This is an optimization exercise on Yosys and OpenROAD, whose aim is a short achievable clock period and few clock cycles, not a production implementation.
RTL that was checked went through simulation tests only; none was proved equivalent to the original.
Some runs may be left out. An edit can pass the tests and still lose a function that they never use.
For runs 2 to 7, only the layout was checked, not whether the RTL still works.
No activity file was given, so power comes from the tool's default toggle rates.

===== flow/constraint.sdc =====
create_clock -name core_clock -period 8.0 [get_ports {CLOCK}]
set_input_delay 1.6000 -clock core_clock [delete_from_list [all_inputs] [get_ports {CLOCK}]]
set_output_delay 1.6000 -clock core_clock [all_outputs]
set_load 0.01 [all_outputs]

===== flow/config.mk =====
export PLATFORM = sky130hd
export DESIGN_NAME = ARMLEG
export DESIGN_NICKNAME = ARMLEG
export VERILOG_FILES = /design/flow/design.v
export SDC_FILE = /design/flow/constraint.sdc
export NUM_CORES = 8
export LEC_CHECK = 0
export CAP_MARGIN = 20
export CORE_MARGIN = 2
export CORE_UTILIZATION = 40
export SLEW_MARGIN = 20

===== flow/run.sh =====
#!/bin/bash
# synth_recipe.tcl (not shown) runs the flow's synth.tcl, then flattens the netlist and writes it again
# the make line also repeats each setting of config.mk as NAME=value (left out here)
make -C /OpenROAD-flow-scripts/flow DESIGN_CONFIG=/design/flow/config.mk WORK_HOME=/design/flow/orfs CLKGATE_MAP_FILE= SYNTH_SCRIPT=/design/flow/synth_recipe.tcl finish

===== flow/design.v =====
module ALU
(
	input [63:0] A,
	input [63:0] B,
	input [3:0] control,
	output reg [63:0] result,
	output reg zeroFlag
);
	always @(*) begin
		case (control)
			4'b0000 : result = A & B;
			4'b0001 : result = A | B;
			4'b0010 : result = A + B;
			4'b0110 : result = A - B;
			4'b0111 : result = B;
			4'b1100 : result = ~(A | B);
			default : result = B;
		endcase
		if (result == 0) begin
			zeroFlag = 1'b1;
		end else begin
			zeroFlag = 1'b0;
		end
	end
endmodule
module ALUControl
(
	input [1:0] ALUop,
	input [10:0] opcodeField,
	output reg [3:0] ALUoperation
);
	always @(*) case (ALUop)
		2'b00 : ALUoperation = 4'b0010;  
		2'b01 : ALUoperation = 4'b0111;
		2'b10 : case (opcodeField)
			11'b10001011000 : ALUoperation = 4'b0010;  
			11'b11001011000 : ALUoperation = 4'b0110;  
			11'b10001010000 : ALUoperation = 4'b0000;  
			11'b10101010000 : ALUoperation = 4'b0001;  
			default : ALUoperation = 4'b0010;
		endcase
		default : ALUoperation = 4'b0010;
	endcase
endmodule
module ALUMux
(
	input [63:0] registerData,
	input [63:0] signExtendedData,
	input ALUsrc,
	output reg [63:0] ALUMUXout
);
	always @(*) case (ALUsrc)
		0: ALUMUXout = registerData;
		1: ALUMUXout = signExtendedData;
		default: ALUMUXout = registerData;
	endcase
endmodule
module Adder (
	input [63:0] incrementBy,
	input [63:0] programCounter,
	output reg[63:0] adderResult
);
	always @ (*) begin
		adderResult = programCounter + incrementBy;
	end
endmodule
module ControlUnit(
	input [10:0] controlInstruction_in,
	output reg reg2Loc,
	output reg ALUsrc,
	output reg memtoReg,
	output reg regWrite,
	output reg memRead,
	output reg memWrite,
	output reg branch,
	output reg uncondBranch,
	output reg [1:0] ALUop
);
	always @(*) begin
		if (controlInstruction_in[10:5] == 6'b000101) begin  
			reg2Loc = 0;
			ALUsrc = 0;
			memtoReg = 0;
			regWrite = 0;
			memRead = 0;
			memWrite = 0;
			branch = 0;
			uncondBranch = 1;
			ALUop = 2'b01;
		end else if (controlInstruction_in[10:3] == 8'b10110100) begin  
			reg2Loc = 1;
			ALUsrc = 0;
			memtoReg = 0;
			regWrite = 0;
			memRead = 0;
			memWrite = 0;
			branch = 1;
			uncondBranch = 0;
			ALUop = 2'b01;
		end else case(controlInstruction_in)	
			'b11111000010: begin              
				reg2Loc = 1;
				ALUsrc = 1;
				memtoReg = 1;
				regWrite = 1;
				memRead = 1;
				memWrite = 0;
				branch = 0;
				uncondBranch = 0;
				ALUop = 2'b00;
			end
			'b11111000000: begin	             
				reg2Loc = 1;
				ALUsrc = 1;
				memtoReg = 0;
				regWrite = 0;
				memRead = 0;
				memWrite = 1;
				branch = 0;
				uncondBranch = 0;
				ALUop = 2'b00;
			end
			'b10001011000,
			'b11001011000,
			'b10001010000,
			'b10101010000: begin                
				reg2Loc = 0;
				ALUsrc = 0;
				memtoReg = 0;
				regWrite = 1;
				memRead = 0;
				memWrite = 0;
				branch = 0;
				uncondBranch = 0;
				ALUop = 2'b10;
			end
			default: begin
				reg2Loc = 1'h0;
				ALUsrc = 1'h0;
				memtoReg = 1'h0;
				regWrite = 1'h0;
				memRead = 1'h0;
				memWrite = 1'h0;
				branch = 1'h0;
				uncondBranch = 1'h0;
				ALUop = 2'h0;
			end
		endcase
	end
endmodule
module ControlUnitMUX
(
	input [10:0] controlInstruction_in,
	input ControlWire,
	output reg [10:0] controlMuxout
);
	wire [10:0] zeroData = 11'b0;
	always @(*)  case (ControlWire)
		0: controlMuxout = zeroData;
		1: controlMuxout = controlInstruction_in;
		default: controlMuxout = controlInstruction_in;
	endcase
endmodule
module DataMemoryMUX
(
	input [63:0] readData,
	input [63:0] ALUresult,
	input memToReg,
	output reg [63:0] dataMemoryMUXout
);
	always @(*) case (memToReg)
		0: dataMemoryMUXout = ALUresult;
		1: dataMemoryMUXout = readData;
		default: dataMemoryMUXout = ALUresult;
	endcase
endmodule
module EXMEM
(
	input CLOCK,
	input RESET,
	input flush,
	input isBranch_in,  
	input uncondBranch_in,  
	input memRead_in,  
	input memWrite_in,  
	input regWrite_in,  
	input memToReg_in,  
	input [63:0] shiftedProgramCounter_in,
	input ALUzero_in,
	input [63:0] ALUresult_in,
	input [63:0] writeDataMem_in,
	input [4:0] writeReg_in,
	output reg isBranch_out,  
	output reg uncondBranch_out,  
	output reg memRead_out,  
	output reg memWrite_out,  
	output reg regWrite_out,  
	output reg memToReg_out,  
	output reg [63:0] shiftedProgramCounter_out,
	output reg ALUzero_out,
	output reg [63:0] ALUresult_out,
	output reg [63:0] writeDataMem_out,
	output reg [4:0] writeReg_out
);
	always @(posedge CLOCK) begin
		isBranch_out <= isBranch_in;
		uncondBranch_out <= uncondBranch_in;
		memRead_out <= memRead_in;
		memWrite_out <= memWrite_in;
		regWrite_out <= regWrite_in;
		memToReg_out <= memToReg_in;
		shiftedProgramCounter_out <= shiftedProgramCounter_in;
		ALUzero_out <= ALUzero_in;
		ALUresult_out <= ALUresult_in;
		writeDataMem_out <= writeDataMem_in;
		writeReg_out <= writeReg_in;
		if (RESET || flush) begin
			isBranch_out <= 1'b0;
			uncondBranch_out <= 1'b0;
			memRead_out <= 1'b0;
			memWrite_out <= 1'b0;
			regWrite_out <= 1'b0;
		end
	end
endmodule
module ForwardingUnit
(
	input [4:0] IDEX_RegisterRm,
	input [4:0] IDEX_RegisterRn,
	input [4:0] EXMEM_RegisterRd,
	input [4:0] MEMWB_RegisterRd,
	input EXMEM_RegWrite,
	input MEMWB_RegWrite,
	output reg [1:0] ForwardA,
	output reg [1:0] ForwardB
);
	always @(*) begin
		ForwardA = 2'b00;
		ForwardB = 2'b00;
		if ((MEMWB_RegWrite) && (MEMWB_RegisterRd != 31) && (MEMWB_RegisterRd == IDEX_RegisterRn)) begin
			ForwardA = 2'b01;
		end
		if ((MEMWB_RegWrite) && (MEMWB_RegisterRd != 31) && (MEMWB_RegisterRd == IDEX_RegisterRm)) begin
			ForwardB = 2'b01;
		end
		if ((EXMEM_RegWrite) && (EXMEM_RegisterRd != 31) && (EXMEM_RegisterRd == IDEX_RegisterRn)) begin
			ForwardA = 2'b10;
		end
		if ((EXMEM_RegWrite) && (EXMEM_RegisterRd != 31) && (EXMEM_RegisterRd == IDEX_RegisterRm)) begin
			ForwardB = 2'b10;
		end
	end
endmodule
module ForwardingUnitALUMuxA
(
	input [63:0] regData1,
	input [63:0] dataMemoryMUXout,
	input [63:0] EXMEM_InputAddress,
	input [1:0] ForwardA,
	output reg [63:0] ForwardingUnitALUMUXoutA
);
	always @(*) case (ForwardA)
		2'b00: ForwardingUnitALUMUXoutA = regData1;
		2'b01: ForwardingUnitALUMUXoutA = dataMemoryMUXout;
		2'b10: ForwardingUnitALUMUXoutA = EXMEM_InputAddress;
		default: ForwardingUnitALUMUXoutA = regData1;
	endcase
endmodule
module ForwardingUnitALUMuxB
(
	input [63:0] regData2,
	input [63:0] dataMemoryMUXout,
	input [63:0] EXMEM_InputAddress,
	input [1:0] ForwardB,
	output reg [63:0] ForwardingUnitALUMUXoutB
);
	always @(*) case (ForwardB)
		2'b00: ForwardingUnitALUMUXoutB = regData2;
		2'b01: ForwardingUnitALUMUXoutB = dataMemoryMUXout;
		2'b10: ForwardingUnitALUMUXoutB = EXMEM_InputAddress;
		default: ForwardingUnitALUMUXoutB = regData2;
	endcase
endmodule
module HazardDetectionUnit
(
	input IDEX_MemRead,
	input [4:0] IDEX_RegisterRd,
	input [4:0] IFID_RegisterRm,
	input [4:0] IFID_RegisterRn,
	output reg IFID_Write,
	output reg PCWire,
	output reg ControlWire
);
	always @(*) begin
		if (IDEX_MemRead && ((IDEX_RegisterRd == IFID_RegisterRn) || (IDEX_RegisterRd == IFID_RegisterRm))) begin
			IFID_Write = 1'b0;
			PCWire = 1'b0;
			ControlWire = 1'b0;
		end else begin
			IFID_Write = 1'b1;
			PCWire = 1'b1;
			ControlWire = 1'b1;
		end
	end
endmodule
module IDEX
(
	input CLOCK,
	input RESET,
	input flush,
	input [1:0] ALUop_in,  
	input ALUsrc_in,  
	input isBranch_in,  
	input uncondBranch_in,  
	input memRead_in,  
	input memWrite_in,  
	input regWrite_in,  
	input memToReg_in,  
	input [63:0] programCounter_in,
	input [63:0] regData1_in,
	input [63:0] regData2_in,
	input [63:0] signExtend_in,
	input [10:0] ALUcontrol_in,
	input [4:0] registerRm_in,
	input [4:0] registerRn_in,
	input [4:0] writeReg_in,
	(* fsm_encoding = "none" *) output reg [1:0] ALUop_out,  
	output reg ALUsrc_out,  
	output reg isBranch_out,  
	output reg uncondBranch_out,  
	output reg memRead_out,  
	output reg memWrite_out,  
	output reg regWrite_out,  
	output reg memToReg_out,  
	output reg [63:0] programCounter_out,
	output reg [63:0] regData1_out,
	output reg [63:0] regData2_out,
	output reg [63:0] signExtend_out,
	output reg [10:0] ALUcontrol_out,
	output reg [4:0] registerRm_out,
	output reg [4:0] registerRn_out,
	output reg [4:0] writeReg_out
);
	always @(posedge CLOCK) begin
		ALUop_out <= ALUop_in;
		ALUsrc_out <= ALUsrc_in;
		isBranch_out <= isBranch_in;
		uncondBranch_out <= uncondBranch_in;
		memRead_out <= memRead_in;
		memWrite_out <= memWrite_in;
		regWrite_out <= regWrite_in;
		memToReg_out <= memToReg_in;
		if (RESET || flush) begin
			isBranch_out <= 1'b0;
			uncondBranch_out <= 1'b0;
			memRead_out <= 1'b0;
			memWrite_out <= 1'b0;
			regWrite_out <= 1'b0;
		end
		programCounter_out <= programCounter_in;
		regData1_out <= regData1_in;
		regData2_out <= regData2_in;
		signExtend_out <= signExtend_in;
		ALUcontrol_out <= ALUcontrol_in;
		writeReg_out <= writeReg_in;
		registerRm_out <= registerRm_in;
	    registerRn_out <= registerRn_in;
	end
endmodule
module IFID
(
	input CLOCK,
	input RESET,
	input flush,
	input IFID_Write,
	input [63:0] programCounter_in,
	input [31:0] CPUInstruction_in,
	output reg [63:0] programCounter_out,
	output reg [31:0] CPUInstruction_out
);
	always @(posedge CLOCK) begin
		if (RESET || flush) begin
			CPUInstruction_out <= 32'b0;
		end else if(IFID_Write) begin
			programCounter_out <= programCounter_in;
			CPUInstruction_out <= CPUInstruction_in;
		end
	end
endmodule
module MEMWB
(
	input CLOCK,
	input RESET,
	input [63:0] memAddress_in,
	input [63:0] memData_in,
	input [4:0] writeReg_in,
	input regWrite_in,
	input memToReg_in,
	output reg [63:0] memAddress_out,
	output reg [63:0] memData_out,
	output reg [4:0] writeReg_out,
	output reg regWrite_out,
	output reg memToReg_out
);
	always @(posedge CLOCK) begin
		regWrite_out <= regWrite_in;
		memToReg_out <= memToReg_in;
		memAddress_out <= memAddress_in;
		memData_out <= memData_in;
		writeReg_out <= writeReg_in;
		if (RESET) begin
			regWrite_out <= 1'b0;
		end
	end
endmodule
module ProgramCounter
(
	input CLOCK,
	input RESET,
	input PCWire,
	input [63:0] programCounter_in,
	output reg [63:0] programCounter_out
);
	always @(posedge CLOCK) begin
		if (RESET) begin
			programCounter_out <= 0;
		end else if (PCWire) begin
			programCounter_out <= programCounter_in;
		end
	end
endmodule
module ProgramCounterMUX
(
	input [63:0] adderResult,
	input [63:0] branch,
	input PCsrc,
	output reg [63:0] programCounterMUXout
);
	always @(*) case (PCsrc)
		0: programCounterMUXout = adderResult;
		1: programCounterMUXout = branch;
		default: programCounterMUXout = adderResult;
	endcase
endmodule
module RegisterModule
(
	input CLOCK,
	input [4:0] readAddress1,
	input [4:0] readAddress2,
	input [4:0] writeAddress,
	input [63:0] writeData,
	input regWrite,
	output reg [63:0] regData1,
	output reg [63:0] regData2
);
	reg [63:0] registerData[30:0];
	always @(posedge CLOCK) begin
		if (regWrite == 1 && writeAddress != 31) begin
			registerData[writeAddress] <= writeData;
		end
	end
	always @(*) begin
		if (readAddress1 == 31)
			regData1 = 64'b0;
		else if (regWrite == 1 && writeAddress == readAddress1)
			regData1 = writeData;
		else
			regData1 = registerData[readAddress1];
		if (readAddress2 == 31)
			regData2 = 64'b0;
		else if (regWrite == 1 && writeAddress == readAddress2)
			regData2 = writeData;
		else
			regData2 = registerData[readAddress2];
	end
endmodule
module RegisterMux
(
	input [4:0] instructionMemory,
	input [4:0] targetAddress,
	input reg2Loc,
	output reg [4:0] registerMUXout
);
	always @(*) case (reg2Loc)
		0: registerMUXout = instructionMemory;
		1: registerMUXout = targetAddress;
		default: registerMUXout = instructionMemory;
	endcase
endmodule
module ShiftLeft2
(
	input [63:0] inputData,
	output reg [63:0] outputData
);
	always @(*) begin
		outputData = inputData << 2;
	end
endmodule
module SignExtend
(
	input [31:0] inputInstruction,
	output reg [63:0] signExtendedInstruction
);
	always @(*) begin
		if (inputInstruction[31:26] == 6'b000101) begin  
			signExtendedInstruction[25:0] = inputInstruction[25:0];
			signExtendedInstruction[63:26] = {38{inputInstruction[25]}};
		end else if (inputInstruction[31:24] == 8'b10110100) begin  
			signExtendedInstruction[18:0] = inputInstruction[23:5];
			signExtendedInstruction[63:19] = {45{inputInstruction[23]}};
		end else begin  
			signExtendedInstruction[8:0] = inputInstruction[20:12];
			signExtendedInstruction[63:9] = {55{inputInstruction[20]}};
		end
	end
endmodule
module ARMLEG (
	input CLOCK,
	input RESET,
	output [63:0] imem_addr,
	input [31:0] imem_data,
	output [63:0] dmem_addr,
	output [63:0] dmem_wdata,
	output dmem_we,
	output dmem_re,
	input [63:0] dmem_rdata
);
	wire reg2Loc;
	wire ALUsrc;
	wire memToReg;
	wire regWrite;
	wire memRead;
	wire memWrite;
	wire branch;
	wire uncondBranch;
	wire zeroFlag;
	wire [63:0] adderResult;
	wire [31:0] CPUInstruction;
	wire [1:0] ALUop;
	wire [4:0] regMUX;
	wire [63:0] regData1;
	wire [63:0] regData2;
	wire [63:0] signExtendedResult;
	wire [3:0] ALUoperation;
	wire [63:0] ALUmux;
	wire [63:0] ALUresult;
	wire [63:0] shiftedResult;
	wire [63:0] branchAddress;
	wire [63:0] readData;
	wire [63:0] dataMemoryMUXresult;
	wire [63:0] programCounter_in;
	wire [63:0] programCounter_out;
	wire [10:0] ControlUnitMUXout;
	wire PCsrc;
	wire [63:0] IFID_ProgramCounter;
	wire [31:0] IFID_CPUInstruction;
	wire [1:0] IDEX_ALUop;  
	wire IDEX_ALUsrc;  
	wire IDEX_isBranch;  
	wire IDEX_uncondBranch;  
	wire IDEX_MemRead;  
	wire IDEX_MemWrite;  
	wire IDEX_RegWrite;  
	wire IDEX_MemToReg;  
	wire [63:0] IDEX_ProgramCounter;
	wire [63:0] IDEX_RegData1;
	wire [63:0] IDEX_RegData2;
	wire [63:0] IDEX_SignExtend;
	wire [10:0] IDEX_ALUcontrol;
	wire  [4:0] IDEX_WriteReg;
	wire  [4:0] IDEX_RegisterRm;
	wire  [4:0] IDEX_RegisterRn;
	wire EXMEM_MemRead;  
	wire EXMEM_MemWrite;  
	wire EXMEM_RegWrite;  
	wire EXMEM_MemToReg;  
	wire EXMEM_ALUzero;  
	wire EXMEM_isBranch;  
	wire EXMEM_uncondBranch;  
	wire [63:0] EXMEM_shiftedprogramCounter_out;  
	wire [63:0] EXMEM_InputAddress;
	wire [63:0] EXMEM_InputData;
	wire  [4:0] EXMEM_WriteReg;
	wire [63:0] MEMWB_Address;
	wire [63:0] MEMWB_ReadData;
	wire  [4:0] MEMWB_WriteAddress;
	wire MEMWB_RegWrite;
	wire MEMWB_MemToReg;
	wire [1:0] ForwardA;
	wire [1:0] ForwardB;
	wire [63:0] ForwardingUnitALUMUXoutA;
	wire [63:0] ForwardingUnitALUMUXoutB;
	wire IFID_Write;
	wire PCWire;
	wire ControlWire;
	assign imem_addr = programCounter_out;
	assign CPUInstruction = imem_data;
	assign dmem_addr = EXMEM_InputAddress;
	assign dmem_wdata = EXMEM_InputData;
	assign dmem_we = EXMEM_MemWrite;
	assign dmem_re = EXMEM_MemRead;
	assign readData = dmem_rdata;
	assign PCsrc = (EXMEM_isBranch & EXMEM_ALUzero) | EXMEM_uncondBranch;
	HazardDetectionUnit hazardDetectionUnit(IDEX_MemRead, IDEX_WriteReg, regMUX, IFID_CPUInstruction[9:5], IFID_Write, PCWire, ControlWire);
	ForwardingUnit forwardingUnit(IDEX_RegisterRm, IDEX_RegisterRn, EXMEM_WriteReg, MEMWB_WriteAddress, EXMEM_RegWrite, MEMWB_RegWrite, ForwardA, ForwardB);
	ForwardingUnitALUMuxA forwardingUnitALUMuxA(IDEX_RegData1, dataMemoryMUXresult, EXMEM_InputAddress, ForwardA, ForwardingUnitALUMUXoutA);
	ForwardingUnitALUMuxB forwardingUnitALUMuxB(IDEX_RegData2, dataMemoryMUXresult, EXMEM_InputAddress, ForwardB, ForwardingUnitALUMUXoutB);
	ProgramCounter programCounter (CLOCK, RESET, PCWire | PCsrc, programCounter_in, programCounter_out);
	Adder fourAdder (64'b0100, programCounter_out, adderResult);
	ProgramCounterMUX programCounterMUX(adderResult, EXMEM_shiftedprogramCounter_out, PCsrc, programCounter_in);
	IFID IFID (CLOCK, RESET, PCsrc, IFID_Write, programCounter_out, CPUInstruction,
		IFID_ProgramCounter, IFID_CPUInstruction
	);
	ControlUnit controlUnit(IFID_CPUInstruction[31:21], reg2Loc, ALUsrc, memToReg, regWrite, memRead, memWrite, branch, uncondBranch, ALUop);
	ControlUnitMUX controlUnitMUX({2'b0, ALUop, ALUsrc, branch, uncondBranch, memRead, memWrite, regWrite, memToReg}, ControlWire, ControlUnitMUXout);
	RegisterMux registerMUX(IFID_CPUInstruction[20:16], IFID_CPUInstruction[4:0], reg2Loc, regMUX);
	RegisterModule registerModule(CLOCK, IFID_CPUInstruction[9:5], regMUX, MEMWB_WriteAddress, dataMemoryMUXresult, MEMWB_RegWrite, regData1, regData2);
	SignExtend signExtend(IFID_CPUInstruction, signExtendedResult);
	IDEX IDEX(CLOCK, RESET, PCsrc, ControlUnitMUXout[8:7], ControlUnitMUXout[6], ControlUnitMUXout[5], ControlUnitMUXout[4], ControlUnitMUXout[3], ControlUnitMUXout[2], ControlUnitMUXout[1], ControlUnitMUXout[0],
		IFID_ProgramCounter, regData1, regData2, signExtendedResult, IFID_CPUInstruction[31:21], regMUX, IFID_CPUInstruction[9:5], IFID_CPUInstruction[4:0],
		IDEX_ALUop, IDEX_ALUsrc, IDEX_isBranch, IDEX_uncondBranch, IDEX_MemRead, IDEX_MemWrite, IDEX_RegWrite, IDEX_MemToReg, IDEX_ProgramCounter, IDEX_RegData1, IDEX_RegData2, IDEX_SignExtend, IDEX_ALUcontrol, IDEX_RegisterRm, IDEX_RegisterRn, IDEX_WriteReg
	);
	ALUControl ALUcontrol(IDEX_ALUop, IDEX_ALUcontrol, ALUoperation);
	ALUMux ALUMUX(ForwardingUnitALUMUXoutB, IDEX_SignExtend, IDEX_ALUsrc, ALUmux);
	ALU ALU(ForwardingUnitALUMUXoutA, ALUmux, ALUoperation, ALUresult, zeroFlag);
	ShiftLeft2 shiftLeft2(IDEX_SignExtend, shiftedResult);
	Adder branchAdder(IDEX_ProgramCounter, shiftedResult,  branchAddress);
	EXMEM EXMEM(CLOCK, RESET, PCsrc, IDEX_isBranch, IDEX_uncondBranch, IDEX_MemRead, IDEX_MemWrite, IDEX_RegWrite, IDEX_MemToReg, branchAddress, zeroFlag, ALUresult, ForwardingUnitALUMUXoutB, IDEX_WriteReg,
		EXMEM_isBranch, EXMEM_uncondBranch, EXMEM_MemRead, EXMEM_MemWrite, EXMEM_RegWrite, EXMEM_MemToReg, EXMEM_shiftedprogramCounter_out, EXMEM_ALUzero, EXMEM_InputAddress, EXMEM_InputData, EXMEM_WriteReg
	);
	MEMWB MEMWB(CLOCK, RESET, EXMEM_InputAddress, readData, EXMEM_WriteReg, EXMEM_RegWrite, EXMEM_MemToReg,
		MEMWB_Address, MEMWB_ReadData, MEMWB_WriteAddress, MEMWB_RegWrite, MEMWB_MemToReg
	);
	DataMemoryMUX dataMemoryMUX(MEMWB_ReadData, MEMWB_Address, MEMWB_MemToReg, dataMemoryMUXresult);
endmodule

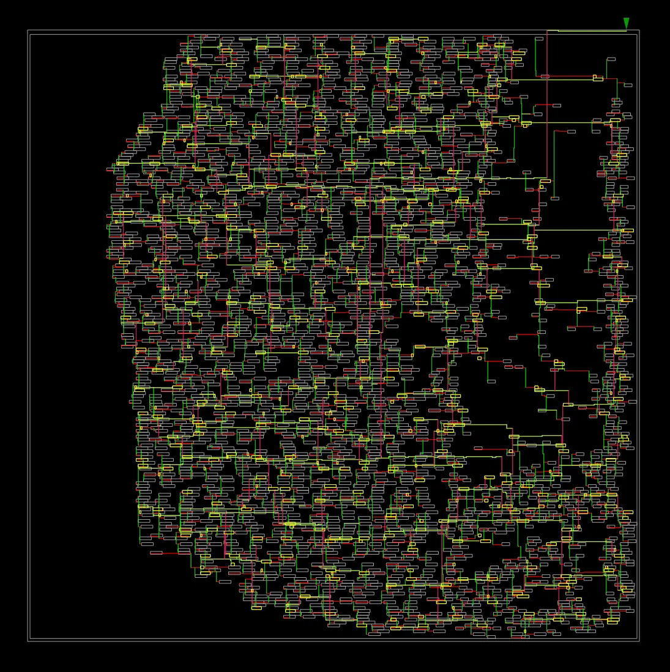
run_1/clocks.png
number of sequential storage elements: 2736
TritonCTS sink count: 2736
source-to-sink clock delay at the later pin of the worst-skew pair: 910 ps
number of clock buffer instances in the layout: 391
worst clock skew: 71.0 ps

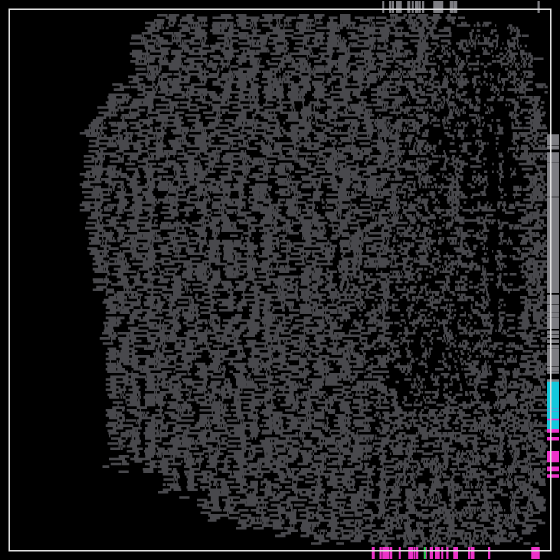
run_1/io_placement.png
Pins as bars across the die edge, other pins in grey.
[cyan] imem_data | pins: 32 | direction: input | edge: right
[green] RESET | pins: 1 | direction: input | edge: bottom
[magenta] imem_addr | pins: 64 | direction: output | edge: 42 bottom, 22 right

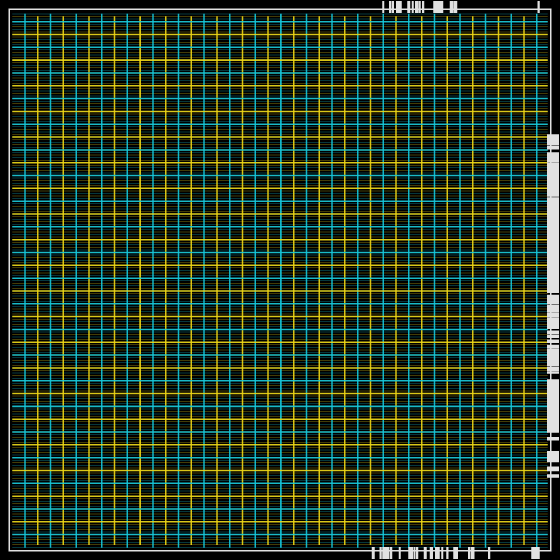
run_1/power_grid.png
Pins as bars on the die edge.
[yellow] VDD
[cyan] VSS
signal pins: 292
met4 straps: 41
met1 rails: 209
met5 straps: 41

run 1: report_power, final:
part / internal (uW) / leakage, uW / switching (uW)
sequential: 17400 / 0.0243 / 741
combinational: 2270 / 0.0218 / 5170
clock: 7980 / 0.00470 / 5830
total: 27600 / 0.0507 / 11700
run 1: cells by family after synthesis:
group	after synthesis	share of synthesized area [%]
AND/OR/NAND/NOR	3588	12.0
buffers and inverters	849	2.48
flip-flops	2736	58.2
XOR/XNOR	258	1.75
adder cells (fa/ha/maj)	147	1.42
multiplexers	1008	14.3
AO/OA/AOI/OAI	1908	9.81
run 1: cells in the mapped netlist (all sizes together) (105+ instances only):
cell type  number  share of area, %
ha            140               1.4
xnor2         140              0.95
nand2        2024               5.9
a31oi         105              0.51
mux2i         261               2.0
clkbuf        636               1.8
a21oi         473               1.8
o21ai         406               1.6
dfxtp         688                11
a311oi        241               1.6
edfxtp       2048                48
buf           128              0.39
nand3         531               2.1
a211oi        162              0.94
nor2          492               1.4
mux4          665                12
and3          192              0.93
xor2          118              0.80
run 1: layer usage:
metal,up-vias,GRT usage (%)
li1,40500,-
met1,48800,39.7
met2,6517,43.8
met3,1174,7.33
met4,12,11.5
met5,-,0
==> impl_table.tex, run 1 <==
\begin{tabular}{lr}
\hline
Metric & Value \\
\hline
\multicolumn{2}{l}{\textbf{Setup path}} \\
Beginning of the worst register-to-register path & MEMWB.writeReg\_out[3] \\
Largest incremental delay on the critical path & 600 ps \\
Worst Setup Path Type & reg -> reg \\
Crit path required time & $\sim$8800 ps \\
Crit start category & flop \\
Buffer and inverter count on the worst path & 3 \\
Critical path destination & EXMEM.ALUzero\_out \\
Number of cells on the worst reg-to-reg path & 29 \\
Slowest cell on the critical path & sky130\_fd\_sc\_hd\_\_or4b\_4 \\
Endpoint arrival time on the critical path & 8540 ps \\
Top cell family by delay on the critical path & simple AND/OR/NAND/NOR gates \\
Register-to-register path setup slack & about 280 ps \\
Timing startpoint of the critical path & MEMWB.writeReg\_out[3] \\
Worst flop-to-flop path endpoint & EXMEM.ALUzero\_out \\
Kind of end point of the critical path & flop \\
Cell count along the critical path & 29 \\
Maximum fanout count along the critical path & 25 \\
\multicolumn{2}{l}{\textbf{Drt}} \\
Remaining DRCs & 0 \\
Sum of met3 wire segment lengths after detailed routing & 60300 um \\
Number of violations reported at the end of detailed-routing iteration 0 & around 13000 \\
Routed length on met1 & around 190000 um \\
Per-cell routed wire length & 32.0 um \\
Uppermost routed layer & met5 \\
Sum of routed wire length over all layers & roughly 500000 um \\
Vias per inst & about 6.4 \\
ANT nets after route & 0 \\
Wire length on met2 & $\sim$220000 um \\
\multicolumn{2}{l}{\textbf{Placed design}} \\
HPWL after DPL & a little under 300000 um \\
Port buffer count & around 290 \\
Number of instances in the placed design & between 10000 and 15000 \\
Dpl ws & -120 ps \\
Post-detailed-placement cell area & 0.139 mm2 \\
Final weighted congestion in routability-driven placement & a little under 1 \\
\multicolumn{2}{l}{\textbf{Synthesis}} \\
Number of synthesized register bits & between 2000 and 3000 \\
Count of cell types in the netlist & between 90 and 100 \\
Syn Area/Cell & approximately 12 um2 \\
Count of synthesis-stage warnings from yosys & 21 \\
Cell count after synthesis & 10500 \\
Sequential area share after synthesis & 58.2\% \\
Primary FF master, synth & sky130\_fd\_sc\_hd\_\_edfxtp\_1 \\
\multicolumn{2}{l}{\textbf{Timing}} \\
Hold slack & between 300 and 400 ps \\
Setup repair after global routing missed its margin & false \\
Fmax & 0.129 GHz \\
Worst-case headroom to the max-slew limit & 15.9\% \\
Final-report setup violation count & 0 \\
Pins Over Slew Limit & 0 \\
Shortest clock period the worst path allows after layout & a little under 8000 ps \\
Final period util & a little over nine tenths \\
\multicolumn{2}{l}{\textbf{Cells and area}} \\
Number of cells in the finished layout apart from fillers & between 15000 and 20000 \\
Area growth from synthesis to final layout & 14.9\% \\
Largest reg by FF count & registerModule.registerData \\
Fill cells & between 20000 and 30000 \\
Fraction of area in non-clock buffers & 4.38\% \\
Final core utilization & between 40\% and 50\% \\
Post-route cell area & roughly 0.15 mm2 \\
Sequential cell area in the final layout & 0.0753 mm2 \\
Most common library cell in the layout ignoring fill and taps & sky130\_fd\_sc\_hd\_\_edfxtp\_1 \\
Most frequent cells in the layout & 2048 x sky130\_fd\_sc\_hd\_\_edfxtp\_1, 2024 x sky130\_fd\_sc\_hd\_\_nand2\_1, 680 x sky130\_fd\_sc\_hd\_\_dfxtp\_1 \\
Multi-input comb cells & $\sim$6900 \\
Register share of the cell area & a little over 50\% \\
\multicolumn{2}{l}{\textbf{Clock tree}} \\
Num CTS Buffers & between 200 and 300 \\
CTS tree & done \\
Number of buffers inserted to repair setup after CTS & 0 \\
Clock slew seen by the registers of the worst setup and hold paths & $\sim$60 ps \\
Maximum root-to-sink buffer count & 4 \\
\multicolumn{2}{l}{\textbf{Hold path}} \\
Hold Path Cell Cnt & 0 \\
Path class of the lowest-slack min-delay path & reg -> reg \\
Worst Hold Launch & IDEX.programCounter\_out[1] \\
Hold path endpoint & EXMEM.shiftedProgramCounter\_out[1] \\
\multicolumn{2}{l}{\textbf{Flow run}} \\
Count of maximum capacitance violations & 0 \\
\multicolumn{2}{l}{\textbf{Floorplanning}} \\
Die extent in x & about 570 um \\
Die Y & about 570 um \\
Die Outline Area & about 0.33 mm2 \\
Core Footprint & $\sim$0.32 mm2 \\
Num ports & around 300 \\
Effective utilization at floorplan & approximately two fifths \\
\multicolumn{2}{l}{\textbf{GRT}} \\
First-pass GRT wire length & roughly 700000 um \\
GRT Total Usage & between 20 and 30\% \\
Vias in the first global route & 92700 \\
Pin count of the biggest net entering global routing & 147 \\
GRT Residual Overflow & 0 \\
\multicolumn{2}{l}{\textbf{Outcome}} \\
Run status & timing/DRC/antenna clean \\
\multicolumn{2}{l}{\textbf{Pwr}} \\
Power Dens Cells & roughly 260 mW/mm2 \\
Static power due to leakage & slightly above 0.05 uW \\
\hline
\end{tabular}
Testbench counts for the RTL of run 1, summed over its fixed seeds: cycles 172,792.
run_1/routing.png
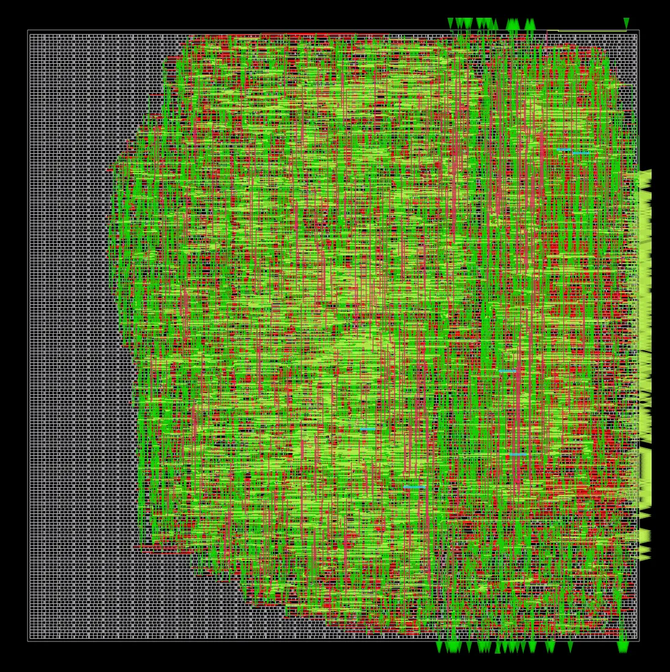

--- run 2 (changed files replaced; the others as in run 1) ---
==> flow/design.v <==
module ARMLEG (
	input CLOCK,
	input RESET,
	output [63:0] imem_addr,
	input [31:0] imem_data,
	output [63:0] dmem_addr,
	output [63:0] dmem_wdata,
	output dmem_we,
	output dmem_re,
	input [63:0] dmem_rdata
);
	reg [9:0] pc;
	assign imem_addr = {52'b0, pc, 2'b00};
	wire [31:0] inst = imem_data;
	wire [10:0] op11 = inst[31:21];
	wire f_isB   = inst[31:26] == 6'b000101;
	wire f_isCBZ = inst[31:24] == 8'hB4;
	wire f_rt31  = inst[4:0] == 5'd31;
	wire f_isADD = op11 == 11'h458;
	wire f_isSUB = op11 == 11'h658;
	wire f_isAND = op11 == 11'h450;
	wire f_isORR = op11 == 11'h550;
	wire f_isLD  = op11 == 11'h7C2;
	wire f_isST  = op11 == 11'h7C0;
	wire f_isR   = f_isADD | f_isSUB | f_isAND | f_isORR;
	wire f_take = f_isB | (f_isCBZ & f_rt31);
	wire [9:0] f_off = f_isB ? inst[9:0] : inst[14:5];
	wire [9:0] f_tgt = pc + f_off;
	wire [9:0] f_seq = pc + 10'd1;
	reg d_isR, d_sub, d_and, d_orr, d_isLD, d_isST, d_isCBZ, d_wr;
	reg [4:0] d_rn, d_r2, d_rd;
	reg [8:0] d_imm;
	reg [9:0] d_tgt;
	reg x_isLD, x_isST, x_sub, x_and, x_orr, x_wr;
	reg [4:0] x_rd;
	reg [63:0] x_a, x_b, x_addr;
	reg w_wr;
	reg [4:0] w_rd;
	reg [63:0] w_res;
	reg w_z;
	reg [63:0] rf [0:30];
	reg [30:0] zf;
	wire [63:0] x_beff = x_b ^ {64{x_sub}};
	wire [63:0] x_sum = x_a + x_beff + {63'b0, x_sub};
	wire [63:0] x_andv = x_a & x_b;
	wire [63:0] x_orv = x_a | x_b;
	wire [63:0] x_out = x_isLD ? dmem_rdata : x_and ? x_andv : x_orr ? x_orv : x_sum;
	wire [63:0] x_p = x_a ^ x_beff;
	wire [63:0] x_g = x_a | x_beff;
	wire x_zsum = (x_p[0] == x_sub) & (&(x_p[63:1] ~^ x_g[62:0]));
	wire x_z = x_isLD ? ~|dmem_rdata : x_and ? ~|x_andv : x_orr ? ~|x_orv : x_zsum;
	assign dmem_addr = x_addr;
	assign dmem_wdata = x_b;
	assign dmem_we = x_isST;
	assign dmem_re = x_isLD;
	wire fx1 = x_wr & (x_rd == d_rn);
	wire fx2 = x_wr & (x_rd == d_r2);
	wire fw1 = w_wr & (w_rd == d_rn);
	wire fw2 = w_wr & (w_rd == d_r2);
	wire [63:0] rd1 = (d_rn == 5'd31) ? 64'b0 : fw1 ? w_res : rf[d_rn];
	wire [63:0] rd2 = (d_r2 == 5'd31) ? 64'b0 : fw2 ? w_res : rf[d_r2];
	wire [63:0] opa = fx1 ? x_out : rd1;
	wire [63:0] opb = fx2 ? x_out : rd2;
	wire stall = (d_isLD | d_isST) & fx1;
	wire [63:0] addr = rd1 + {{55{d_imm[8]}}, d_imm};
	wire zt = fx2 ? x_z : fw2 ? w_z : zf[d_r2];
	wire redirect = d_isCBZ & zt;
	always @(posedge CLOCK) begin
		if (RESET)
			pc <= 10'd0;
		else if (redirect)
			pc <= d_tgt;
		else if (!stall)
			pc <= f_take ? f_tgt : f_seq;
		if (RESET || redirect) begin
			d_isR <= 1'b0;
			d_isLD <= 1'b0;
			d_isST <= 1'b0;
			d_isCBZ <= 1'b0;
			d_wr <= 1'b0;
		end else if (!stall) begin
			d_isR <= f_isR;
			d_isLD <= f_isLD;
			d_isST <= f_isST;
			d_isCBZ <= f_isCBZ & ~f_rt31;
			d_wr <= (f_isR | f_isLD) & ~f_rt31;
		end
		if (!stall) begin
			d_sub <= f_isSUB;
			d_and <= f_isAND;
			d_orr <= f_isORR;
			d_rn <= inst[9:5];
			d_r2 <= f_isR ? inst[20:16] : inst[4:0];
			d_rd <= inst[4:0];
			d_imm <= inst[20:12];
			d_tgt <= f_tgt;
		end
		if (RESET || stall) begin
			x_isLD <= 1'b0;
			x_isST <= 1'b0;
			x_wr <= 1'b0;
		end else begin
			x_isLD <= d_isLD;
			x_isST <= d_isST;
			x_wr <= d_wr;
		end
		x_sub <= d_sub;
		x_and <= d_and;
		x_orr <= d_orr;
		x_rd <= d_rd;
		x_a <= opa;
		x_b <= opb;
		x_addr <= addr;
		if (RESET)
			w_wr <= 1'b0;
		else
			w_wr <= x_wr;
		w_rd <= x_rd;
		w_res <= x_out;
		w_z <= x_z;
		if (w_wr) begin
			rf[w_rd] <= w_res;
			zf[w_rd] <= w_z;
		end
	end
endmodule
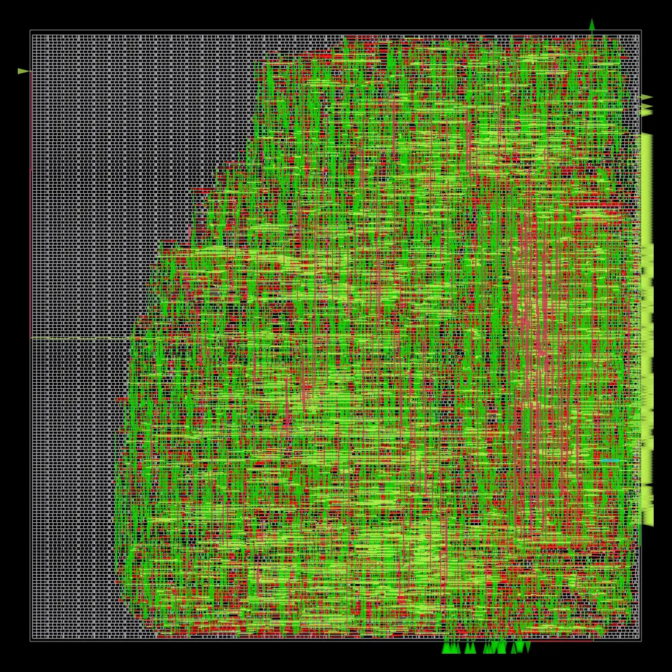
run_2/routing.png
routed vias: 74100
per-cell routed wire length: 34.3 um

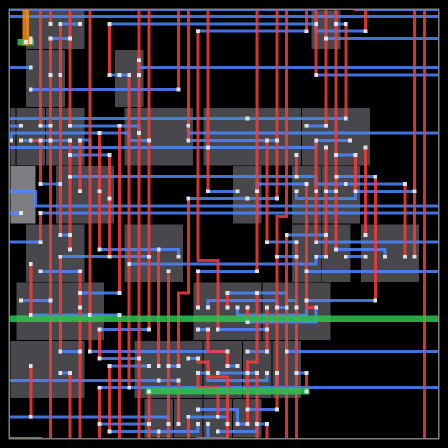
run_2/detail.png
Region (399, 126) to (419, 146) um. Cells in grey, sequential cells in the stronger grey; small squares are vias.
[blue] metal 1
[orange] metal 4
[green] metal 3
[red] metal 2
cells with their middle in the window: 30
sequential cells in the window: 0
most frequent: nor2_1 (7), nand2_1 (6)

==> run 2 against run 1 <==
First-iteration DRC count is 21% lower. Critical endpoint is now x_addr[63]. Wire length is 18% lower. Synthesized cell count is 30% lower. Sequential share of layout area is 0.37 points higher.
==> impl_table.tex, run 2 <==
\begin{tabular}{lr}
\hline
Metric & Value \\
\hline
\multicolumn{2}{l}{\textbf{Cells and area}} \\
Post-route cell area & 0.133 mm2 (-11\%) \\
Most common library cell in the layout ignoring fill and taps & sky130\_fd\_sc\_hd\_\_edfxtp\_1 \\
Number of cells in the finished layout apart from fillers & 11600 (-24\%) \\
Largest reg by FF count & rf \\
Most frequent cells in the layout & 2052 x sky130\_fd\_sc\_hd\_\_edfxtp\_1, 1157 x sky130\_fd\_sc\_hd\_\_mux4\_2, 500 x sky130\_fd\_sc\_hd\_\_nand2\_1 \\
\multicolumn{2}{l}{\textbf{Pwr}} \\
Power Dens Cells & 256 mW/mm2 (-3.5\%) \\
Combinational group share of total power & 16.7\% (-2.2 points) \\
Internal power & 23900 uW (-13\%) \\
Share of power burned in the clock network & 33.7\% (-1.4 points) \\
\multicolumn{2}{l}{\textbf{Setup path}} \\
Worst flop-to-flop path endpoint & x\_addr[63] \\
Register-to-register path setup slack & 1150 ps (+880 ps) \\
Buffer and inverter count on the worst path & 2 (-1) \\
Number of cells on the worst reg-to-reg path & 18 (-38\%) \\
Top cell family by delay on the critical path & compound AO/OA/AOI/OAI gates \\
Crit path required time & 8730 ps (-90 ps) \\
Crit start category & flop \\
Largest incremental delay on the critical path & 860 ps (+260 ps) \\
Kind of end point of the critical path & flop \\
Slowest cell on the critical path & sky130\_fd\_sc\_hd\_\_dfxtp\_4 \\
Maximum fanout count along the critical path & 52 (+110\%) \\
Cell count along the critical path & 18 (-38\%) \\
\multicolumn{2}{l}{\textbf{Drt}} \\
Number of violations reported at the end of detailed-routing iteration 0 & 10500 (-21\%) \\
Sum of met3 wire segment lengths after detailed routing & 43700 um (-27\%) \\
Remaining DRCs & 0 (unchanged) \\
ANT nets after route & 0 (unchanged) \\
Wire length on met2 & 181000 um (-16\%) \\
Routed length on met1 & 159000 um (-17\%) \\
Sum of routed wire length over all layers & 398000 um (-18\%) \\
Vias per inst & 6.39 (+0.61\%) \\
\multicolumn{2}{l}{\textbf{Synthesis}} \\
Sequential area share after synthesis & 57.6\% (-0.63 points) \\
Portion of netlist area occupied by mux cells & 24.9\% (+11 points) \\
Syn Area/Cell & 15.9 um2 (+29\%) \\
Primary FF master, synth & sky130\_fd\_sc\_hd\_\_edfxtp\_1 \\
Most area-consuming cells after synthesis & sky130\_fd\_sc\_hd\_\_edfxtp\_1 52\%, sky130\_fd\_sc\_hd\_\_mux4\_2 22\%, sky130\_fd\_sc\_hd\_\_dfxtp\_1 5.1\% \\
Count of cell types in the netlist & 94 (+2.2\%) \\
Count of synthesis-stage warnings from yosys & 1 (-95\%) \\
Post-synth top area share & 52.5\% (+4.9 points) \\
Share of the synthesized netlist area taken by xor and xnor gates & 2.07\% (+0.33 points) \\
Number of synthesized register bits & 2350 (-14\%) \\
Most used standard cell by instance count after synthesis & sky130\_fd\_sc\_hd\_\_edfxtp\_1 \\
Cell taking the most area after synthesis & sky130\_fd\_sc\_hd\_\_edfxtp\_1 \\
Main combinational cell family by area after synthesis & multiplexers \\
Compound-gate portion of the synthesized area & 6.19\% (-3.6 points) \\
Cell count after synthesis & 7365 (-30\%) \\
Top cell types by occurrence after synthesis & 2052 x sky130\_fd\_sc\_hd\_\_edfxtp\_1, 1157 x sky130\_fd\_sc\_hd\_\_mux4\_2, 500 x sky130\_fd\_sc\_hd\_\_nand2\_1 \\
\multicolumn{2}{l}{\textbf{Clock tree}} \\
Source-to-sink clock delay at the later pin of the worst-skew pair & 950 ps (+40 ps) \\
Maximum root-to-sink buffer count & 4 (unchanged) \\
Hold buffer count at cts & 0 \\
Clock slew seen by the registers of the worst setup and hold paths & 70 ps (about the same) \\
Number of buffers inserted to repair setup after CTS & 0 (unchanged) \\
Num CTS Buffers & 241 (-19\%) \\
CTS tree & done \\
TritonCTS sink count & 2350 (-14\%) \\
\multicolumn{2}{l}{\textbf{Floorplanning}} \\
Die extent in x & 546 um (-4.7\%) \\
Die Y & 546 um (-4.7\%) \\
Num ports & 292 (unchanged) \\
Die Outline Area & 0.298 mm2 (-9.2\%) \\
Effective utilization at floorplan & 40.3\% (about the same) \\
Core Footprint & 0.292 mm2 (-9.3\%) \\
\multicolumn{2}{l}{\textbf{Timing}} \\
Worst-case headroom to the max-slew limit & 14.1\% (-1.7 points) \\
Final-report setup violation count & 0 (unchanged) \\
Setup repair after global routing missed its margin & false \\
Worst clock skew & 103 ps (+32.5 ps) \\
Fmax & 0.146 GHz (+13\%) \\
Hold slack & 339 ps (+12.6 ps) \\
Shortest clock period the worst path allows after layout & 6850 ps (-877 ps) \\
\multicolumn{2}{l}{\textbf{Placed design}} \\
HPWL after DPL & 244000 um (-18\%) \\
Final weighted congestion in routability-driven placement & 0.984 (-0.49\%) \\
Dpl ws & 1430 ps (+1550 ps) \\
Number of instances in the placed design & 11200 (-24\%) \\
Port buffer count & 237 (-19\%) \\
\multicolumn{2}{l}{\textbf{Flow run}} \\
Count of maximum capacitance violations & 0 (unchanged) \\
\multicolumn{2}{l}{\textbf{GRT}} \\
GRT Residual Overflow & 0 (unchanged) \\
GRT Total Usage & 26.1\% (-2.8 points) \\
GR Layer Usage met1 & 36.6\% (-3.1 points) \\
Vias in the first global route & 72300 (-22\%) \\
Layer carrying the most global-route usage & met2 \\
Met2 track utilization from global routing & 40.2\% (-3.7 points) \\
Pin count of the biggest net entering global routing & 130 (-12\%) \\
\multicolumn{2}{l}{\textbf{Outcome}} \\
Run status & timing/DRC/antenna clean \\
\multicolumn{2}{l}{\textbf{Hold path}} \\
Path class of the lowest-slack min-delay path & reg -> reg \\
Hold path endpoint & x\_rd[4] \\
Worst Hold Launch & d\_rd[4] \\
\hline
\end{tabular}
-- run 2: cell types whose count changed in the layout (fill, tap and decap cells not counted), moves of 127 or more --
| cell | change |
|---|---|
| sky130_fd_sc_hd__a21oi_1 | -183 |
| sky130_fd_sc_hd__a311oi_1 | -240 |
| sky130_fd_sc_hd__and3_1 | -177 |
| sky130_fd_sc_hd__buf_4 | -225 |
| sky130_fd_sc_hd__dfxtp_1 | -426 |
| sky130_fd_sc_hd__inv_1 | +127 |
| sky130_fd_sc_hd__mux4_2 | +492 |
| sky130_fd_sc_hd__nand2_1 | -1524 |
| sky130_fd_sc_hd__nand3_1 | -493 |
| sky130_fd_sc_hd__nor2_1 | -194 |
-- run 2: power groups by stage --
stage               logic, uW  registers (uW)  clock network (uW)
global placement         5490           16900                   0
CTS                      5540           16700               11500
finish                   5670           16800               11400
floorplan                2870           16600                   0
global route             5970           16900               12000
detailed placement       5520           17000                   0
-- run 2: layout make-up --
class | instances | area [um2]
sequential | 2350 | 67700
clock inverter | 146 | 1570
timing repair buffer | 417 | 4270
clock buffer | 292 | 6310
antenna | 3 | 7.51
fill | 25100 | 159000
multi-input combinational | 4280 | 47100
inverter | 208 | 782
tap | 3900 | 4880
run_2/clocks.png
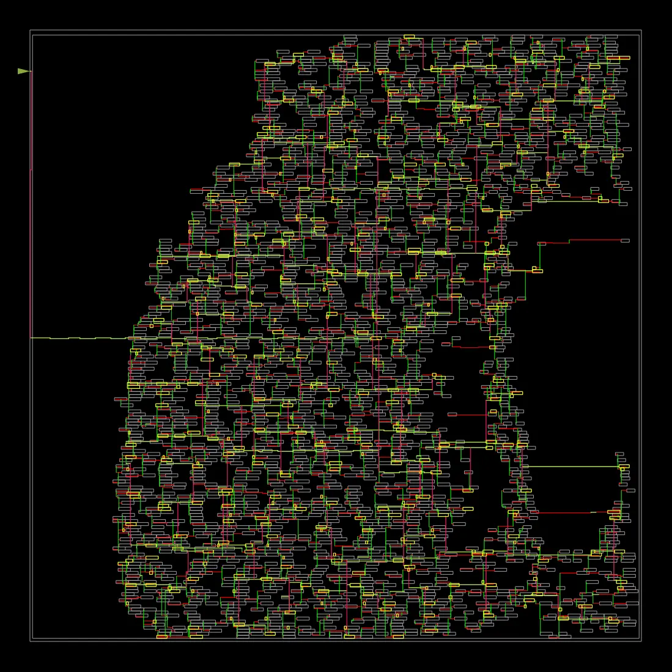

## Run 3: what changed since run 2
--- a/flow/config.mk
+++ b/flow/config.mk
@@ -7,2 +7,3 @@
 export LEC_CHECK = 0
+export ABC_CLOCK_PERIOD_IN_PS = 2500
 export CAP_MARGIN = 20
@@ -10,2 +11,4 @@
 export CORE_UTILIZATION = 40
+export GPL_TIMING_DRIVEN = 1
+export SETUP_SLACK_MARGIN = 5
 export SLEW_MARGIN = 20
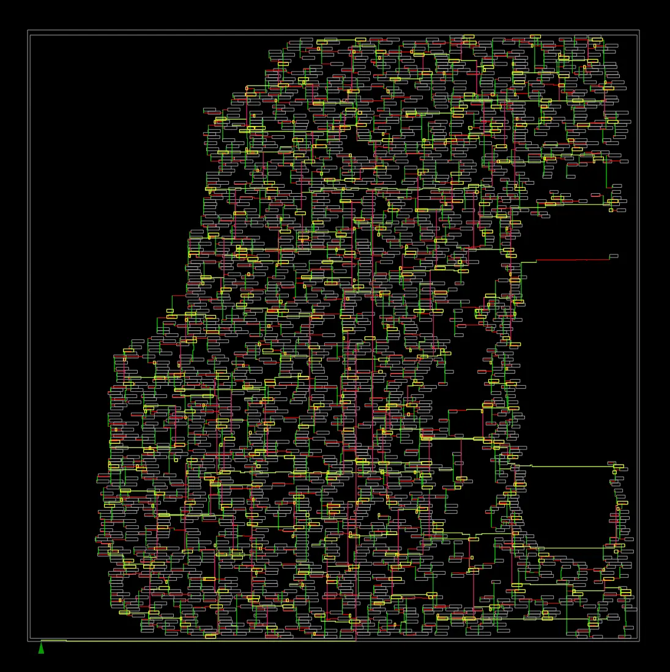
run_3/clocks.png
Num CTS Buffers: 247
number of sequential storage elements: 2350
TritonCTS sink count: 2350
worst clock skew: 123 ps

==> run 3 against run 2 <==
Hold slack improved by 8.4 ps. Combinational power rose by 53%. Clock-buffer cell count rose by 10. Clock power barely moved. Maximum frequency rose by 24%. Sequential share of layout area fell by 5.0 points. Register-to-register slack improved by 1300 ps. Core utilization rose by 5.2 points. Synthesized cell count did not move. Clock skew rose by 19 ps. Worst setup slack improved by 1300 ps. Total power rose by 9.1%.
==> impl_table.tex, run 3 <==
\begin{tabular}{lr}
\hline
Metric & Value \\
\hline
\multicolumn{2}{l}{\textbf{Synthesis}} \\
Number of synthesized register bits & 2350 (unchanged) \\
Count of synthesis-stage warnings from yosys & 1 (unchanged) \\
Compound-gate portion of the synthesized area & 6.19\% (unchanged) \\
Most area-consuming cells after synthesis & sky130\_fd\_sc\_hd\_\_edfxtp\_1 52\%, sky130\_fd\_sc\_hd\_\_mux4\_2 22\%, sky130\_fd\_sc\_hd\_\_dfxtp\_1 5.1\% \\
Most used standard cell by instance count after synthesis & sky130\_fd\_sc\_hd\_\_edfxtp\_1 \\
Syn Area/Cell & 15.9 um2 (unchanged) \\
Top cell types by occurrence after synthesis & 2052 x sky130\_fd\_sc\_hd\_\_edfxtp\_1, 1157 x sky130\_fd\_sc\_hd\_\_mux4\_2, 500 x sky130\_fd\_sc\_hd\_\_nand2\_1 \\
Share of the synthesized netlist area taken by xor and xnor gates & 2.07\% (unchanged) \\
Portion of netlist area occupied by mux cells & 24.9\% (unchanged) \\
Cell taking the most area after synthesis & sky130\_fd\_sc\_hd\_\_edfxtp\_1 \\
Post-synth top area share & 52.5\% (unchanged) \\
Sequential area share after synthesis & 57.6\% (unchanged) \\
Count of cell types in the netlist & 94 (unchanged) \\
Main combinational cell family by area after synthesis & multiplexers \\
Primary FF master, synth & sky130\_fd\_sc\_hd\_\_edfxtp\_1 \\
Cell count after synthesis & 7365 (unchanged) \\
\multicolumn{2}{l}{\textbf{Pwr}} \\
Combinational group power & 8670 uW (+53\%) \\
Group with the largest share of power & sequential cells \\
Internal power & 25700 uW (+7.7\%) \\
Power Dens Cells & 250 mW/mm2 (-2.2\%) \\
Clock distribution power & 11600 uW (about the same) \\
Power consumed by sequential cells & 16700 uW (about the same) \\
Share of power burned in the clock network & 31.3\% (-2.4 points) \\
Pwr Total & about 37000 uW \\
Combinational group share of total power & 23.4\% (+6.7 points) \\
\multicolumn{2}{l}{\textbf{Timing}} \\
Pins Over Slew Limit & 0 \\
Final-report setup violation count & 0 (unchanged) \\
Setup repair after global routing missed its margin & true \\
Worst-case headroom to the max-slew limit & 18.2\% (+4.1 points) \\
Accumulated negative setup slack & 0 ps \\
Hold slack & 347 ps (+8.44 ps) \\
Fmax & 0.181 GHz (+24\%) \\
Slack of the critical path & 2490 ps \\
Shortest clock period the worst path allows after layout & 5510 ps (-1330 ps) \\
\multicolumn{2}{l}{\textbf{Setup path}} \\
Buffer and inverter count on the worst path & 4 (+2) \\
Maximum fanout count along the critical path & 11 (-79\%) \\
Crit path required time & 8780 ps (+50 ps) \\
Crit start category & flop \\
Top cell family by delay on the critical path & compound AO/OA/AOI/OAI gates \\
Largest incremental delay on the critical path & 520 ps (-340 ps) \\
Kind of end point of the critical path & flop \\
Slowest cell on the critical path & sky130\_fd\_sc\_hd\_\_mux4\_2 \\
\multicolumn{2}{l}{\textbf{GRT}} \\
GRT Residual Overflow & 0 (unchanged) \\
Pin count of the biggest net entering global routing & 90 (-31\%) \\
GRT Total Usage & 28.7\% (+2.6 points) \\
Vias in the first global route & 77300 (+6.9\%) \\
Initial antenna violation count & 17 \\
\multicolumn{2}{l}{\textbf{Floorplanning}} \\
Num ports & 292 (unchanged) \\
Effective utilization at floorplan & 40.3\% (unchanged) \\
Die Outline Area & 0.298 mm2 (unchanged) \\
Die Y & 546 um (unchanged) \\
Die extent in x & 546 um (unchanged) \\
Core Footprint & 0.292 mm2 (unchanged) \\
\multicolumn{2}{l}{\textbf{Cells and area}} \\
Fill cells & 23600 (-5.9\%) \\
Post-route cell area & 0.148 mm2 (+12\%) \\
Area of combinational cells with multiple inputs & 0.0531 mm2 (+13\%) \\
Final net count & approximately 8500 \\
Largest reg by FF count & rf \\
Most frequent cells in the layout & 2052 x sky130\_fd\_sc\_hd\_\_edfxtp\_1, 1157 x sky130\_fd\_sc\_hd\_\_mux4\_2, 488 x sky130\_fd\_sc\_hd\_\_buf\_4 \\
Number of cells in the finished layout apart from fillers & 12400 (+6.5\%) \\
Sequential cell area in the final layout & 0.0681 mm2 (+0.59\%) \\
Most common library cell in the layout ignoring fill and taps & sky130\_fd\_sc\_hd\_\_edfxtp\_1 \\
\multicolumn{2}{l}{\textbf{Drt}} \\
ANT nets after route & 0 (unchanged) \\
Number of violations reported at the end of detailed-routing iteration 0 & 11100 (+5.6\%) \\
Remaining DRCs & 0 (unchanged) \\
Vias per inst & 6.42 (+0.52\%) \\
Per-cell routed wire length & 35.7 um (+4.1\%) \\
\multicolumn{2}{l}{\textbf{Flow run}} \\
Count of maximum capacitance violations & 0 (unchanged) \\
\multicolumn{2}{l}{\textbf{Placed design}} \\
Port buffer count & 237 (unchanged) \\
Dpl ws & 1510 ps (+77.5 ps) \\
HPWL after DPL & 252000 um (+3.5\%) \\
Number of instances in the placed design & 11200 (+0.21\%) \\
Final weighted congestion in routability-driven placement & 1.01 (+2.7\%) \\
\multicolumn{2}{l}{\textbf{Clock tree}} \\
Hold buffer count at cts & 0 (unchanged) \\
Clock slew seen by the registers of the worst setup and hold paths & 70 ps (about the same) \\
Count of H-tree levels built during CTS & 4 \\
CTS tree & done \\
Maximum root-to-sink buffer count & 4 (unchanged) \\
Source-to-sink clock delay at the later pin of the worst-skew pair & 960 ps (about the same) \\
\multicolumn{2}{l}{\textbf{Hold path}} \\
Worst Hold Launch & d\_rd[0] \\
Path class of the lowest-slack min-delay path & reg -> reg \\
\multicolumn{2}{l}{\textbf{Outcome}} \\
Run status & timing/DRC/antenna clean \\
\hline
\end{tabular}
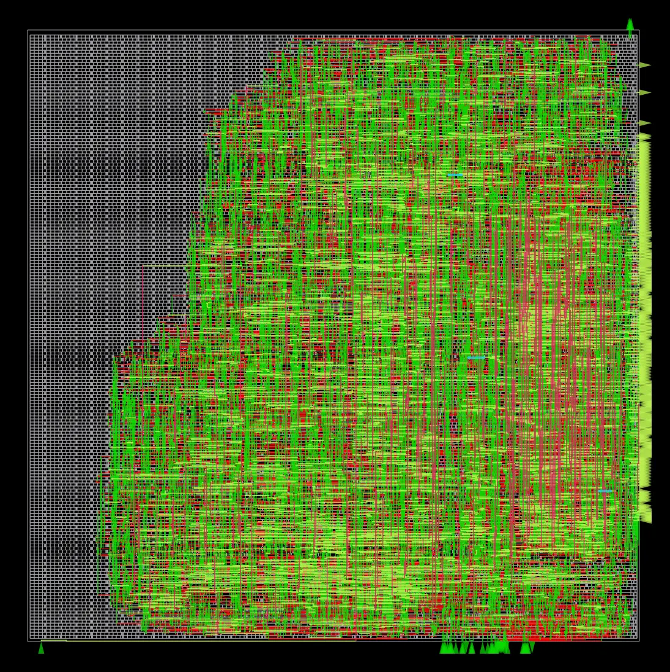
run_3/routing.png
sum of met3 wire segment lengths after detailed routing: 49300 um
sum of routed wire length over all layers: 441000 um
routed vias: 79300
routed length on met1: 168000 um

==> run 3: cell counts after synthesis <==
Identical to the previous run, type by type.
==> run 3: path summary, 6_finish.rpt <==
kind	slack, ps	depth (start not counted)	endpoint
hold reg to reg	350	0	x_rd[0]
hold / removal	350	0	x_rd[0]
setup / recovery	2490	19	x_addr[57]
setup reg to reg	2490	19	x_addr[57]
==> run 3: final cells by class <==
cell class,count,share of cell area [%]
diodes,5,0.00846
clock buffers,302,4.46
clock inverters,150,0.987
inverters,208,0.530
multi-input cells,4285,35.9
flip-flops and latches,2350,46.0
well taps,3900,3.30
repair buffers,1151,8.81
==> run 3: repair_timing <==
action,4_1_cts,5_1_grt
endpoints found under the setup margin,1222,729
hold endpoints to repair,0,0
gates cloned,40,7
gates resized for setup,1891,428
buffers inserted,475,194
pin swaps,228,294
==> run 3: routing by layer <==
metal  wire length, um  track usage, %  part of all wire, %  vias up
met5                34               0               0.0077        -
met4             23300            12.4                  5.3        6
met3             49300            6.11                   11      972
met2            201000            44.3                   45     5279
met1            168000            39.3                   38    41600
li1                  -               -                    -    31500
run_3/power_grid.png
Pins as bars on the die edge.
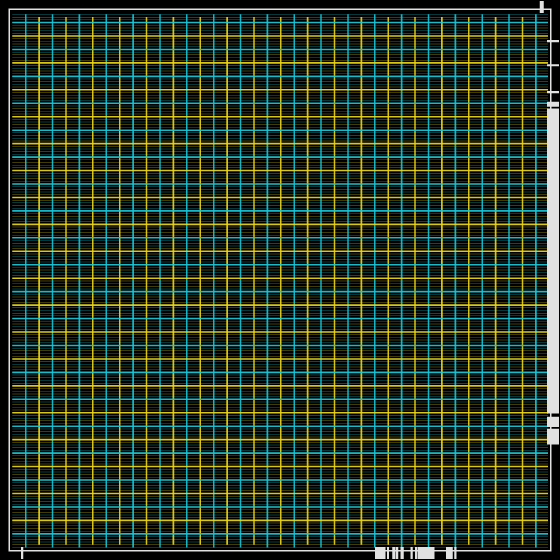

## Run 4: files that changed since run 3, shown whole
==> flow/design.v <==
module ARMLEG (
	input CLOCK,
	input RESET,
	output [63:0] imem_addr,
	input [31:0] imem_data,
	output [63:0] dmem_addr,
	output [63:0] dmem_wdata,
	output dmem_we,
	output dmem_re,
	input [63:0] dmem_rdata
);
	integer i;
	reg [9:0] pc;
	reg d_valid;
	reg d_isR, d_sub, d_and, d_orr, d_isLD, d_isST, d_isCBZ, d_wr;
	reg [4:0] d_rd;
	reg [30:0] d_rn_oh, d_r2_oh;    
	reg [30:0] d_sel1, d_sel2;      
	reg d_fw1, d_fw2;               
	reg d_fx1, d_fx2;               
	reg [8:0] d_imm;
	reg [9:0] d_tgt;
	reg x_isLD, x_isST, x_add, x_and, x_orr, x_sub, x_wr;
	reg [4:0] x_rd;
	reg [63:0] x_a, x_b, x_bi, x_addr;
	reg w_wr;
	reg [4:0] w_rd;
	reg [63:0] w_res;
	reg w_z;
	reg [63:0] rf [0:30];
	reg [30:0] zf;
	assign imem_addr = {52'b0, pc, 2'b00};
	wire [31:0] inst = imem_data;
	wire [10:0] op11 = inst[31:21];
	wire f_isB   = inst[31:26] == 6'b000101;
	wire f_isCBZ = inst[31:24] == 8'hB4;
	wire f_rt31  = inst[4:0] == 5'd31;
	wire f_isADD = op11 == 11'h458;
	wire f_isSUB = op11 == 11'h658;
	wire f_isAND = op11 == 11'h450;
	wire f_isORR = op11 == 11'h550;
	wire f_isLD  = op11 == 11'h7C2;
	wire f_isST  = op11 == 11'h7C0;
	wire f_isR   = f_isADD | f_isSUB | f_isAND | f_isORR;
	wire f_take = f_isB | (f_isCBZ & f_rt31);
	wire [9:0] f_tgtB = pc + inst[9:0];
	wire [9:0] f_tgtC = pc + inst[14:5];
	wire [9:0] f_seq = pc + 10'd1;
	wire [4:0] f_rn = inst[9:5];
	wire [4:0] f_r2 = f_isR ? inst[20:16] : inst[4:0];
	reg [30:0] f_rn_oh, f_r2_oh;
	always @(*) begin
		for (i = 0; i < 31; i = i + 1) begin
			f_rn_oh[i] = f_rn == i;
			f_r2_oh[i] = f_r2 == i;
		end
	end
	wire dwr = d_wr & d_valid;
	wire f_fx1 = dwr & (d_rd == f_rn);
	wire f_fx2 = dwr & (d_rd == f_r2);
	wire f_fw1 = x_wr & (x_rd == f_rn);
	wire f_fw2 = x_wr & (x_rd == f_r2);
	wire [63:0] x_sum = x_a + x_bi + {63'b0, x_sub};
	wire [63:0] x_andv = x_a & x_b;
	wire [63:0] x_orv = x_a | x_b;
	wire [63:0] x_out = ({64{x_isLD}} & dmem_rdata) | ({64{x_and}} & x_andv) |
	                    ({64{x_orr}} & x_orv) | ({64{x_add}} & x_sum);
	wire [63:0] x_p = x_a ^ x_bi;
	wire [63:0] x_g = x_a | x_bi;
	wire x_zsum = (x_p[0] == x_sub) & (&(x_p[63:1] ~^ x_g[62:0]));
	wire x_z = (x_isLD & ~|dmem_rdata) | (x_and & ~|x_andv) | (x_orr & ~|x_orv) | (x_add & x_zsum);
	assign dmem_addr = x_addr;
	assign dmem_wdata = x_b;
	assign dmem_we = x_isST;
	assign dmem_re = x_isLD;
	reg [63:0] rd1, rd2;
	always @(*) begin
		rd1 = {64{d_fw1}} & w_res;
		rd2 = {64{d_fw2}} & w_res;
		for (i = 0; i < 31; i = i + 1) begin
			rd1 = rd1 | ({64{d_sel1[i]}} & rf[i]);
			rd2 = rd2 | ({64{d_sel2[i]}} & rf[i]);
		end
	end
	wire zt_rf = (d_fw2 & w_z) | (|(d_sel2 & zf));
	wire [63:0] opa = d_fx1 ? x_out : rd1;
	wire [63:0] opb = d_fx2 ? x_out : rd2;
	wire [63:0] opbi = d_fx2 ? (x_out ^ {64{d_sub}}) : (rd2 ^ {64{d_sub}});
	wire stall = d_valid & (d_isLD | d_isST) & d_fx1;
	wire [9:0] a_lo = {1'b0, rd1[8:0]} + {1'b0, d_imm};
	wire [54:0] a_hi = rd1[63:9];
	wire [54:0] a_inc = a_hi + 55'd1;
	wire [54:0] a_dec = a_hi - 55'd1;
	wire [54:0] addr_hi = (a_lo[9] & ~d_imm[8]) ? a_inc : (~a_lo[9] & d_imm[8]) ? a_dec : a_hi;
	wire [63:0] addr = {addr_hi, a_lo[8:0]};
	wire zt = d_fx2 ? x_z : zt_rf;
	wire redirect = d_valid & d_isCBZ & zt;
	always @(posedge CLOCK) begin
		if (RESET)
			pc <= 10'd0;
		else if (redirect)
			pc <= d_tgt;
		else if (!stall)
			pc <= f_take ? (f_isB ? f_tgtB : f_tgtC) : f_seq;
		if (RESET || redirect)
			d_valid <= 1'b0;
		else if (!stall)
			d_valid <= 1'b1;
		if (!stall) begin
			d_isR <= f_isR;
			d_isLD <= f_isLD;
			d_isST <= f_isST;
			d_isCBZ <= f_isCBZ & ~f_rt31;
			d_wr <= (f_isR | f_isLD) & ~f_rt31;
			d_sub <= f_isSUB;
			d_and <= f_isAND;
			d_orr <= f_isORR;
			d_rd <= inst[4:0];
			d_imm <= inst[20:12];
			d_tgt <= f_tgtC;
			d_rn_oh <= f_rn_oh;
			d_r2_oh <= f_r2_oh;
			d_fx1 <= f_fx1;
			d_fx2 <= f_fx2;
			d_fw1 <= f_fw1;
			d_fw2 <= f_fw2;
			d_sel1 <= f_rn_oh & ~{31{f_fw1}};
			d_sel2 <= f_r2_oh & ~{31{f_fw2}};
		end else begin
			d_fx1 <= 1'b0;
			d_fx2 <= 1'b0;
			d_fw1 <= d_fx1;
			d_fw2 <= d_fx2;
			d_sel1 <= d_rn_oh & ~{31{d_fx1}};
			d_sel2 <= d_r2_oh & ~{31{d_fx2}};
		end
		if (RESET || stall || !d_valid) begin
			x_isLD <= 1'b0;
			x_isST <= 1'b0;
			x_wr <= 1'b0;
		end else begin
			x_isLD <= d_isLD;
			x_isST <= d_isST;
			x_wr <= d_wr;
		end
		x_add <= d_isR & ~d_and & ~d_orr;
		x_sub <= d_sub;
		x_and <= d_and;
		x_orr <= d_orr;
		x_rd <= d_rd;
		x_a <= opa;
		x_b <= opb;
		x_bi <= opbi;
		x_addr <= addr;
		if (RESET)
			w_wr <= 1'b0;
		else
			w_wr <= x_wr;
		w_rd <= x_rd;
		w_res <= x_out;
		w_z <= x_z;
		if (w_wr) begin
			rf[w_rd] <= w_res;
			zf[w_rd] <= w_z;
		end
	end
endmodule
==> flow/config.mk <==
export PLATFORM = sky130hd
export DESIGN_NAME = ARMLEG
export DESIGN_NICKNAME = ARMLEG
export VERILOG_FILES = /design/flow/design.v
export SDC_FILE = /design/flow/constraint.sdc
export NUM_CORES = 8
export LEC_CHECK = 0
export ABC_CLOCK_PERIOD_IN_PS = 1000
export CAP_MARGIN = 20
export CORE_MARGIN = 2
export CORE_UTILIZATION = 40
export GPL_TIMING_DRIVEN = 1
export SETUP_SLACK_MARGIN = 5
export SLEW_MARGIN = 20
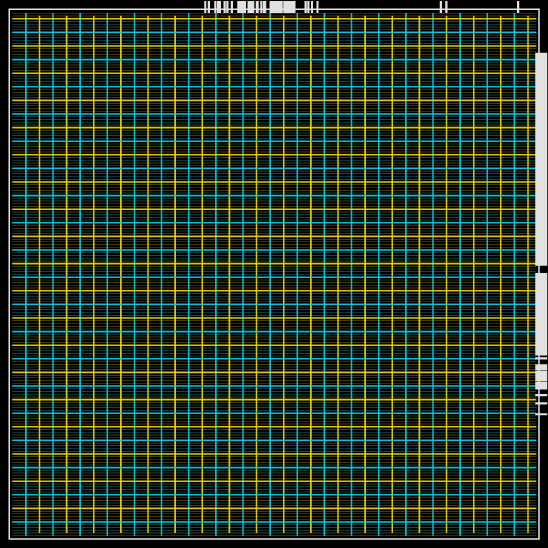
run_4/power_grid.png
(1 px per um) Pins as bars on the die edge.
[cyan] VSS
[yellow] VDD
met1 rails: 193
rows: 192
signal pins: 292
met4 straps: 38

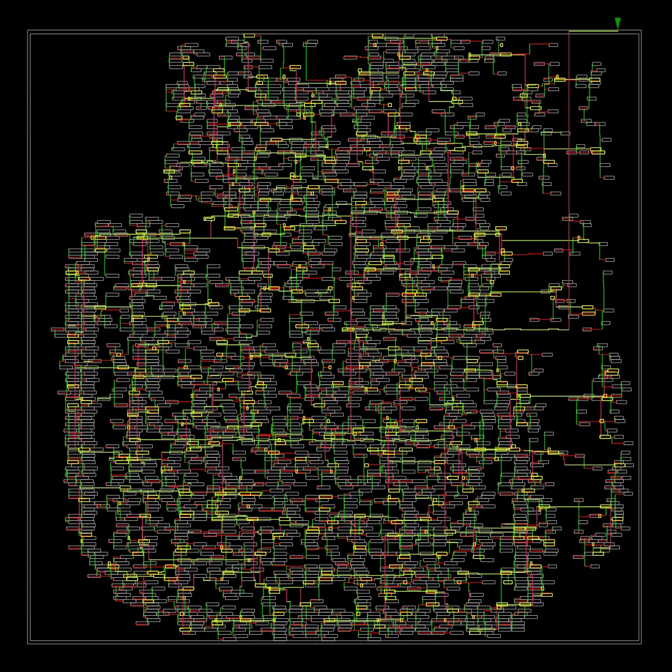
run_4/clocks.png
Num CTS Buffers: 275
source-to-sink clock delay at the later pin of the worst-skew pair: 920 ps
worst clock skew: 71.5 ps
number of sequential storage elements: 2494

==> run 4 against run 3 <==
Cell count grew 4.7%. Clock-buffer cell count grew 45. Via count grew 27%. Core utilization is essentially flat. Global-route usage grew 17 points. Cell area shrank 6.2%. Largest cell class unchanged. Largest power group unchanged. Highest routed layer unchanged.
==> impl_table.tex, run 4 <==
\begin{tabular}{lr}
\hline
Metric & Value \\
\hline
\multicolumn{2}{l}{\textbf{GRT}} \\
Layer carrying the most global-route usage & met2 \\
GRT Residual Overflow & 0 (unchanged) \\
Met2 track utilization from global routing & 63.2\% (+19 points) \\
Vias in the first global route & 92600 (+20\%) \\
Pin count of the biggest net entering global routing & 74 (-18\%) \\
GR Layer Usage met1 & 50.1\% (+11 points) \\
Initial antenna violation count & 57 (+40) \\
\multicolumn{2}{l}{\textbf{Clock tree}} \\
CTS tree & done \\
Clock slew seen by the registers of the worst setup and hold paths & 60 ps (about the same) \\
Maximum root-to-sink buffer count & 4 (unchanged) \\
Count of H-tree levels built during CTS & 5 (+1) \\
TritonCTS sink count & 2494 (+6.1\%) \\
\multicolumn{2}{l}{\textbf{Drt}} \\
Routed length on met1 & 204000 um (+22\%) \\
Sum of routed wire length over all layers & 658000 um (+49\%) \\
Routed vias & 101000 (+27\%) \\
Uppermost routed layer & met5 \\
ANT nets after route & 0 (unchanged) \\
Number of violations reported at the end of detailed-routing iteration 0 & 24500 (+120\%) \\
Vias per inst & 7.78 (+21\%) \\
Sum of met3 wire segment lengths after detailed routing & 116000 um (+140\%) \\
Wire length on met2 & 262000 um (+31\%) \\
Per-cell routed wire length & 50.9 um (+42\%) \\
\multicolumn{2}{l}{\textbf{Placed design}} \\
Number of instances in the placed design & 11800 (+5.3\%) \\
Port buffer count & 237 (unchanged) \\
Dpl ws & 2410 ps (+902 ps) \\
HPWL after DPL & 368000 um (+46\%) \\
\multicolumn{2}{l}{\textbf{Setup path}} \\
Kind of end point of the critical path & flop \\
Worst flop-to-flop path endpoint & x\_addr[27] \\
Crit start category & flop \\
Register-to-register path setup slack & 3600 ps (+1110 ps) \\
Slowest cell on the critical path & sky130\_fd\_sc\_hd\_\_or4\_4 \\
Maximum fanout count along the critical path & 14 (+3) \\
Critical path destination & x\_addr[27] \\
Largest incremental delay on the critical path & 580 ps (+60 ps) \\
\multicolumn{2}{l}{\textbf{Outcome}} \\
Run status & timing/DRC/antenna clean \\
\multicolumn{2}{l}{\textbf{Synthesis}} \\
Primary FF master, synth & sky130\_fd\_sc\_hd\_\_edfxtp\_1 \\
Top cell types by occurrence after synthesis & 2078 x sky130\_fd\_sc\_hd\_\_edfxtp\_1, 1270 x sky130\_fd\_sc\_hd\_\_a22oi\_1, 416 x sky130\_fd\_sc\_hd\_\_dfxtp\_1 \\
Portion of netlist area occupied by mux cells & 0.717\% (-24 points) \\
Cell taking the most area after synthesis & sky130\_fd\_sc\_hd\_\_edfxtp\_1 \\
Most used standard cell by instance count after synthesis & sky130\_fd\_sc\_hd\_\_edfxtp\_1 \\
Number of synthesized register bits & 2494 (+6.1\%) \\
Share of the synthesized netlist area taken by xor and xnor gates & 2.17\% (+0.093 points) \\
Post-synth top area share & 56.7\% (+4.3 points) \\
Sequential area share after synthesis & 64.3\% (+6.8 points) \\
Most area-consuming cells after synthesis & sky130\_fd\_sc\_hd\_\_edfxtp\_1 57\%, sky130\_fd\_sc\_hd\_\_a22oi\_1 8.7\%, sky130\_fd\_sc\_hd\_\_dfxtp\_1 7.6\% \\
Main combinational cell family by area after synthesis & compound AO/OA/AOI/OAI gates \\
Cell count after synthesis & 8239 (+12\%) \\
Compound-gate portion of the synthesized area & 19.3\% (+13 points) \\
Count of cell types in the netlist & 95 (+1.1\%) \\
Syn Area/Cell & 13.3 um2 (-16\%) \\
\multicolumn{2}{l}{\textbf{Cells and area}} \\
Number of cells in the finished layout apart from fillers & 12900 (+4.7\%) \\
Sequential cell area in the final layout & 0.0716 mm2 (+5.1\%) \\
Final net count & 9316 (+9.0\%) \\
Largest reg by FF count & rf \\
Most common library cell in the layout ignoring fill and taps & sky130\_fd\_sc\_hd\_\_edfxtp\_1 \\
Fill cells & 22900 (-2.9\%) \\
Most frequent cells in the layout & 2078 x sky130\_fd\_sc\_hd\_\_edfxtp\_1, 1262 x sky130\_fd\_sc\_hd\_\_a22oi\_1, 581 x sky130\_fd\_sc\_hd\_\_buf\_4 \\
Area of combinational cells with multiple inputs & 0.0406 mm2 (-23\%) \\
\multicolumn{2}{l}{\textbf{Flow run}} \\
Count of maximum capacitance violations & 0 (unchanged) \\
\multicolumn{2}{l}{\textbf{Floorplanning}} \\
Die extent in x & 528 um (-3.2\%) \\
Core Footprint & 0.274 mm2 (-6.2\%) \\
Effective utilization at floorplan & 40.2\% (-0.078 points) \\
Die Outline Area & 0.279 mm2 (-6.3\%) \\
Num ports & 292 (unchanged) \\
\multicolumn{2}{l}{\textbf{Timing}} \\
Fmax & 0.227 GHz (+25\%) \\
Hold slack & 419 ps (+72.0 ps) \\
Accumulated negative setup slack & 0 ps (unchanged) \\
Worst-case headroom to the max-slew limit & 10.6\% (-7.6 points) \\
Pins Over Slew Limit & 0 (unchanged) \\
Shortest clock period the worst path allows after layout & 4400 ps (-1110 ps) \\
Slack of the critical path & 3600 ps (+1110 ps) \\
\multicolumn{2}{l}{\textbf{Pwr}} \\
Power Dens Cells & 230 mW/mm2 (-8.1\%) \\
Combinational group share of total power & 12.8\% (-11 points) \\
Clock distribution power & 13400 uW (+16\%) \\
Share of power burned in registers & 45.2\% \\
Group with the largest share of power & sequential cells \\
Switching fraction of total power & around 27\% \\
Power consumed by sequential cells & 14400 uW (-14\%) \\
Combinational group power & 4070 uW (-53\%) \\
Internal power & 23300 uW (-9.5\%) \\
\multicolumn{2}{l}{\textbf{Hold path}} \\
Path class of the lowest-slack min-delay path & reg -> reg \\
\hline
\end{tabular}
run 4: changes by cell type in the layout (fill, tap and decap cells not counted), sizes merged, moves of 118 or more:
cell | before | now
mux2i | 268 | 54
a221oi | 18 | 365
nand4 | 66 | 410
mux4 | 1157 | 0
nand3 | 41 | 171
a22o | 24 | 369
a22oi | 22 | 1275
nand2 | 500 | 240
o21ai | 358 | 180
dfxtp | 298 | 416
run 4: critical path: cells and delay by family, from the launching register on:
kind	cells	cell delay, ps
AOI/OAI and AO/OA	3	870
xor gates and xnor gates	1	170
adders and majority gates	1	250
buffers and inverters	4	670
DFF	1	500
and+or+nand+nor	8	1830
run 4: area by class of cell:
class | count | share of cell area, %
Clock inverter | 139 | 1.23
Timing Repair Buffer | 1145 | 8.41
Antenna cell | 81 | 0.146
Clock buffer | 347 | 5.39
Tap cell | 3589 | 3.24
Multi-Input combinational cell | 4906 | 29.3
Inverter | 232 | 0.723
Sequential cell | 2494 | 51.6
run 4: what timing repair did:
action	CTS	global route
hold buffers	0	0
cloned	9	1
endpoints found under the hold margin	0	0
pin swaps	239	208
gates resized for setup	1993	408
setup buffers	427	151
setup endpoints to repair	1465	615
## Run 5: what changed since run 4
--- a/flow/config.mk
+++ b/flow/config.mk
@@ -7,3 +7,3 @@
 export LEC_CHECK = 0
-export ABC_CLOCK_PERIOD_IN_PS = 1000
+export ABC_CLOCK_PERIOD_IN_PS = 2500
 export CAP_MARGIN = 20
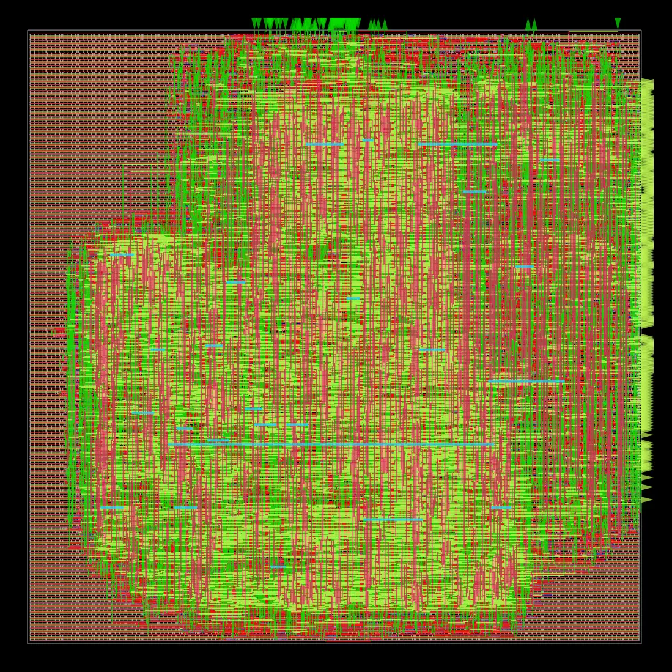
run_5/routing.png
uppermost routed layer: met5
wire length on met2: 262000 um
routed length on met1: 204000 um
sum of routed wire length over all layers: 658000 um
routed vias: 101000

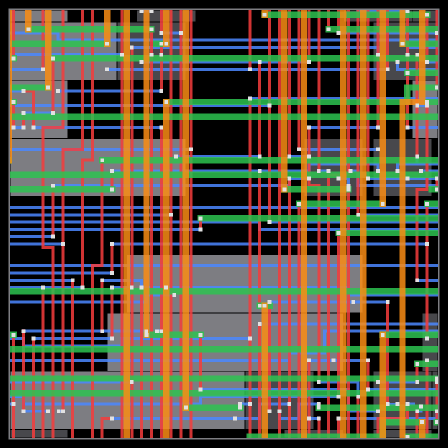
run_5/detail.png
Region (386, 122) to (406, 142) um. Cells in grey, sequential cells in the stronger grey; small squares are vias.
[orange] metal 4
[blue] metal 1
[green] metal 3
[red] metal 2
cells with their middle in the window: 10
netlist names of flops here include: rf (4)
most frequent: edfxtp_1 (4), a22oi_1 (3), a22o_1 (3)
sequential cells in the window: 4

==> run 5 against run 4 <==
Core utilization unchanged. Global-route usage unchanged. Still clean. Synthesized cell count unchanged. Largest cell class unchanged. Combinational power about the same. Critical path depth unchanged. Die area unchanged. Wire length unchanged. Largest power group unchanged. Worst setup slack unchanged. Via count unchanged. Cell count unchanged. Clock skew unchanged. Critical path type unchanged.
==> impl_table.tex, run 5 <==
\begin{tabular}{lr}
\hline
Metric & Value \\
\hline
\multicolumn{2}{l}{\textbf{Setup path}} \\
Kind of end point of the critical path & flop \\
Buffer and inverter count on the worst path & 4 (unchanged) \\
Maximum fanout count along the critical path & 14 (unchanged) \\
Slowest cell on the critical path & sky130\_fd\_sc\_hd\_\_or4\_4 \\
Endpoint arrival time on the critical path & between 5000 and 6000 ps \\
Worst Setup Path Type & reg -> reg \\
Crit start category & flop \\
Register-to-register path setup slack & 3600 ps (about the same) \\
Cell-by-cell trace of the critical path & buf\_6, a22oi\_1, nand3\_1, or4\_4, ha\_4, nor2\_1, nor2\_4, nor2\_4, o31a\_4, buf\_12, buf\_6, nand3\_4, buf\_12, nor3\_4, nand2\_2, o32ai\_2, xnor2\_1 \\
Largest incremental delay on the critical path & 580 ps (about the same) \\
Top cell family by delay on the critical path & simple AND/OR/NAND/NOR gates \\
\multicolumn{2}{l}{\textbf{Timing}} \\
Worst clock skew & 71.5 ps (unchanged) \\
Fmax & 0.227 GHz (unchanged) \\
Worst-case headroom to the max-slew limit & 10.6\% (unchanged) \\
Pins Over Slew Limit & 0 (unchanged) \\
Accumulated negative setup slack & 0 ps (unchanged) \\
Slack of the critical path & 3600 ps (unchanged) \\
Setup repair after global routing missed its margin & true \\
Hold slack & 419 ps (unchanged) \\
Shortest clock period the worst path allows after layout & 4400 ps (unchanged) \\
\multicolumn{2}{l}{\textbf{Synthesis}} \\
Number of synthesized register bits & 2494 (unchanged) \\
Post-synth top area share & 56.7\% (unchanged) \\
Sequential area share after synthesis & 64.3\% (unchanged) \\
Cell taking the most area after synthesis & sky130\_fd\_sc\_hd\_\_edfxtp\_1 \\
Count of synthesis-stage warnings from yosys & 1 \\
Area of the mapped netlist & approximately 0.11 mm2 \\
Cell count after synthesis & 8239 (unchanged) \\
Count of cell types in the netlist & 95 (unchanged) \\
Primary FF master, synth & sky130\_fd\_sc\_hd\_\_edfxtp\_1 \\
Top cell types by occurrence after synthesis & 2078 x sky130\_fd\_sc\_hd\_\_edfxtp\_1, 1270 x sky130\_fd\_sc\_hd\_\_a22oi\_1, 416 x sky130\_fd\_sc\_hd\_\_dfxtp\_1 \\
Most used standard cell by instance count after synthesis & sky130\_fd\_sc\_hd\_\_edfxtp\_1 \\
Syn Area/Cell & 13.3 um2 (unchanged) \\
Most area-consuming cells after synthesis & sky130\_fd\_sc\_hd\_\_edfxtp\_1 57\%, sky130\_fd\_sc\_hd\_\_a22oi\_1 8.7\%, sky130\_fd\_sc\_hd\_\_dfxtp\_1 7.6\% \\
Async set or reset register ratio after synthesis & 0\% \\
\multicolumn{2}{l}{\textbf{Cells and area}} \\
Most common library cell in the layout ignoring fill and taps & sky130\_fd\_sc\_hd\_\_edfxtp\_1 \\
Final net count & 9316 (unchanged) \\
Share of layout cells above drive strength 1 & about 28\% \\
Number of cells in the finished layout apart from fillers & 12900 (unchanged) \\
Area growth from synthesis to final layout & 26.1\% \\
Final core utilization & about half \\
Most frequent cells in the layout & 2078 x sky130\_fd\_sc\_hd\_\_edfxtp\_1, 1262 x sky130\_fd\_sc\_hd\_\_a22oi\_1, 581 x sky130\_fd\_sc\_hd\_\_buf\_4 \\
Largest reg by FF count & rf \\
\multicolumn{2}{l}{\textbf{Placed design}} \\
Final weighted congestion in routability-driven placement & 1.03 \\
Dpl ws & 2410 ps (unchanged) \\
Number of instances in the placed design & 11800 (unchanged) \\
Post-detailed-placement cell area & approximately 0.12 mm2 \\
HPWL after DPL & 368000 um (unchanged) \\
Port buffer count & 237 (unchanged) \\
\multicolumn{2}{l}{\textbf{Floorplanning}} \\
Die Outline Area & 0.279 mm2 (unchanged) \\
Core Footprint & 0.274 mm2 (unchanged) \\
Die extent in x & 528 um (unchanged) \\
Number of rows created at floorplan & 192 \\
Num ports & 292 (unchanged) \\
Effective utilization at floorplan & 40.2\% (unchanged) \\
\multicolumn{2}{l}{\textbf{Outcome}} \\
Run status & timing/DRC/antenna clean \\
\multicolumn{2}{l}{\textbf{Clock tree}} \\
TritonCTS sink count & 2494 (unchanged) \\
CTS tree & done \\
Clock slew seen by the registers of the worst setup and hold paths & 60 ps (about the same) \\
Num CTS Buffers & 275 (unchanged) \\
Source-to-sink clock delay at the later pin of the worst-skew pair & 920 ps (about the same) \\
Maximum root-to-sink buffer count & 4 (unchanged) \\
CTS Root Cell & sky130\_fd\_sc\_hd\_\_clkbuf\_16 \\
Number of buffers inserted to repair setup after CTS & 427 (unchanged) \\
Count of H-tree levels built during CTS & 5 (unchanged) \\
Hold buffer count at cts & 0 (unchanged) \\
CTS resizes & 1993 (unchanged) \\
\multicolumn{2}{l}{\textbf{Drt}} \\
Per-cell routed wire length & 50.9 um (unchanged) \\
Number of optimization iterations in the first detailed-route pass & 13 \\
Vias per inst & 7.78 (unchanged) \\
Number of violations reported at the end of detailed-routing iteration 0 & 24500 (unchanged) \\
Remaining DRCs & 0 \\
ANT nets after route & 0 (unchanged) \\
Sum of met3 wire segment lengths after detailed routing & 116000 um (unchanged) \\
\multicolumn{2}{l}{\textbf{Pwr}} \\
Share of power burned in registers & 45.2\% (about the same) \\
Clock distribution power & 13400 uW (about the same) \\
Share of power burned in the clock network & around two fifths \\
Power consumed by sequential cells & 14400 uW (about the same) \\
Switching fraction of total power & 26.9\% (unchanged) \\
Group with the largest share of power & sequential cells \\
Internal power & 23300 uW (unchanged) \\
Combinational group power & 4070 uW (about the same) \\
Power Dens Cells & 230 mW/mm2 (unchanged) \\
Combinational group share of total power & 12.8\% (about the same) \\
Worst-case vdd ir drop & 144 uV \\
\multicolumn{2}{l}{\textbf{GRT}} \\
Initial antenna violation count & 57 (unchanged) \\
GRT Residual Overflow & 0 (unchanged) \\
Vias in the first global route & 92600 (unchanged) \\
Pin count of the biggest net entering global routing & 74 (unchanged) \\
Layer carrying the most global-route usage & met2 \\
Met2 track utilization from global routing & 63.2\% (unchanged) \\
GR Layer Usage met1 & 50.1\% (unchanged) \\
\multicolumn{2}{l}{\textbf{Flow run}} \\
Count of maximum capacitance violations & 0 (unchanged) \\
\multicolumn{2}{l}{\textbf{Hold path}} \\
Path class of the lowest-slack min-delay path & reg -> reg \\
\hline
\end{tabular}
==> run 5: layout make-up <==
| class | instances | area [um2] |
|---|---|---|
| well taps | 3589 | 4490 |
| inverters | 232 | 1000 |
| diodes | 81 | 203 |
| flip-flops and latches | 2494 | 71600 |
| multi-input cells | 4906 | 40600 |
| repair buffers | 1145 | 11700 |
| clock buffers | 347 | 7480 |
| clock inverters | 139 | 1710 |
| fillers | 22900 | 135000 |
==> run 5: kinds of logic (layout without fill, tap and decap cells) <==
kind of cell             count (synthesis)  count (layout)  share of synthesized area [%]
buffers and inverters                  893            1863                           4.04
AO/OA/AOI/OAI                         2831            2832                           19.3
flip-flops                            2494            2494                           64.3
multiplexers                            76              76                          0.717
XOR/XNOR                               272             272                           2.17
adder cells (fa/ha/maj)                166             166                           1.92
other                                    1             135                        0.00341
AND/OR/NAND/NOR                       1506            1506                           7.55
==> run 5: path summary, 6_finish.rpt <==
path	to	start	cells past startpoint
worst min register to register	x_and	d_and	0
worst max-delay path	x_addr[27]	d_sel1[10]	17
worst max register to register	x_addr[27]	d_sel1[10]	17
worst min-delay path	x_and	d_and	0
run_5/io_placement.png
(1 px per um) Pins as bars across the die edge, other pins in grey.
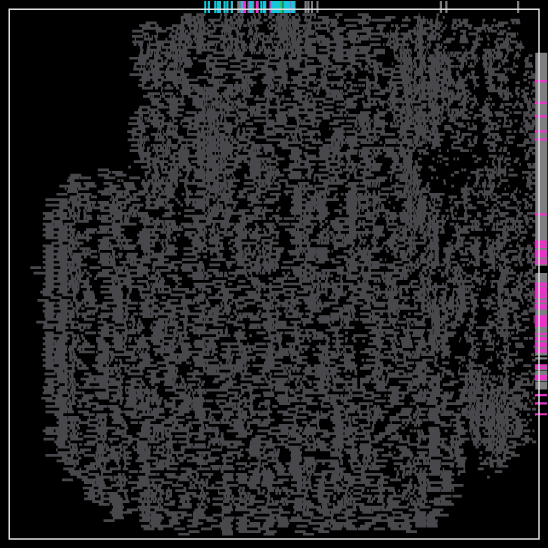

==> run 6: a larger rewrite; changed files in full <==
==> flow/design.v <==
module ALU (
	input [63:0] base,
	input [8:0] imm,
	output [63:0] addr
);
	wire [8:0] lp = base[8:0] ^ imm;
	wire [8:0] lg = base[8:0] & imm;
	wire [8:0] a1, b1, a2, b2, a3, b3, c;
	genvar i;
	generate
		for (i = 0; i < 9; i = i + 1) begin : lo
			if (i >= 1) PreI c1 (lg[i], lp[i], lg[i-1], lp[i-1], a1[i], b1[i]);
			else begin assign a1[i] = ~lg[i]; assign b1[i] = ~lp[i]; end
			if (i >= 2) PreN c2 (a1[i], b1[i], a1[i-2], b1[i-2], a2[i], b2[i]);
			else begin assign a2[i] = ~a1[i]; assign b2[i] = ~b1[i]; end
			if (i >= 4) PreI c3 (a2[i], b2[i], a2[i-4], b2[i-4], a3[i], b3[i]);
			else begin assign a3[i] = ~a2[i]; assign b3[i] = ~b2[i]; end
			if (i >= 8) GenN c4 (a3[i], b3[i], a3[i-8], c[i]);
			else assign c[i] = ~a3[i];
		end
	endgenerate
	wire [8:0] lo_sum = lp ^ {c[7:0], 1'b0};
	wire c9 = c[8];
	wire [54:0] hi = base[63:9];
	wire [54:0] o0 = hi, z0 = ~hi;
	wire [54:0] o1, z1, o2, z2, o3, z3, o4, z4, o5, z5, o6, z6;
	generate
		for (i = 0; i < 55; i = i + 1) begin : pre
			if (i >= 1) begin AndI ao1 (o0[i], o0[i-1], o1[i]); AndI az1 (z0[i], z0[i-1], z1[i]); end
			else begin assign o1[i] = ~o0[i]; assign z1[i] = ~z0[i]; end
			if (i >= 2) begin AndN ao2 (o1[i], o1[i-2], o2[i]); AndN az2 (z1[i], z1[i-2], z2[i]); end
			else begin assign o2[i] = ~o1[i]; assign z2[i] = ~z1[i]; end
			if (i >= 4) begin AndI ao3 (o2[i], o2[i-4], o3[i]); AndI az3 (z2[i], z2[i-4], z3[i]); end
			else begin assign o3[i] = ~o2[i]; assign z3[i] = ~z2[i]; end
			if (i >= 8) begin AndN ao4 (o3[i], o3[i-8], o4[i]); AndN az4 (z3[i], z3[i-8], z4[i]); end
			else begin assign o4[i] = ~o3[i]; assign z4[i] = ~z3[i]; end
			if (i >= 16) begin AndI ao5 (o4[i], o4[i-16], o5[i]); AndI az5 (z4[i], z4[i-16], z5[i]); end
			else begin assign o5[i] = ~o4[i]; assign z5[i] = ~z4[i]; end
			if (i >= 32) begin AndN ao6 (o5[i], o5[i-32], o6[i]); AndN az6 (z5[i], z5[i-32], z6[i]); end
			else begin assign o6[i] = ~o5[i]; assign z6[i] = ~z5[i]; end
		end
	endgenerate
	wire [54:0] ones = {o6[53:0], 1'b1};
	wire [54:0] zeros = {z6[53:0], 1'b1};
	wire up = c9 & ~imm[8];
	wire down = ~c9 & imm[8];
	assign addr = {hi ^ (({55{up}} & ones) | ({55{down}} & zeros)), lo_sum};
endmodule
module Adder (
	input [63:0] a,
	input [63:0] b,
	input cin,
	output [63:0] sum,
	output [63:0] sumn
);
	wire [63:0] p = a ^ b;
	wire [63:0] g0 = {a[62:0] & b[62:0], cin};
	wire [63:0] p0 = {p[62:0], 1'b0};
	wire [63:0] g1, p1, g2, p2, g3, p3, g4, p4, g5, p5, g6;
	genvar i;
	generate
		for (i = 0; i < 64; i = i + 1) begin : l
			if (i >= 1) PreI c1 (g0[i], p0[i], g0[i-1], p0[i-1], g1[i], p1[i]);
			else begin assign g1[i] = ~g0[i]; assign p1[i] = ~p0[i]; end
			if (i >= 2) PreN c2 (g1[i], p1[i], g1[i-2], p1[i-2], g2[i], p2[i]);
			else begin assign g2[i] = ~g1[i]; assign p2[i] = ~p1[i]; end
			if (i >= 4) PreI c3 (g2[i], p2[i], g2[i-4], p2[i-4], g3[i], p3[i]);
			else begin assign g3[i] = ~g2[i]; assign p3[i] = ~p2[i]; end
			if (i >= 8) PreN c4 (g3[i], p3[i], g3[i-8], p3[i-8], g4[i], p4[i]);
			else begin assign g4[i] = ~g3[i]; assign p4[i] = ~p3[i]; end
			if (i >= 16) PreI c5 (g4[i], p4[i], g4[i-16], p4[i-16], g5[i], p5[i]);
			else begin assign g5[i] = ~g4[i]; assign p5[i] = ~p4[i]; end
			if (i >= 32) GenN c6 (g5[i], p5[i], g5[i-32], g6[i]);
			else assign g6[i] = ~g5[i];
		end
	endgenerate
	assign sum = p ^ g6;
	assign sumn = ~p ^ g6;
endmodule
module RegisterModule (
	input [31*64-1:0] regs,
	input [4:0] sel,
	output [63:0] q
);
	wire [63:0] e [0:31];
	genvar i;
	generate
		for (i = 0; i < 31; i = i + 1) begin : ent
			assign e[i] = regs[i*64 +: 64];
		end
	endgenerate
	assign e[31] = 64'b0;
	wire [63:0] m1 [0:7];
	wire [63:0] m2 [0:1];
	generate
		for (i = 0; i < 8; i = i + 1) begin : l1
			assign m1[i] = sel[1] ? (sel[0] ? e[4*i+3] : e[4*i+2]) : (sel[0] ? e[4*i+1] : e[4*i]);
		end
		for (i = 0; i < 2; i = i + 1) begin : l2
			assign m2[i] = sel[3] ? (sel[2] ? m1[4*i+3] : m1[4*i+2]) : (sel[2] ? m1[4*i+1] : m1[4*i]);
		end
	endgenerate
	assign q = sel[4] ? m2[1] : m2[0];
endmodule
module PreI (input g1, input p1, input g0, input p0, output gn, output pn);
	assign gn = ~(g1 | (p1 & g0));
	assign pn = ~(p1 & p0);
endmodule
module PreN (input gn1, input pn1, input gn0, input pn0, output g, output p);
	assign g = ~(gn1 & (pn1 | gn0));
	assign p = ~(pn1 | pn0);
endmodule
module GenI (input g1, input p1, input g0, output gn);
	assign gn = ~(g1 | (p1 & g0));
endmodule
module GenN (input gn1, input pn1, input gn0, output g);
	assign g = ~(gn1 & (pn1 | gn0));
endmodule
module AndI (input a1, input a0, output yn);
	assign yn = ~(a1 & a0);
endmodule
module AndN (input an1, input an0, output y);
	assign y = ~(an1 | an0);
endmodule
module ARMLEG (
	input CLOCK,
	input RESET,
	output [63:0] imem_addr,
	input [31:0] imem_data,
	output [63:0] dmem_addr,
	output [63:0] dmem_wdata,
	output dmem_we,
	output dmem_re,
	input [63:0] dmem_rdata
);
	integer i;
	reg [9:0] pc;
	reg d_valid;
	reg d_isLD, d_isST, d_add, d_sub, d_and, d_orr, d_cbz, d_wr;
	reg [4:0] d_rd;
	reg [63:0] d_vn, d_vb;          
	reg d_xa, d_wa, d_w2a, d_ra;    
	reg d_xb, d_wb, d_w2b, d_rb;    
	reg d_xa_add, d_xa_and, d_xa_orr, d_xa_ld;    
	reg d_xb_add, d_xb_and, d_xb_orr, d_xb_ld, d_xb_addp, d_xb_addn;
	reg [8:0] d_imm;
	reg [9:0] d_tgt;
	reg x_isLD, x_isST, x_add, x_and, x_orr, x_sub, x_wr;
	reg [4:0] x_rd;
	reg [63:0] x_a, x_b, x_bi, x_addr;
	reg w_wr, w2_wr;
	reg [4:0] w_rd, w2_rd;
	reg [63:0] w_res, w2_res;
	reg w_z;
	reg [63:0] rf [0:30];
	reg [30:0] zf;
	wire [63:0] x_sum, x_sumn;
	Adder alu_add (.a(x_a), .b(x_bi), .cin(x_sub), .sum(x_sum), .sumn(x_sumn));
	wire [63:0] x_andv = x_a & x_b;
	wire [63:0] x_orv = x_a | x_b;
	wire [63:0] x_out = ({64{x_isLD}} & dmem_rdata) | ({64{x_and}} & x_andv) |
	                    ({64{x_orr}} & x_orv) | ({64{x_add}} & x_sum);
	wire [63:0] x_p = x_a ^ x_bi;
	wire [63:0] x_g = x_a | x_bi;
	wire x_zsum = (x_p[0] == x_sub) & (&(x_p[63:1] ~^ x_g[62:0]));
	wire x_z = (x_isLD & ~|dmem_rdata) | (x_and & ~|x_andv) | (x_orr & ~|x_orv) | (x_add & x_zsum);
	assign dmem_addr = x_addr;
	assign dmem_wdata = x_b;
	assign dmem_we = x_isST;
	assign dmem_re = x_isLD;
	wire [63:0] va = ({64{d_wa}} & w_res) | ({64{d_w2a}} & w2_res) | ({64{d_ra}} & d_vn);
	wire [63:0] vb = ({64{d_wb}} & w_res) | ({64{d_w2b}} & w2_res) | ({64{d_rb}} & d_vb);
	wire [63:0] sub64 = {64{d_sub}};
	wire [63:0] opa = ({64{d_xa_add}} & x_sum) | ({64{d_xa_and}} & x_andv) |
	                  ({64{d_xa_orr}} & x_orv) | ({64{d_xa_ld}} & dmem_rdata) | ({64{~d_xa}} & va);
	wire [63:0] opb_early = ({64{d_xb_and}} & x_andv) | ({64{d_xb_orr}} & x_orv) |
	                        ({64{d_xb_ld}} & dmem_rdata) | ({64{~d_xb}} & vb);
	wire [63:0] opbi_early = ({64{d_xb_and}} & (x_andv ^ sub64)) | ({64{d_xb_orr}} & (x_orv ^ sub64)) |
	                         ({64{d_xb_ld}} & (dmem_rdata ^ sub64)) | ({64{~d_xb}} & (vb ^ sub64));
	wire [63:0] opb = opb_early | ({64{d_xb_add}} & x_sum);
	wire [63:0] opbi = opbi_early | ({64{d_xb_addp}} & x_sum) | ({64{d_xb_addn}} & x_sumn);
	wire [63:0] addr;
	ALU agu (.base(va), .imm(d_imm), .addr(addr));
	wire redirect = d_valid & d_cbz & x_z;
	assign imem_addr = {52'b0, pc, 2'b00};
	wire [31:0] inst = imem_data;
	wire [10:0] op11 = inst[31:21];
	wire f_isB   = inst[31:26] == 6'b000101;
	wire f_isCBZ = inst[31:24] == 8'hB4;
	wire f_isADD = op11 == 11'h458;
	wire f_isSUB = op11 == 11'h658;
	wire f_isAND = op11 == 11'h450;
	wire f_isORR = op11 == 11'h550;
	wire f_isLD  = op11 == 11'h7C2;
	wire f_isST  = op11 == 11'h7C0;
	wire f_isR   = f_isADD | f_isSUB | f_isAND | f_isORR;
	wire [4:0] f_rn = inst[9:5];
	wire [4:0] f_rm = inst[20:16];
	wire [4:0] f_rt = inst[4:0];
	wire [4:0] f_rb = inst[28] ? f_rt : f_rm;
	wire f_rt31 = f_rt == 5'd31;
	wire [31*64-1:0] rf_flat;
	genvar gi;
	generate
		for (gi = 0; gi < 31; gi = gi + 1) begin : rff
			assign rf_flat[gi*64 +: 64] = rf[gi];
		end
	endgenerate
	wire [63:0] f_vn, f_vb;
	RegisterModule rd_n (.regs(rf_flat), .sel(f_rn), .q(f_vn));
	RegisterModule rd_b (.regs(rf_flat), .sel(f_rb), .q(f_vb));
	wire dwr = d_valid & d_wr;
	wire f_xa = dwr & (d_rd == f_rn);
	wire f_wa = x_wr & (x_rd == f_rn);
	wire f_w2a = w_wr & (w_rd == f_rn);
	wire f_xb = dwr & (d_rd == f_rb);
	wire f_wb = x_wr & (x_rd == f_rb);
	wire f_w2b = w_wr & (w_rd == f_rb);
	wire f_xt = dwr & (d_rd == f_rt);
	wire f_wt = x_wr & (x_rd == f_rt);
	wire f_w2t = w_wr & (w_rd == f_rt);
	wire zf_rt = (f_rt == 5'd31) | zf[f_rt];
	wire f_zt = f_wt ? x_z : f_w2t ? w_z : zf_rt;
	wire f_cbzD = f_isCBZ & ~f_rt31 & f_xt;    
	wire f_take = f_isB | (f_isCBZ & (f_rt31 | (~f_xt & f_zt)));
	wire stall = (f_isLD | f_isST) & f_xa;
	wire [9:0] f_tgtB = pc + inst[9:0];
	wire [9:0] f_tgtC = pc + inst[14:5];
	wire [9:0] f_seq = pc + 10'd1;
	always @(posedge CLOCK) begin
		if (RESET)
			pc <= 10'd0;
		else if (redirect)
			pc <= d_tgt;
		else if (!stall)
			pc <= f_take ? (f_isB ? f_tgtB : f_tgtC) : f_seq;
		d_valid <= ~RESET & ~redirect & ~stall;
		d_isLD <= f_isLD;
		d_isST <= f_isST;
		d_add <= f_isADD | f_isSUB;
		d_sub <= f_isSUB;
		d_and <= f_isAND;
		d_orr <= f_isORR;
		d_cbz <= f_cbzD;
		d_wr <= (f_isR | f_isLD) & ~f_rt31;
		d_rd <= f_rt;
		d_imm <= inst[20:12];
		d_tgt <= f_tgtC;
		d_vn <= f_vn;
		d_vb <= f_vb;
		d_xa <= f_xa;
		d_wa <= f_wa;
		d_w2a <= f_w2a & ~f_wa;
		d_ra <= ~f_wa & ~f_w2a;
		d_xb <= f_xb;
		d_xa_add <= f_xa & d_add;
		d_xa_and <= f_xa & d_and;
		d_xa_orr <= f_xa & d_orr;
		d_xa_ld <= f_xa & d_isLD;
		d_xb_add <= f_xb & d_add;
		d_xb_and <= f_xb & d_and;
		d_xb_orr <= f_xb & d_orr;
		d_xb_ld <= f_xb & d_isLD;
		d_xb_addp <= f_xb & d_add & ~f_isSUB;
		d_xb_addn <= f_xb & d_add & f_isSUB;
		d_wb <= f_wb;
		d_w2b <= f_w2b & ~f_wb;
		d_rb <= ~f_wb & ~f_w2b;
		if (RESET || !d_valid) begin
			x_isLD <= 1'b0;
			x_isST <= 1'b0;
			x_wr <= 1'b0;
		end else begin
			x_isLD <= d_isLD;
			x_isST <= d_isST;
			x_wr <= d_wr;
		end
		x_add <= d_add;
		x_sub <= d_sub;
		x_and <= d_and;
		x_orr <= d_orr;
		x_rd <= d_rd;
		x_a <= opa;
		x_b <= opb;
		x_bi <= opbi;
		x_addr <= addr;
		w_wr <= ~RESET & x_wr;
		w_rd <= x_rd;
		w_res <= x_out;
		w_z <= x_z;
		w2_wr <= ~RESET & w_wr;
		w2_rd <= w_rd;
		w2_res <= w_res;
		if (w_wr) begin
			rf[w_rd] <= w_res;
			zf[w_rd] <= w_z;
		end
	end
endmodule
==> flow/config.mk <==
export PLATFORM = sky130hd
export DESIGN_NAME = ARMLEG
export DESIGN_NICKNAME = ARMLEG
export VERILOG_FILES = /design/flow/design.v
export SDC_FILE = /design/flow/constraint.sdc
export NUM_CORES = 8
export LEC_CHECK = 0
export CAP_MARGIN = 20
export CORE_MARGIN = 2
export CORE_UTILIZATION = 30
export GPL_TIMING_DRIVEN = 1
export SETUP_SLACK_MARGIN = 5
export SLEW_MARGIN = 20
export SYNTH_HIERARCHICAL = 1
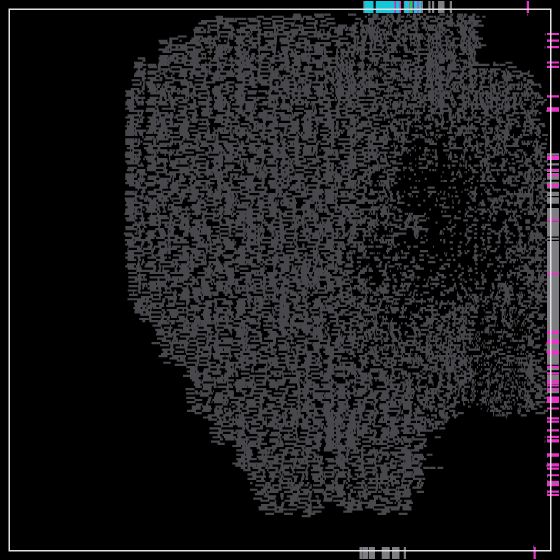
run_6/io_placement.png
Pins as bars across the die edge, other pins in grey.
[cyan] imem_data | pins: 32 | direction: input | edge: top
[magenta] imem_addr | pins: 64 | direction: output | edge: 52 right, 11 top, 1 bottom
[green] RESET | pins: 1 | direction: input | edge: top

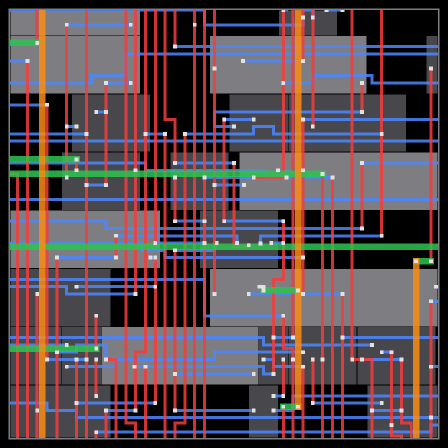
run_6/detail.png
Region (493, 158) to (513, 178) um. Cells in grey, sequential cells in the stronger grey; small squares are vias.
[green] metal 3
[red] metal 2
[orange] metal 4
[blue] metal 1
netlist names of flops here include: rf (4)
cells with their middle in the window: 20
most frequent: mux2i_1 (4), edfxtp_1 (4)
sequential cells in the window: 6

==> run 6 against run 5 <==
Clock skew about the same. Global-route usage shrank 18 points. Sequential share of layout area fell by 7.3 points. Sequential power increased by 6%. Die area rose by 61%.
==> impl_table.tex, run 6 <==
\begin{tabular}{lr}
\hline
Metric & Value \\
\hline
\multicolumn{2}{l}{\textbf{Outcome}} \\
Run status & timing/DRC/antenna clean \\
\multicolumn{2}{l}{\textbf{Floorplanning}} \\
Die Outline Area & 0.450 mm2 (+61\%) \\
Num ports & 292 (unchanged) \\
Number of rows created at floorplan & 244 (+27\%) \\
Effective utilization at floorplan & 30.2\% (-10 points) \\
\multicolumn{2}{l}{\textbf{Cells and area}} \\
Fill cells & 42400 (+85\%) \\
Largest reg by FF count & rf \\
Final core utilization & 37.3\% (-13 points) \\
Number of cells in the finished layout apart from fillers & 17600 (+36\%) \\
Share of layout cells above drive strength 1 & 25.7\% (-1.9 points) \\
Area growth from synthesis to final layout & 23.5\% \\
Final net count & 11700 (+26\%) \\
Most common library cell in the layout ignoring fill and taps & sky130\_fd\_sc\_hd\_\_edfxtp\_1 \\
\multicolumn{2}{l}{\textbf{Clock tree}} \\
Source-to-sink clock delay at the later pin of the worst-skew pair & 930 ps (about the same) \\
CTS tree & done \\
CTS Root Cell & sky130\_fd\_sc\_hd\_\_clkbuf\_16 \\
CTS resizes & 2051 (+2.9\%) \\
Maximum root-to-sink buffer count & 4 (unchanged) \\
Count of H-tree levels built during CTS & 5 (unchanged) \\
Num CTS Buffers & 287 (+4.4\%) \\
Number of buffers inserted to repair setup after CTS & 300 (-30\%) \\
Hold buffer count at cts & 0 (unchanged) \\
TritonCTS sink count & 2607 (+4.5\%) \\
\multicolumn{2}{l}{\textbf{Drt}} \\
ANT nets after route & 0 (unchanged) \\
Vias per inst & 6.17 (-21\%) \\
Per-cell routed wire length & 36.5 um (-28\%) \\
Number of violations reported at the end of detailed-routing iteration 0 & 18100 (-26\%) \\
\multicolumn{2}{l}{\textbf{Setup path}} \\
Worst Setup Path Type & in -> reg \\
Number of cells on the worst reg-to-reg path & 12 (-5) \\
Worst flop-to-flop path endpoint & pc[2] \\
Timing startpoint of the critical path & dmem\_rdata[56] \\
Endpoint arrival time on the critical path & 4380 ps (-850 ps) \\
Cell-by-cell trace of the critical path & dlygate4sd2\_1, nor4\_2, nand2\_2, nor4\_4, nand4\_1, o211ai\_1, buf\_4, buf\_6, nor4b\_4, or4\_1, a31oi\_1, nor4\_1 \\
Buffer and inverter count on the worst path & 3 (-1) \\
Kind of end point of the critical path & flop \\
Critical path destination & pc[2] \\
Top cell family by delay on the critical path & simple AND/OR/NAND/NOR gates \\
Cell count along the critical path & 12 (-5) \\
\multicolumn{2}{l}{\textbf{GRT}} \\
Initial antenna violation count & 72 (+26\%) \\
Pin count of the biggest net entering global routing & 97 (+31\%) \\
Vias in the first global route & 102000 (+10\%) \\
\multicolumn{2}{l}{\textbf{Pwr}} \\
Internal power & 24900 uW (+6.7\%) \\
Switching fraction of total power & 30.1\% (+3.2 points) \\
Share of power burned in the clock network & 38.5\% (-3.5 points) \\
Share of power burned in registers & 42.7\% (-2.5 points) \\
Worst-case vdd ir drop & 180 uV (+25\%) \\
Power Dens Cells & 216 mW/mm2 (-6.0\%) \\
\multicolumn{2}{l}{\textbf{Synthesis}} \\
Count of synthesis-stage warnings from yosys & 8 (+7) \\
Area of the mapped netlist & 0.133 mm2 (+21\%) \\
Syn Area/Cell & 12.2 um2 (-8.7\%) \\
\multicolumn{2}{l}{\textbf{Placed design}} \\
HPWL after DPL & 379000 um (+2.9\%) \\
Number of instances in the placed design & 16600 (+41\%) \\
Final weighted congestion in routability-driven placement & 1.01 (-1.6\%) \\
\multicolumn{2}{l}{\textbf{Hold path}} \\
Hold path endpoint & x\_orr \\
Hold Path Cell Cnt & 0 (unchanged) \\
\multicolumn{2}{l}{\textbf{Timing}} \\
Accumulated negative setup slack & 0 ps (unchanged) \\
Shortest clock period the worst path allows after layout & 3570 ps (-834 ps) \\
Setup repair after global routing missed its margin & true \\
Fmax & 0.280 GHz (+23\%) \\
\hline
\end{tabular}
-- run 6: final cells by class --
class	instances	share of cell area, %
Sequential cell	2607	44.3
Multi-Input combinational cell	7054	36.7
Timing Repair Buffer	1005	7.41
Clock buffer	388	4.89
Tap cell	5904	4.49
Inverter	491	1.20
Clock inverter	142	0.898
Timing Repair inverter	10	0.0836
Antenna cell	33	0.0501
-- run 6: metrics by stage --
| stage | hold WS, ps | setup WS [ps] | instance area [um2] |
|---|---|---|---|
| after CTS | 349 | 4500 | 161000 |
| after floorplan | 336 | 4150 | 134000 |
| after global routing | 357 | 4400 | 165000 |
| after global placement | 348 | 1930 | 142000 |
| after detailed placement | 346 | 1970 | 143000 |
| final | 350 | 4430 | 165000 |
-- run 6: power groups by stage --
stage	combinational [uW]	sequential [uW]	clock, uW
5_1_grt	6770	15100	14200
2_1_floorplan	2850	15100	0
4_1_cts	6100	15100	13700
3_3_place_gp	4950	15400	0
3_5_place_dp	4940	15400	0
6_report	6710	15200	13700
-- run 6: routing by layer --
layer	GRT usage, %	routed length, um	up-vias
met5	0	167	-
met4	18.7	51000	22
met3	7.37	78900	1896
met2	41.2	282000	8268
met1	33.0	231000	55000
li1	-	-	43600
run_6/power_grid.png
Pins as bars on the die edge.
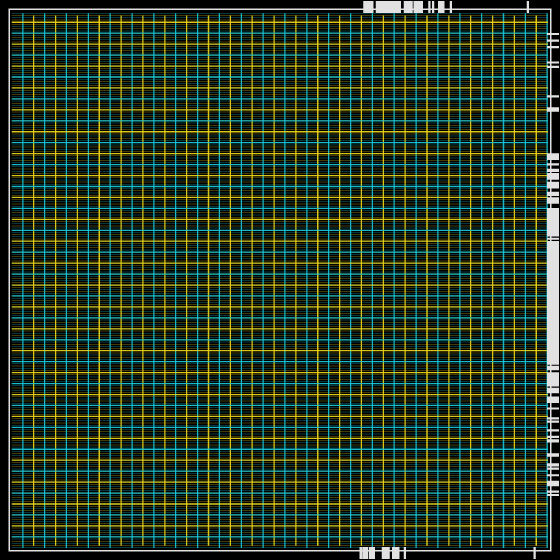

## Run 7: what changed since run 6
--- a/flow/config.mk
+++ b/flow/config.mk
@@ -9,3 +9,3 @@
 export CORE_MARGIN = 2
-export CORE_UTILIZATION = 30
+export CORE_UTILIZATION = 40
 export GPL_TIMING_DRIVEN = 1
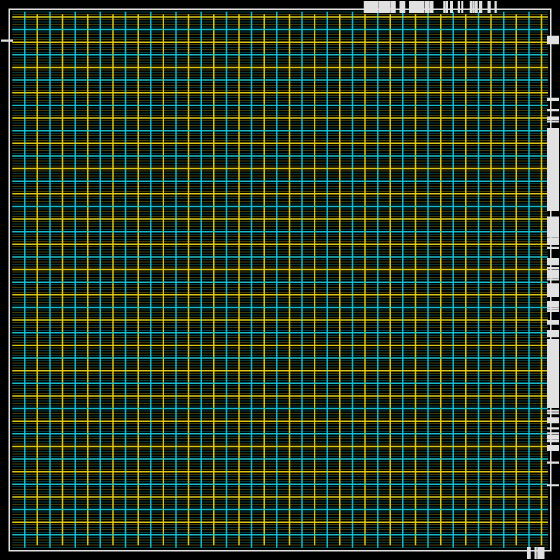
run_7/power_grid.png
Pins as bars on the die edge.
[yellow] VDD
[cyan] VSS
met5 straps: 42
rows: 212

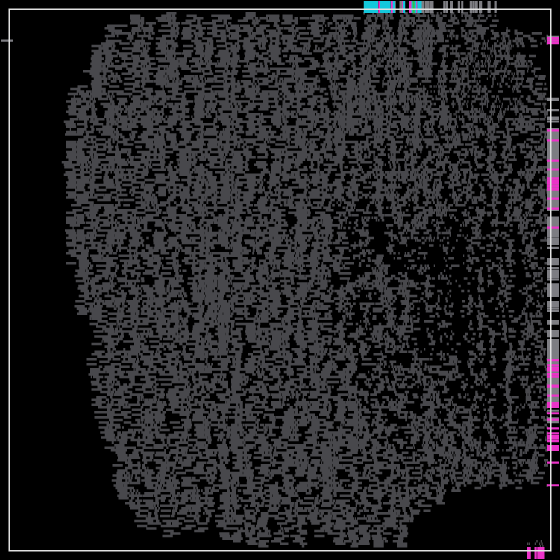
run_7/io_placement.png
Pins as bars across the die edge, other pins in grey.
[magenta] imem_addr | pins: 64 | direction: output | edge: 45 right, 10 top, 9 bottom
[green] RESET | pins: 1 | direction: input | edge: top
[cyan] imem_data | pins: 32 | direction: input | edge: top
all pins by edge: 208 right, 74 top, 9 bottom, 1 left

==> run 7 against run 6 <==
Via count increased by 2.9%. Wire length increased by 3.7%. Cell count decreased by 7.7%. Clock-buffer cell count increased by 1. Clock skew increased by 8.4 ps. Register-to-register slack got worse by 270 ps. Total power increased by 0.17%. Critical path depth decreased by 1. Combinational power increased by 5.1%. Hold slack improved by 37 ps. Die area decreased by 25%.
==> impl_table.tex, run 7 <==
\begin{tabular}{lr}
\hline
Metric & Value \\
\hline
\multicolumn{2}{l}{\textbf{Cells and area}} \\
Final net count & 11900 (+1.5\%) \\
Logic inverters & 503 (+0.40\%) \\
Multi-input comb cells & 7048 (-0.085\%) \\
Number of clock buffer instances in the layout & 389 (+0.26\%) \\
Share of the final layout cell area in multi-input gates & 37.3\% (+0.64 points) \\
Fraction of area in non-clock buffers & 8.48\% (+1.1 points) \\
Number of sequential storage elements & 2607 (unchanged) \\
Area growth from synthesis to final layout & 24.4\% \\
Final core utilization & 49.9\% (+13 points) \\
Share of layout cells above drive strength 1 & 28.9\% (+3.2 points) \\
Post-route cell area & 0.166 mm2 (+0.78\%) \\
Inserted Diodes & 26 (-21\%) \\
Number of cells in the finished layout apart from fillers & 16300 (-7.7\%) \\
Area-dominant cell class after layout & registers \\
Count of buffers not belonging to the clock network in the layout & 1179 (+17\%) \\
\multicolumn{2}{l}{\textbf{Pwr}} \\
Internal power & 24800 uW (-0.18\%) \\
Power Dens Cells & 215 mW/mm2 (-0.61\%) \\
Share of power burned in registers & 42.5\% (-0.2 points) \\
Share of power burned in the clock network & 37.7\% (-0.8 points) \\
Group with the largest share of power & sequential cells \\
Power consumed by sequential cells & 15100 uW (about the same) \\
\multicolumn{2}{l}{\textbf{Clock tree}} \\
Num CTS Buffers & 288 (+0.35\%) \\
Hold buffer count at cts & 0 (unchanged) \\
Count of H-tree levels built during CTS & 5 (unchanged) \\
CTS resizes & 2171 (+5.9\%) \\
Maximum root-to-sink buffer count & 4 (unchanged) \\
CTS Root Cell & sky130\_fd\_sc\_hd\_\_clkbuf\_16 \\
Source-to-sink clock delay at the later pin of the worst-skew pair & 960 ps (+30 ps) \\
CTS tree & done \\
\multicolumn{2}{l}{\textbf{Drt}} \\
Routed length on met1 & 228000 um (-1.5\%) \\
Vias per inst & 6.88 (+11\%) \\
Sum of met3 wire segment lengths after detailed routing & 94900 um (+20\%) \\
\multicolumn{2}{l}{\textbf{Setup path}} \\
Kind of end point of the critical path & flop \\
Worst flop-to-flop path endpoint & pc[9] \\
Worst Setup Path Type & reg -> reg \\
Number of cells on the worst reg-to-reg path & 11 (-1) \\
\multicolumn{2}{l}{\textbf{Timing}} \\
Slack of the critical path & 4220 ps (-211 ps) \\
Shortest clock period the worst path allows after layout & 3780 ps (+211 ps) \\
Hold slack & 388 ps (+37.4 ps) \\
\multicolumn{2}{l}{\textbf{Floorplanning}} \\
Num ports & 292 (unchanged) \\
Die Outline Area & 0.338 mm2 (-25\%) \\
Number of rows created at floorplan & 212 (-13\%) \\
Tap cell instance count & 4387 (-26\%) \\
Effective utilization at floorplan & 40.1\% (+9.9 points) \\
\multicolumn{2}{l}{\textbf{Hold path}} \\
Hold path endpoint & x\_and \\
\multicolumn{2}{l}{\textbf{Placed design}} \\
Final weighted congestion in routability-driven placement & 1.08 (+6.4\%) \\
\multicolumn{2}{l}{\textbf{Synthesis}} \\
Count of synthesis-stage warnings from yosys & 8 (unchanged) \\
Area of the mapped netlist & 0.133 mm2 (unchanged) \\
\multicolumn{2}{l}{\textbf{GRT}} \\
GR Layer Usage met1 & 45.9\% (+13 points) \\
Layer carrying the most global-route usage & met2 \\
Met2 track utilization from global routing & 55.3\% (+14 points) \\
Pin count of the biggest net entering global routing & 118 (+22\%) \\
Vias in the first global route & 106000 (+3.8\%) \\
\multicolumn{2}{l}{\textbf{Outcome}} \\
Run status & timing/DRC/antenna clean \\
\hline
\end{tabular}
[run 7: changes by cell type in the layout (fill, tap and decap cells not counted), moves of 23 or more]
| cell | delta |
|---|---|
| sky130_fd_sc_hd__o221ai_1 | -36 |
| sky130_fd_sc_hd__nor2_2 | +42 |
| sky130_fd_sc_hd__inv_2 | +25 |
| sky130_fd_sc_hd__dfxtp_2 | -37 |
| sky130_fd_sc_hd__nor2_1 | -51 |
| sky130_fd_sc_hd__a21oi_2 | +50 |
| sky130_fd_sc_hd__buf_16 | +24 |
| sky130_fd_sc_hd__o22ai_2 | +23 |
| sky130_fd_sc_hd__o221ai_4 | +27 |
| sky130_fd_sc_hd__buf_2 | +35 |
| sky130_fd_sc_hd__inv_1 | -43 |
| sky130_fd_sc_hd__a21oi_1 | -48 |
| sky130_fd_sc_hd__buf_4 | +115 |
| sky130_fd_sc_hd__o22ai_1 | -37 |
[run 7: worst max-delay path, delay by kind of cell, from the launching register on]
| family | cells | cell delay, ps |
|---|---|---|
| AND/OR/NAND/NOR | 6 | 2310 |
| buffers and inverters | 2 | 410 |
| AO/OA/AOI/OAI | 3 | 620 |
| flip-flops | 1 | 380 |
run_7/detail.png
Region (426, 135) to (446, 155) um. Cells in grey, sequential cells in the stronger grey; small squares are vias.
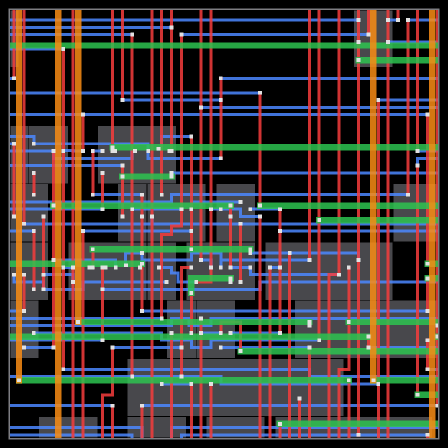

## Run 8: what changed since run 7
--- a/flow/design.v
+++ b/flow/design.v
@@ -48,2 +48,21 @@
 endmodule
+module ALUControl (
+	input [63:0] a,
+	input [63:0] b,       
+	input [63:0] braw,    
+	input cin,
+	input add,
+	input and_,
+	input orr,
+	output z
+);
+	wire [63:0] p = a ^ b;
+	wire [63:0] g = a | b;
+	wire [63:0] bad = {p[63:1] ^ g[62:0], p[0] ^ cin};
+	wire nz_add, nz_and, nz_orr;
+	SignExtend t_add (.v(bad), .nz(nz_add));
+	SignExtend t_and (.v(a & braw), .nz(nz_and));
+	SignExtend t_orr (.v(a | braw), .nz(nz_orr));
+	assign z = (add & ~nz_add) | (and_ & ~nz_and) | (orr & ~nz_orr);
+endmodule
 module Adder (
@@ -79,2 +98,25 @@
 endmodule
+module ProgramCounter (
+	input [9:0] a,
+	input [9:0] b,
+	output [9:0] sum
+);
+	wire [9:0] p = a ^ b;
+	wire [9:0] g = a & b;
+	wire [9:0] g1, p1, g2, p2, g3, p3, c;
+	genvar i;
+	generate
+		for (i = 0; i < 10; i = i + 1) begin : l
+			if (i >= 1) PreI c1 (g[i], p[i], g[i-1], p[i-1], g1[i], p1[i]);
+			else begin assign g1[i] = ~g[i]; assign p1[i] = ~p[i]; end
+			if (i >= 2) PreN c2 (g1[i], p1[i], g1[i-2], p1[i-2], g2[i], p2[i]);
+			else begin assign g2[i] = ~g1[i]; assign p2[i] = ~p1[i]; end
+			if (i >= 4) PreI c3 (g2[i], p2[i], g2[i-4], p2[i-4], g3[i], p3[i]);
+			else begin assign g3[i] = ~g2[i]; assign p3[i] = ~p2[i]; end
+			if (i >= 8) GenN c4 (g3[i], p3[i], g3[i-8], c[i]);
+			else assign c[i] = ~g3[i];
+		end
+	endgenerate
+	assign sum = p ^ {c[8:0], 1'b0};
+endmodule
 module RegisterModule (
@@ -124,2 +166,31 @@
 endmodule
+module SignExtend (
+	input [63:0] v,
+	output nz
+);
+	wire [31:0] l1;
+	wire [15:0] l2;
+	wire [7:0] l3;
+	wire [3:0] l4;
+	wire [1:0] l5;
+	genvar i;
+	generate
+		for (i = 0; i < 32; i = i + 1) begin : a
+			AndN c (v[2*i], v[2*i+1], l1[i]);         
+		end
+		for (i = 0; i < 16; i = i + 1) begin : b
+			AndI c (l1[2*i], l1[2*i+1], l2[i]);       
+		end
+		for (i = 0; i < 8; i = i + 1) begin : c
+			AndN c (l2[2*i], l2[2*i+1], l3[i]);
+		end
+		for (i = 0; i < 4; i = i + 1) begin : d
+			AndI c (l3[2*i], l3[2*i+1], l4[i]);
+		end
+		for (i = 0; i < 2; i = i + 1) begin : e
+			AndN c (l4[2*i], l4[2*i+1], l5[i]);
+		end
+	endgenerate
+	AndI f (l5[0], l5[1], nz);
+endmodule
 module ARMLEG (
@@ -162,6 +233,6 @@
 	                    ({64{x_orr}} & x_orv) | ({64{x_add}} & x_sum);
-	wire [63:0] x_p = x_a ^ x_bi;
-	wire [63:0] x_g = x_a | x_bi;
-	wire x_zsum = (x_p[0] == x_sub) & (&(x_p[63:1] ~^ x_g[62:0]));
-	wire x_z = (x_isLD & ~|dmem_rdata) | (x_and & ~|x_andv) | (x_orr & ~|x_orv) | (x_add & x_zsum);
+	wire x_zalu, rdata_nz;
+	ALUControl zt_alu (.a(x_a), .b(x_bi), .braw(x_b), .cin(x_sub), .add(x_add), .and_(x_and), .orr(x_orr), .z(x_zalu));
+	SignExtend zt_ld (.v(dmem_rdata), .nz(rdata_nz));
+	wire x_z = x_zalu | (x_isLD & ~rdata_nz);
 	assign dmem_addr = x_addr;
@@ -226,4 +297,5 @@
 	wire stall = (f_isLD | f_isST) & f_xa;
-	wire [9:0] f_tgtB = pc + inst[9:0];
-	wire [9:0] f_tgtC = pc + inst[14:5];
+	wire [9:0] f_tgtB, f_tgtC;
+	ProgramCounter add_b (.a(pc), .b(inst[9:0]), .sum(f_tgtB));
+	ProgramCounter add_c (.a(pc), .b(inst[14:5]), .sum(f_tgtC));
 	wire [9:0] f_seq = pc + 10'd1;
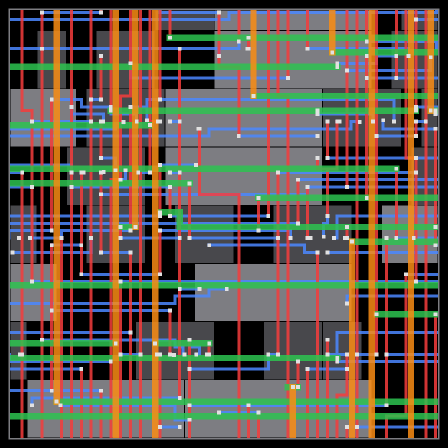
run_8/detail.png
Region (427, 136) to (447, 156) um. Cells in grey, sequential cells in the stronger grey; small squares are vias.
[blue] metal 1
[red] metal 2
[green] metal 3
[orange] metal 4
cells with their middle in the window: 18
netlist names of flops here include: w2_res (3)
most frequent: a222oi_1 (6), dfxtp_1 (5), buf_4 (4)
sequential cells in the window: 6

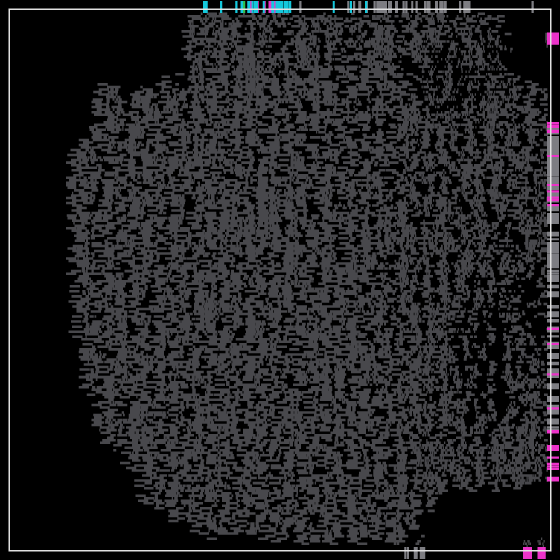
run_8/io_placement.png
Pins as bars across the die edge, other pins in grey.
[green] RESET | pins: 1 | direction: input | edge: top
[cyan] imem_data | pins: 32 | direction: input | edge: top
[magenta] imem_addr | pins: 64 | direction: output | edge: 37 right, 17 bottom, 10 top

==> run 8 against run 7 <==
Clock power hardly changed. Wire length shrank 7.3%. Largest power group unchanged. Sequential share of layout area grew 1.0 points.
==> impl_table.tex, run 8 <==
\begin{tabular}{lr}
\hline
Metric & Value \\
\hline
\multicolumn{2}{l}{\textbf{Outcome}} \\
Run status & timing/DRC/antenna clean \\
\multicolumn{2}{l}{\textbf{Pwr}} \\
Power Dens Cells & 225 mW/mm2 (+4.8\%) \\
Share of power burned in the clock network & 37.5\% (-0.2 points) \\
Share of power burned in registers & 41.7\% (-0.8 points) \\
Group with the largest share of power & sequential cells \\
Internal power & 25400 uW (+2.4\%) \\
Power consumed by sequential cells & 15200 uW (about the same) \\
\multicolumn{2}{l}{\textbf{Synthesis}} \\
Count of synthesis-stage warnings from yosys & 8 (unchanged) \\
Area of the mapped netlist & 0.134 mm2 (+0.21\%) \\
\multicolumn{2}{l}{\textbf{GRT}} \\
Pin count of the biggest net entering global routing & 75 (-36\%) \\
Met2 track utilization from global routing & 52.6\% (-2.7 points) \\
Layer carrying the most global-route usage & met2 \\
GR Layer Usage met1 & 42.3\% (-3.6 points) \\
Vias in the first global route & 106000 (-0.28\%) \\
\multicolumn{2}{l}{\textbf{Floorplanning}} \\
Num ports & 292 (unchanged) \\
Number of rows created at floorplan & 212 (unchanged) \\
Die Outline Area & 0.339 mm2 (+0.21\%) \\
Die extent in x & slightly below 600 um \\
\multicolumn{2}{l}{\textbf{Drt}} \\
Routed length on met1 & 216000 um (-5.2\%) \\
Sum of met3 wire segment lengths after detailed routing & 81700 um (-14\%) \\
Vias per inst & 6.77 (-1.7\%) \\
\multicolumn{2}{l}{\textbf{Setup path}} \\
Worst flop-to-flop path endpoint & pc[7] \\
Beginning of the worst register-to-register path & x\_b[55] \\
Worst Setup Path Type & reg -> reg \\
Number of cells on the worst reg-to-reg path & 18 (+7) \\
Maximum fanout count along the critical path & 7 \\
Buffer and inverter count on the worst path & 5 (+3) \\
Top cell family by delay on the critical path & simple AND/OR/NAND/NOR gates \\
\multicolumn{2}{l}{\textbf{Clock tree}} \\
CTS Root Cell & sky130\_fd\_sc\_hd\_\_clkbuf\_16 \\
CTS tree & done \\
Count of H-tree levels built during CTS & 5 (unchanged) \\
Source-to-sink clock delay at the later pin of the worst-skew pair & 960 ps (about the same) \\
Hold buffer count at cts & 0 (unchanged) \\
Maximum root-to-sink buffer count & 4 (unchanged) \\
TritonCTS sink count & $\sim$2600 \\
CTS resizes & 1994 (-8.2\%) \\
\multicolumn{2}{l}{\textbf{Cells and area}} \\
Final core utilization & 48.8\% (-1.1 points) \\
Final net count & 11800 (-0.77\%) \\
Share of layout cells above drive strength 1 & 27.5\% (-1.4 points) \\
Area growth from synthesis to final layout & 21.5\% \\
\multicolumn{2}{l}{\textbf{Placed design}} \\
Final weighted congestion in routability-driven placement & 0.994 (-7.8\%) \\
\multicolumn{2}{l}{\textbf{Timing}} \\
Final Hold Viols & 0 \\
Shortest clock period the worst path allows after layout & 3370 ps (-405 ps) \\
\multicolumn{2}{l}{\textbf{Hold path}} \\
Hold path endpoint & x\_add \\
Worst Hold Launch & d\_add \\
\hline
\end{tabular}
Testbench counts for the RTL of run 8, summed over its fixed seeds: cycles 124,386.
run 8: layout make-up:
cell class,instances,area [um2],share of cell area (%)
clock buffer,387,8000,4.93
timing repair inverter,18,214,0.132
clock inverter,142,1500,0.921
sequential,2607,73000,45.0
tap,4387,5490,3.38
antenna,24,60.1,0.0370
timing repair buffer,1067,12100,7.45
multi-input combinational,7031,59800,36.8
inverter,522,2200,1.36
run 8: how the worst max path moves through the flow:
| stage | start | endpoint | cells past startpoint |
|---|---|---|---|
| after global routing | x_a[21] | pc[2] | 21 |
| after floorplan | imem_data[0] | d_vb[28] | 12 |
| after CTS | d_wa | x_addr[63] | 15 |
| final | x_b[55] | pc[7] | 18 |
| after detailed placement | imem_data[28] | d_vb[49] | 9 |
| after global placement | imem_data[28] | d_vb[59] | 9 |
run 8: stage by stage:
step | setup slack [ps] | cells | hold slack [ps] | power [uW] | area (um2)
5_1_grt | 4610 | 16200 | 382 | 37200 | 162000
4_1_cts | 4800 | 16100 | 380 | 35800 | 160000
2_1_floorplan | 4590 | 11000 | 336 | 18800 | 135000
3_5_place_dp | 2040 | 15000 | 405 | 21100 | 141000
3_3_place_gp | 2150 | 15000 | 399 | 21100 | 141000
6_report | 4630 | 16200 | 362 | 36500 | 162000

[afterwards: timing with drivers on the ports]
How much do the figures lean on ideal ports? The routed layouts below were timed once more, with nothing changed but the port constraints.
Step 1 (the two cells are an assumption about what drives the block):
set clk [get_ports {CLOCK}]
set_driving_cell -lib_cell sky130_fd_sc_hd__clkbuf_16 $clk
set_driving_cell -lib_cell sky130_fd_sc_hd__buf_2 [delete_from_list [all_inputs] $clk]
Step 2 also shifts input and output timing later by t, the mid clock arrival at the registers, as if the neighbouring blocks saw the same clock.
Slacks: no drivers / after step 1 / after step 2; pairs: no drivers / after step 1.
run	shift t [ns]	slack for setup (ns)	worst setup path at the end	worst data-port slew with drivers (ns)
run 1	0.988	0.277 / 0.277 / 0.277	register to register	0.12
run 2	0.986	1.154 / 1.154 / 1.154	register to register	0.06
run 3	1.003	2.486 / 2.486 / 2.486	register to register	0.11
run 4	1.005	3.597 / 3.597 / 3.518	input to register	0.06
run 5	1.005	3.597 / 3.597 / 3.518	input to register	0.06
run 6	1.023	4.431 / 4.445 / 3.421	input to register	0.36
run 7	1.027	4.220 / 4.220 / 3.423	input to register	0.42
run 8	1.034	4.625 / 4.625 / 3.603	input to register	0.46
After both steps every run listed still meets setup and hold. The setup slack of run 8, which loses most, moves by 0.000 ns with the drivers and by -1.022 ns with both steps.
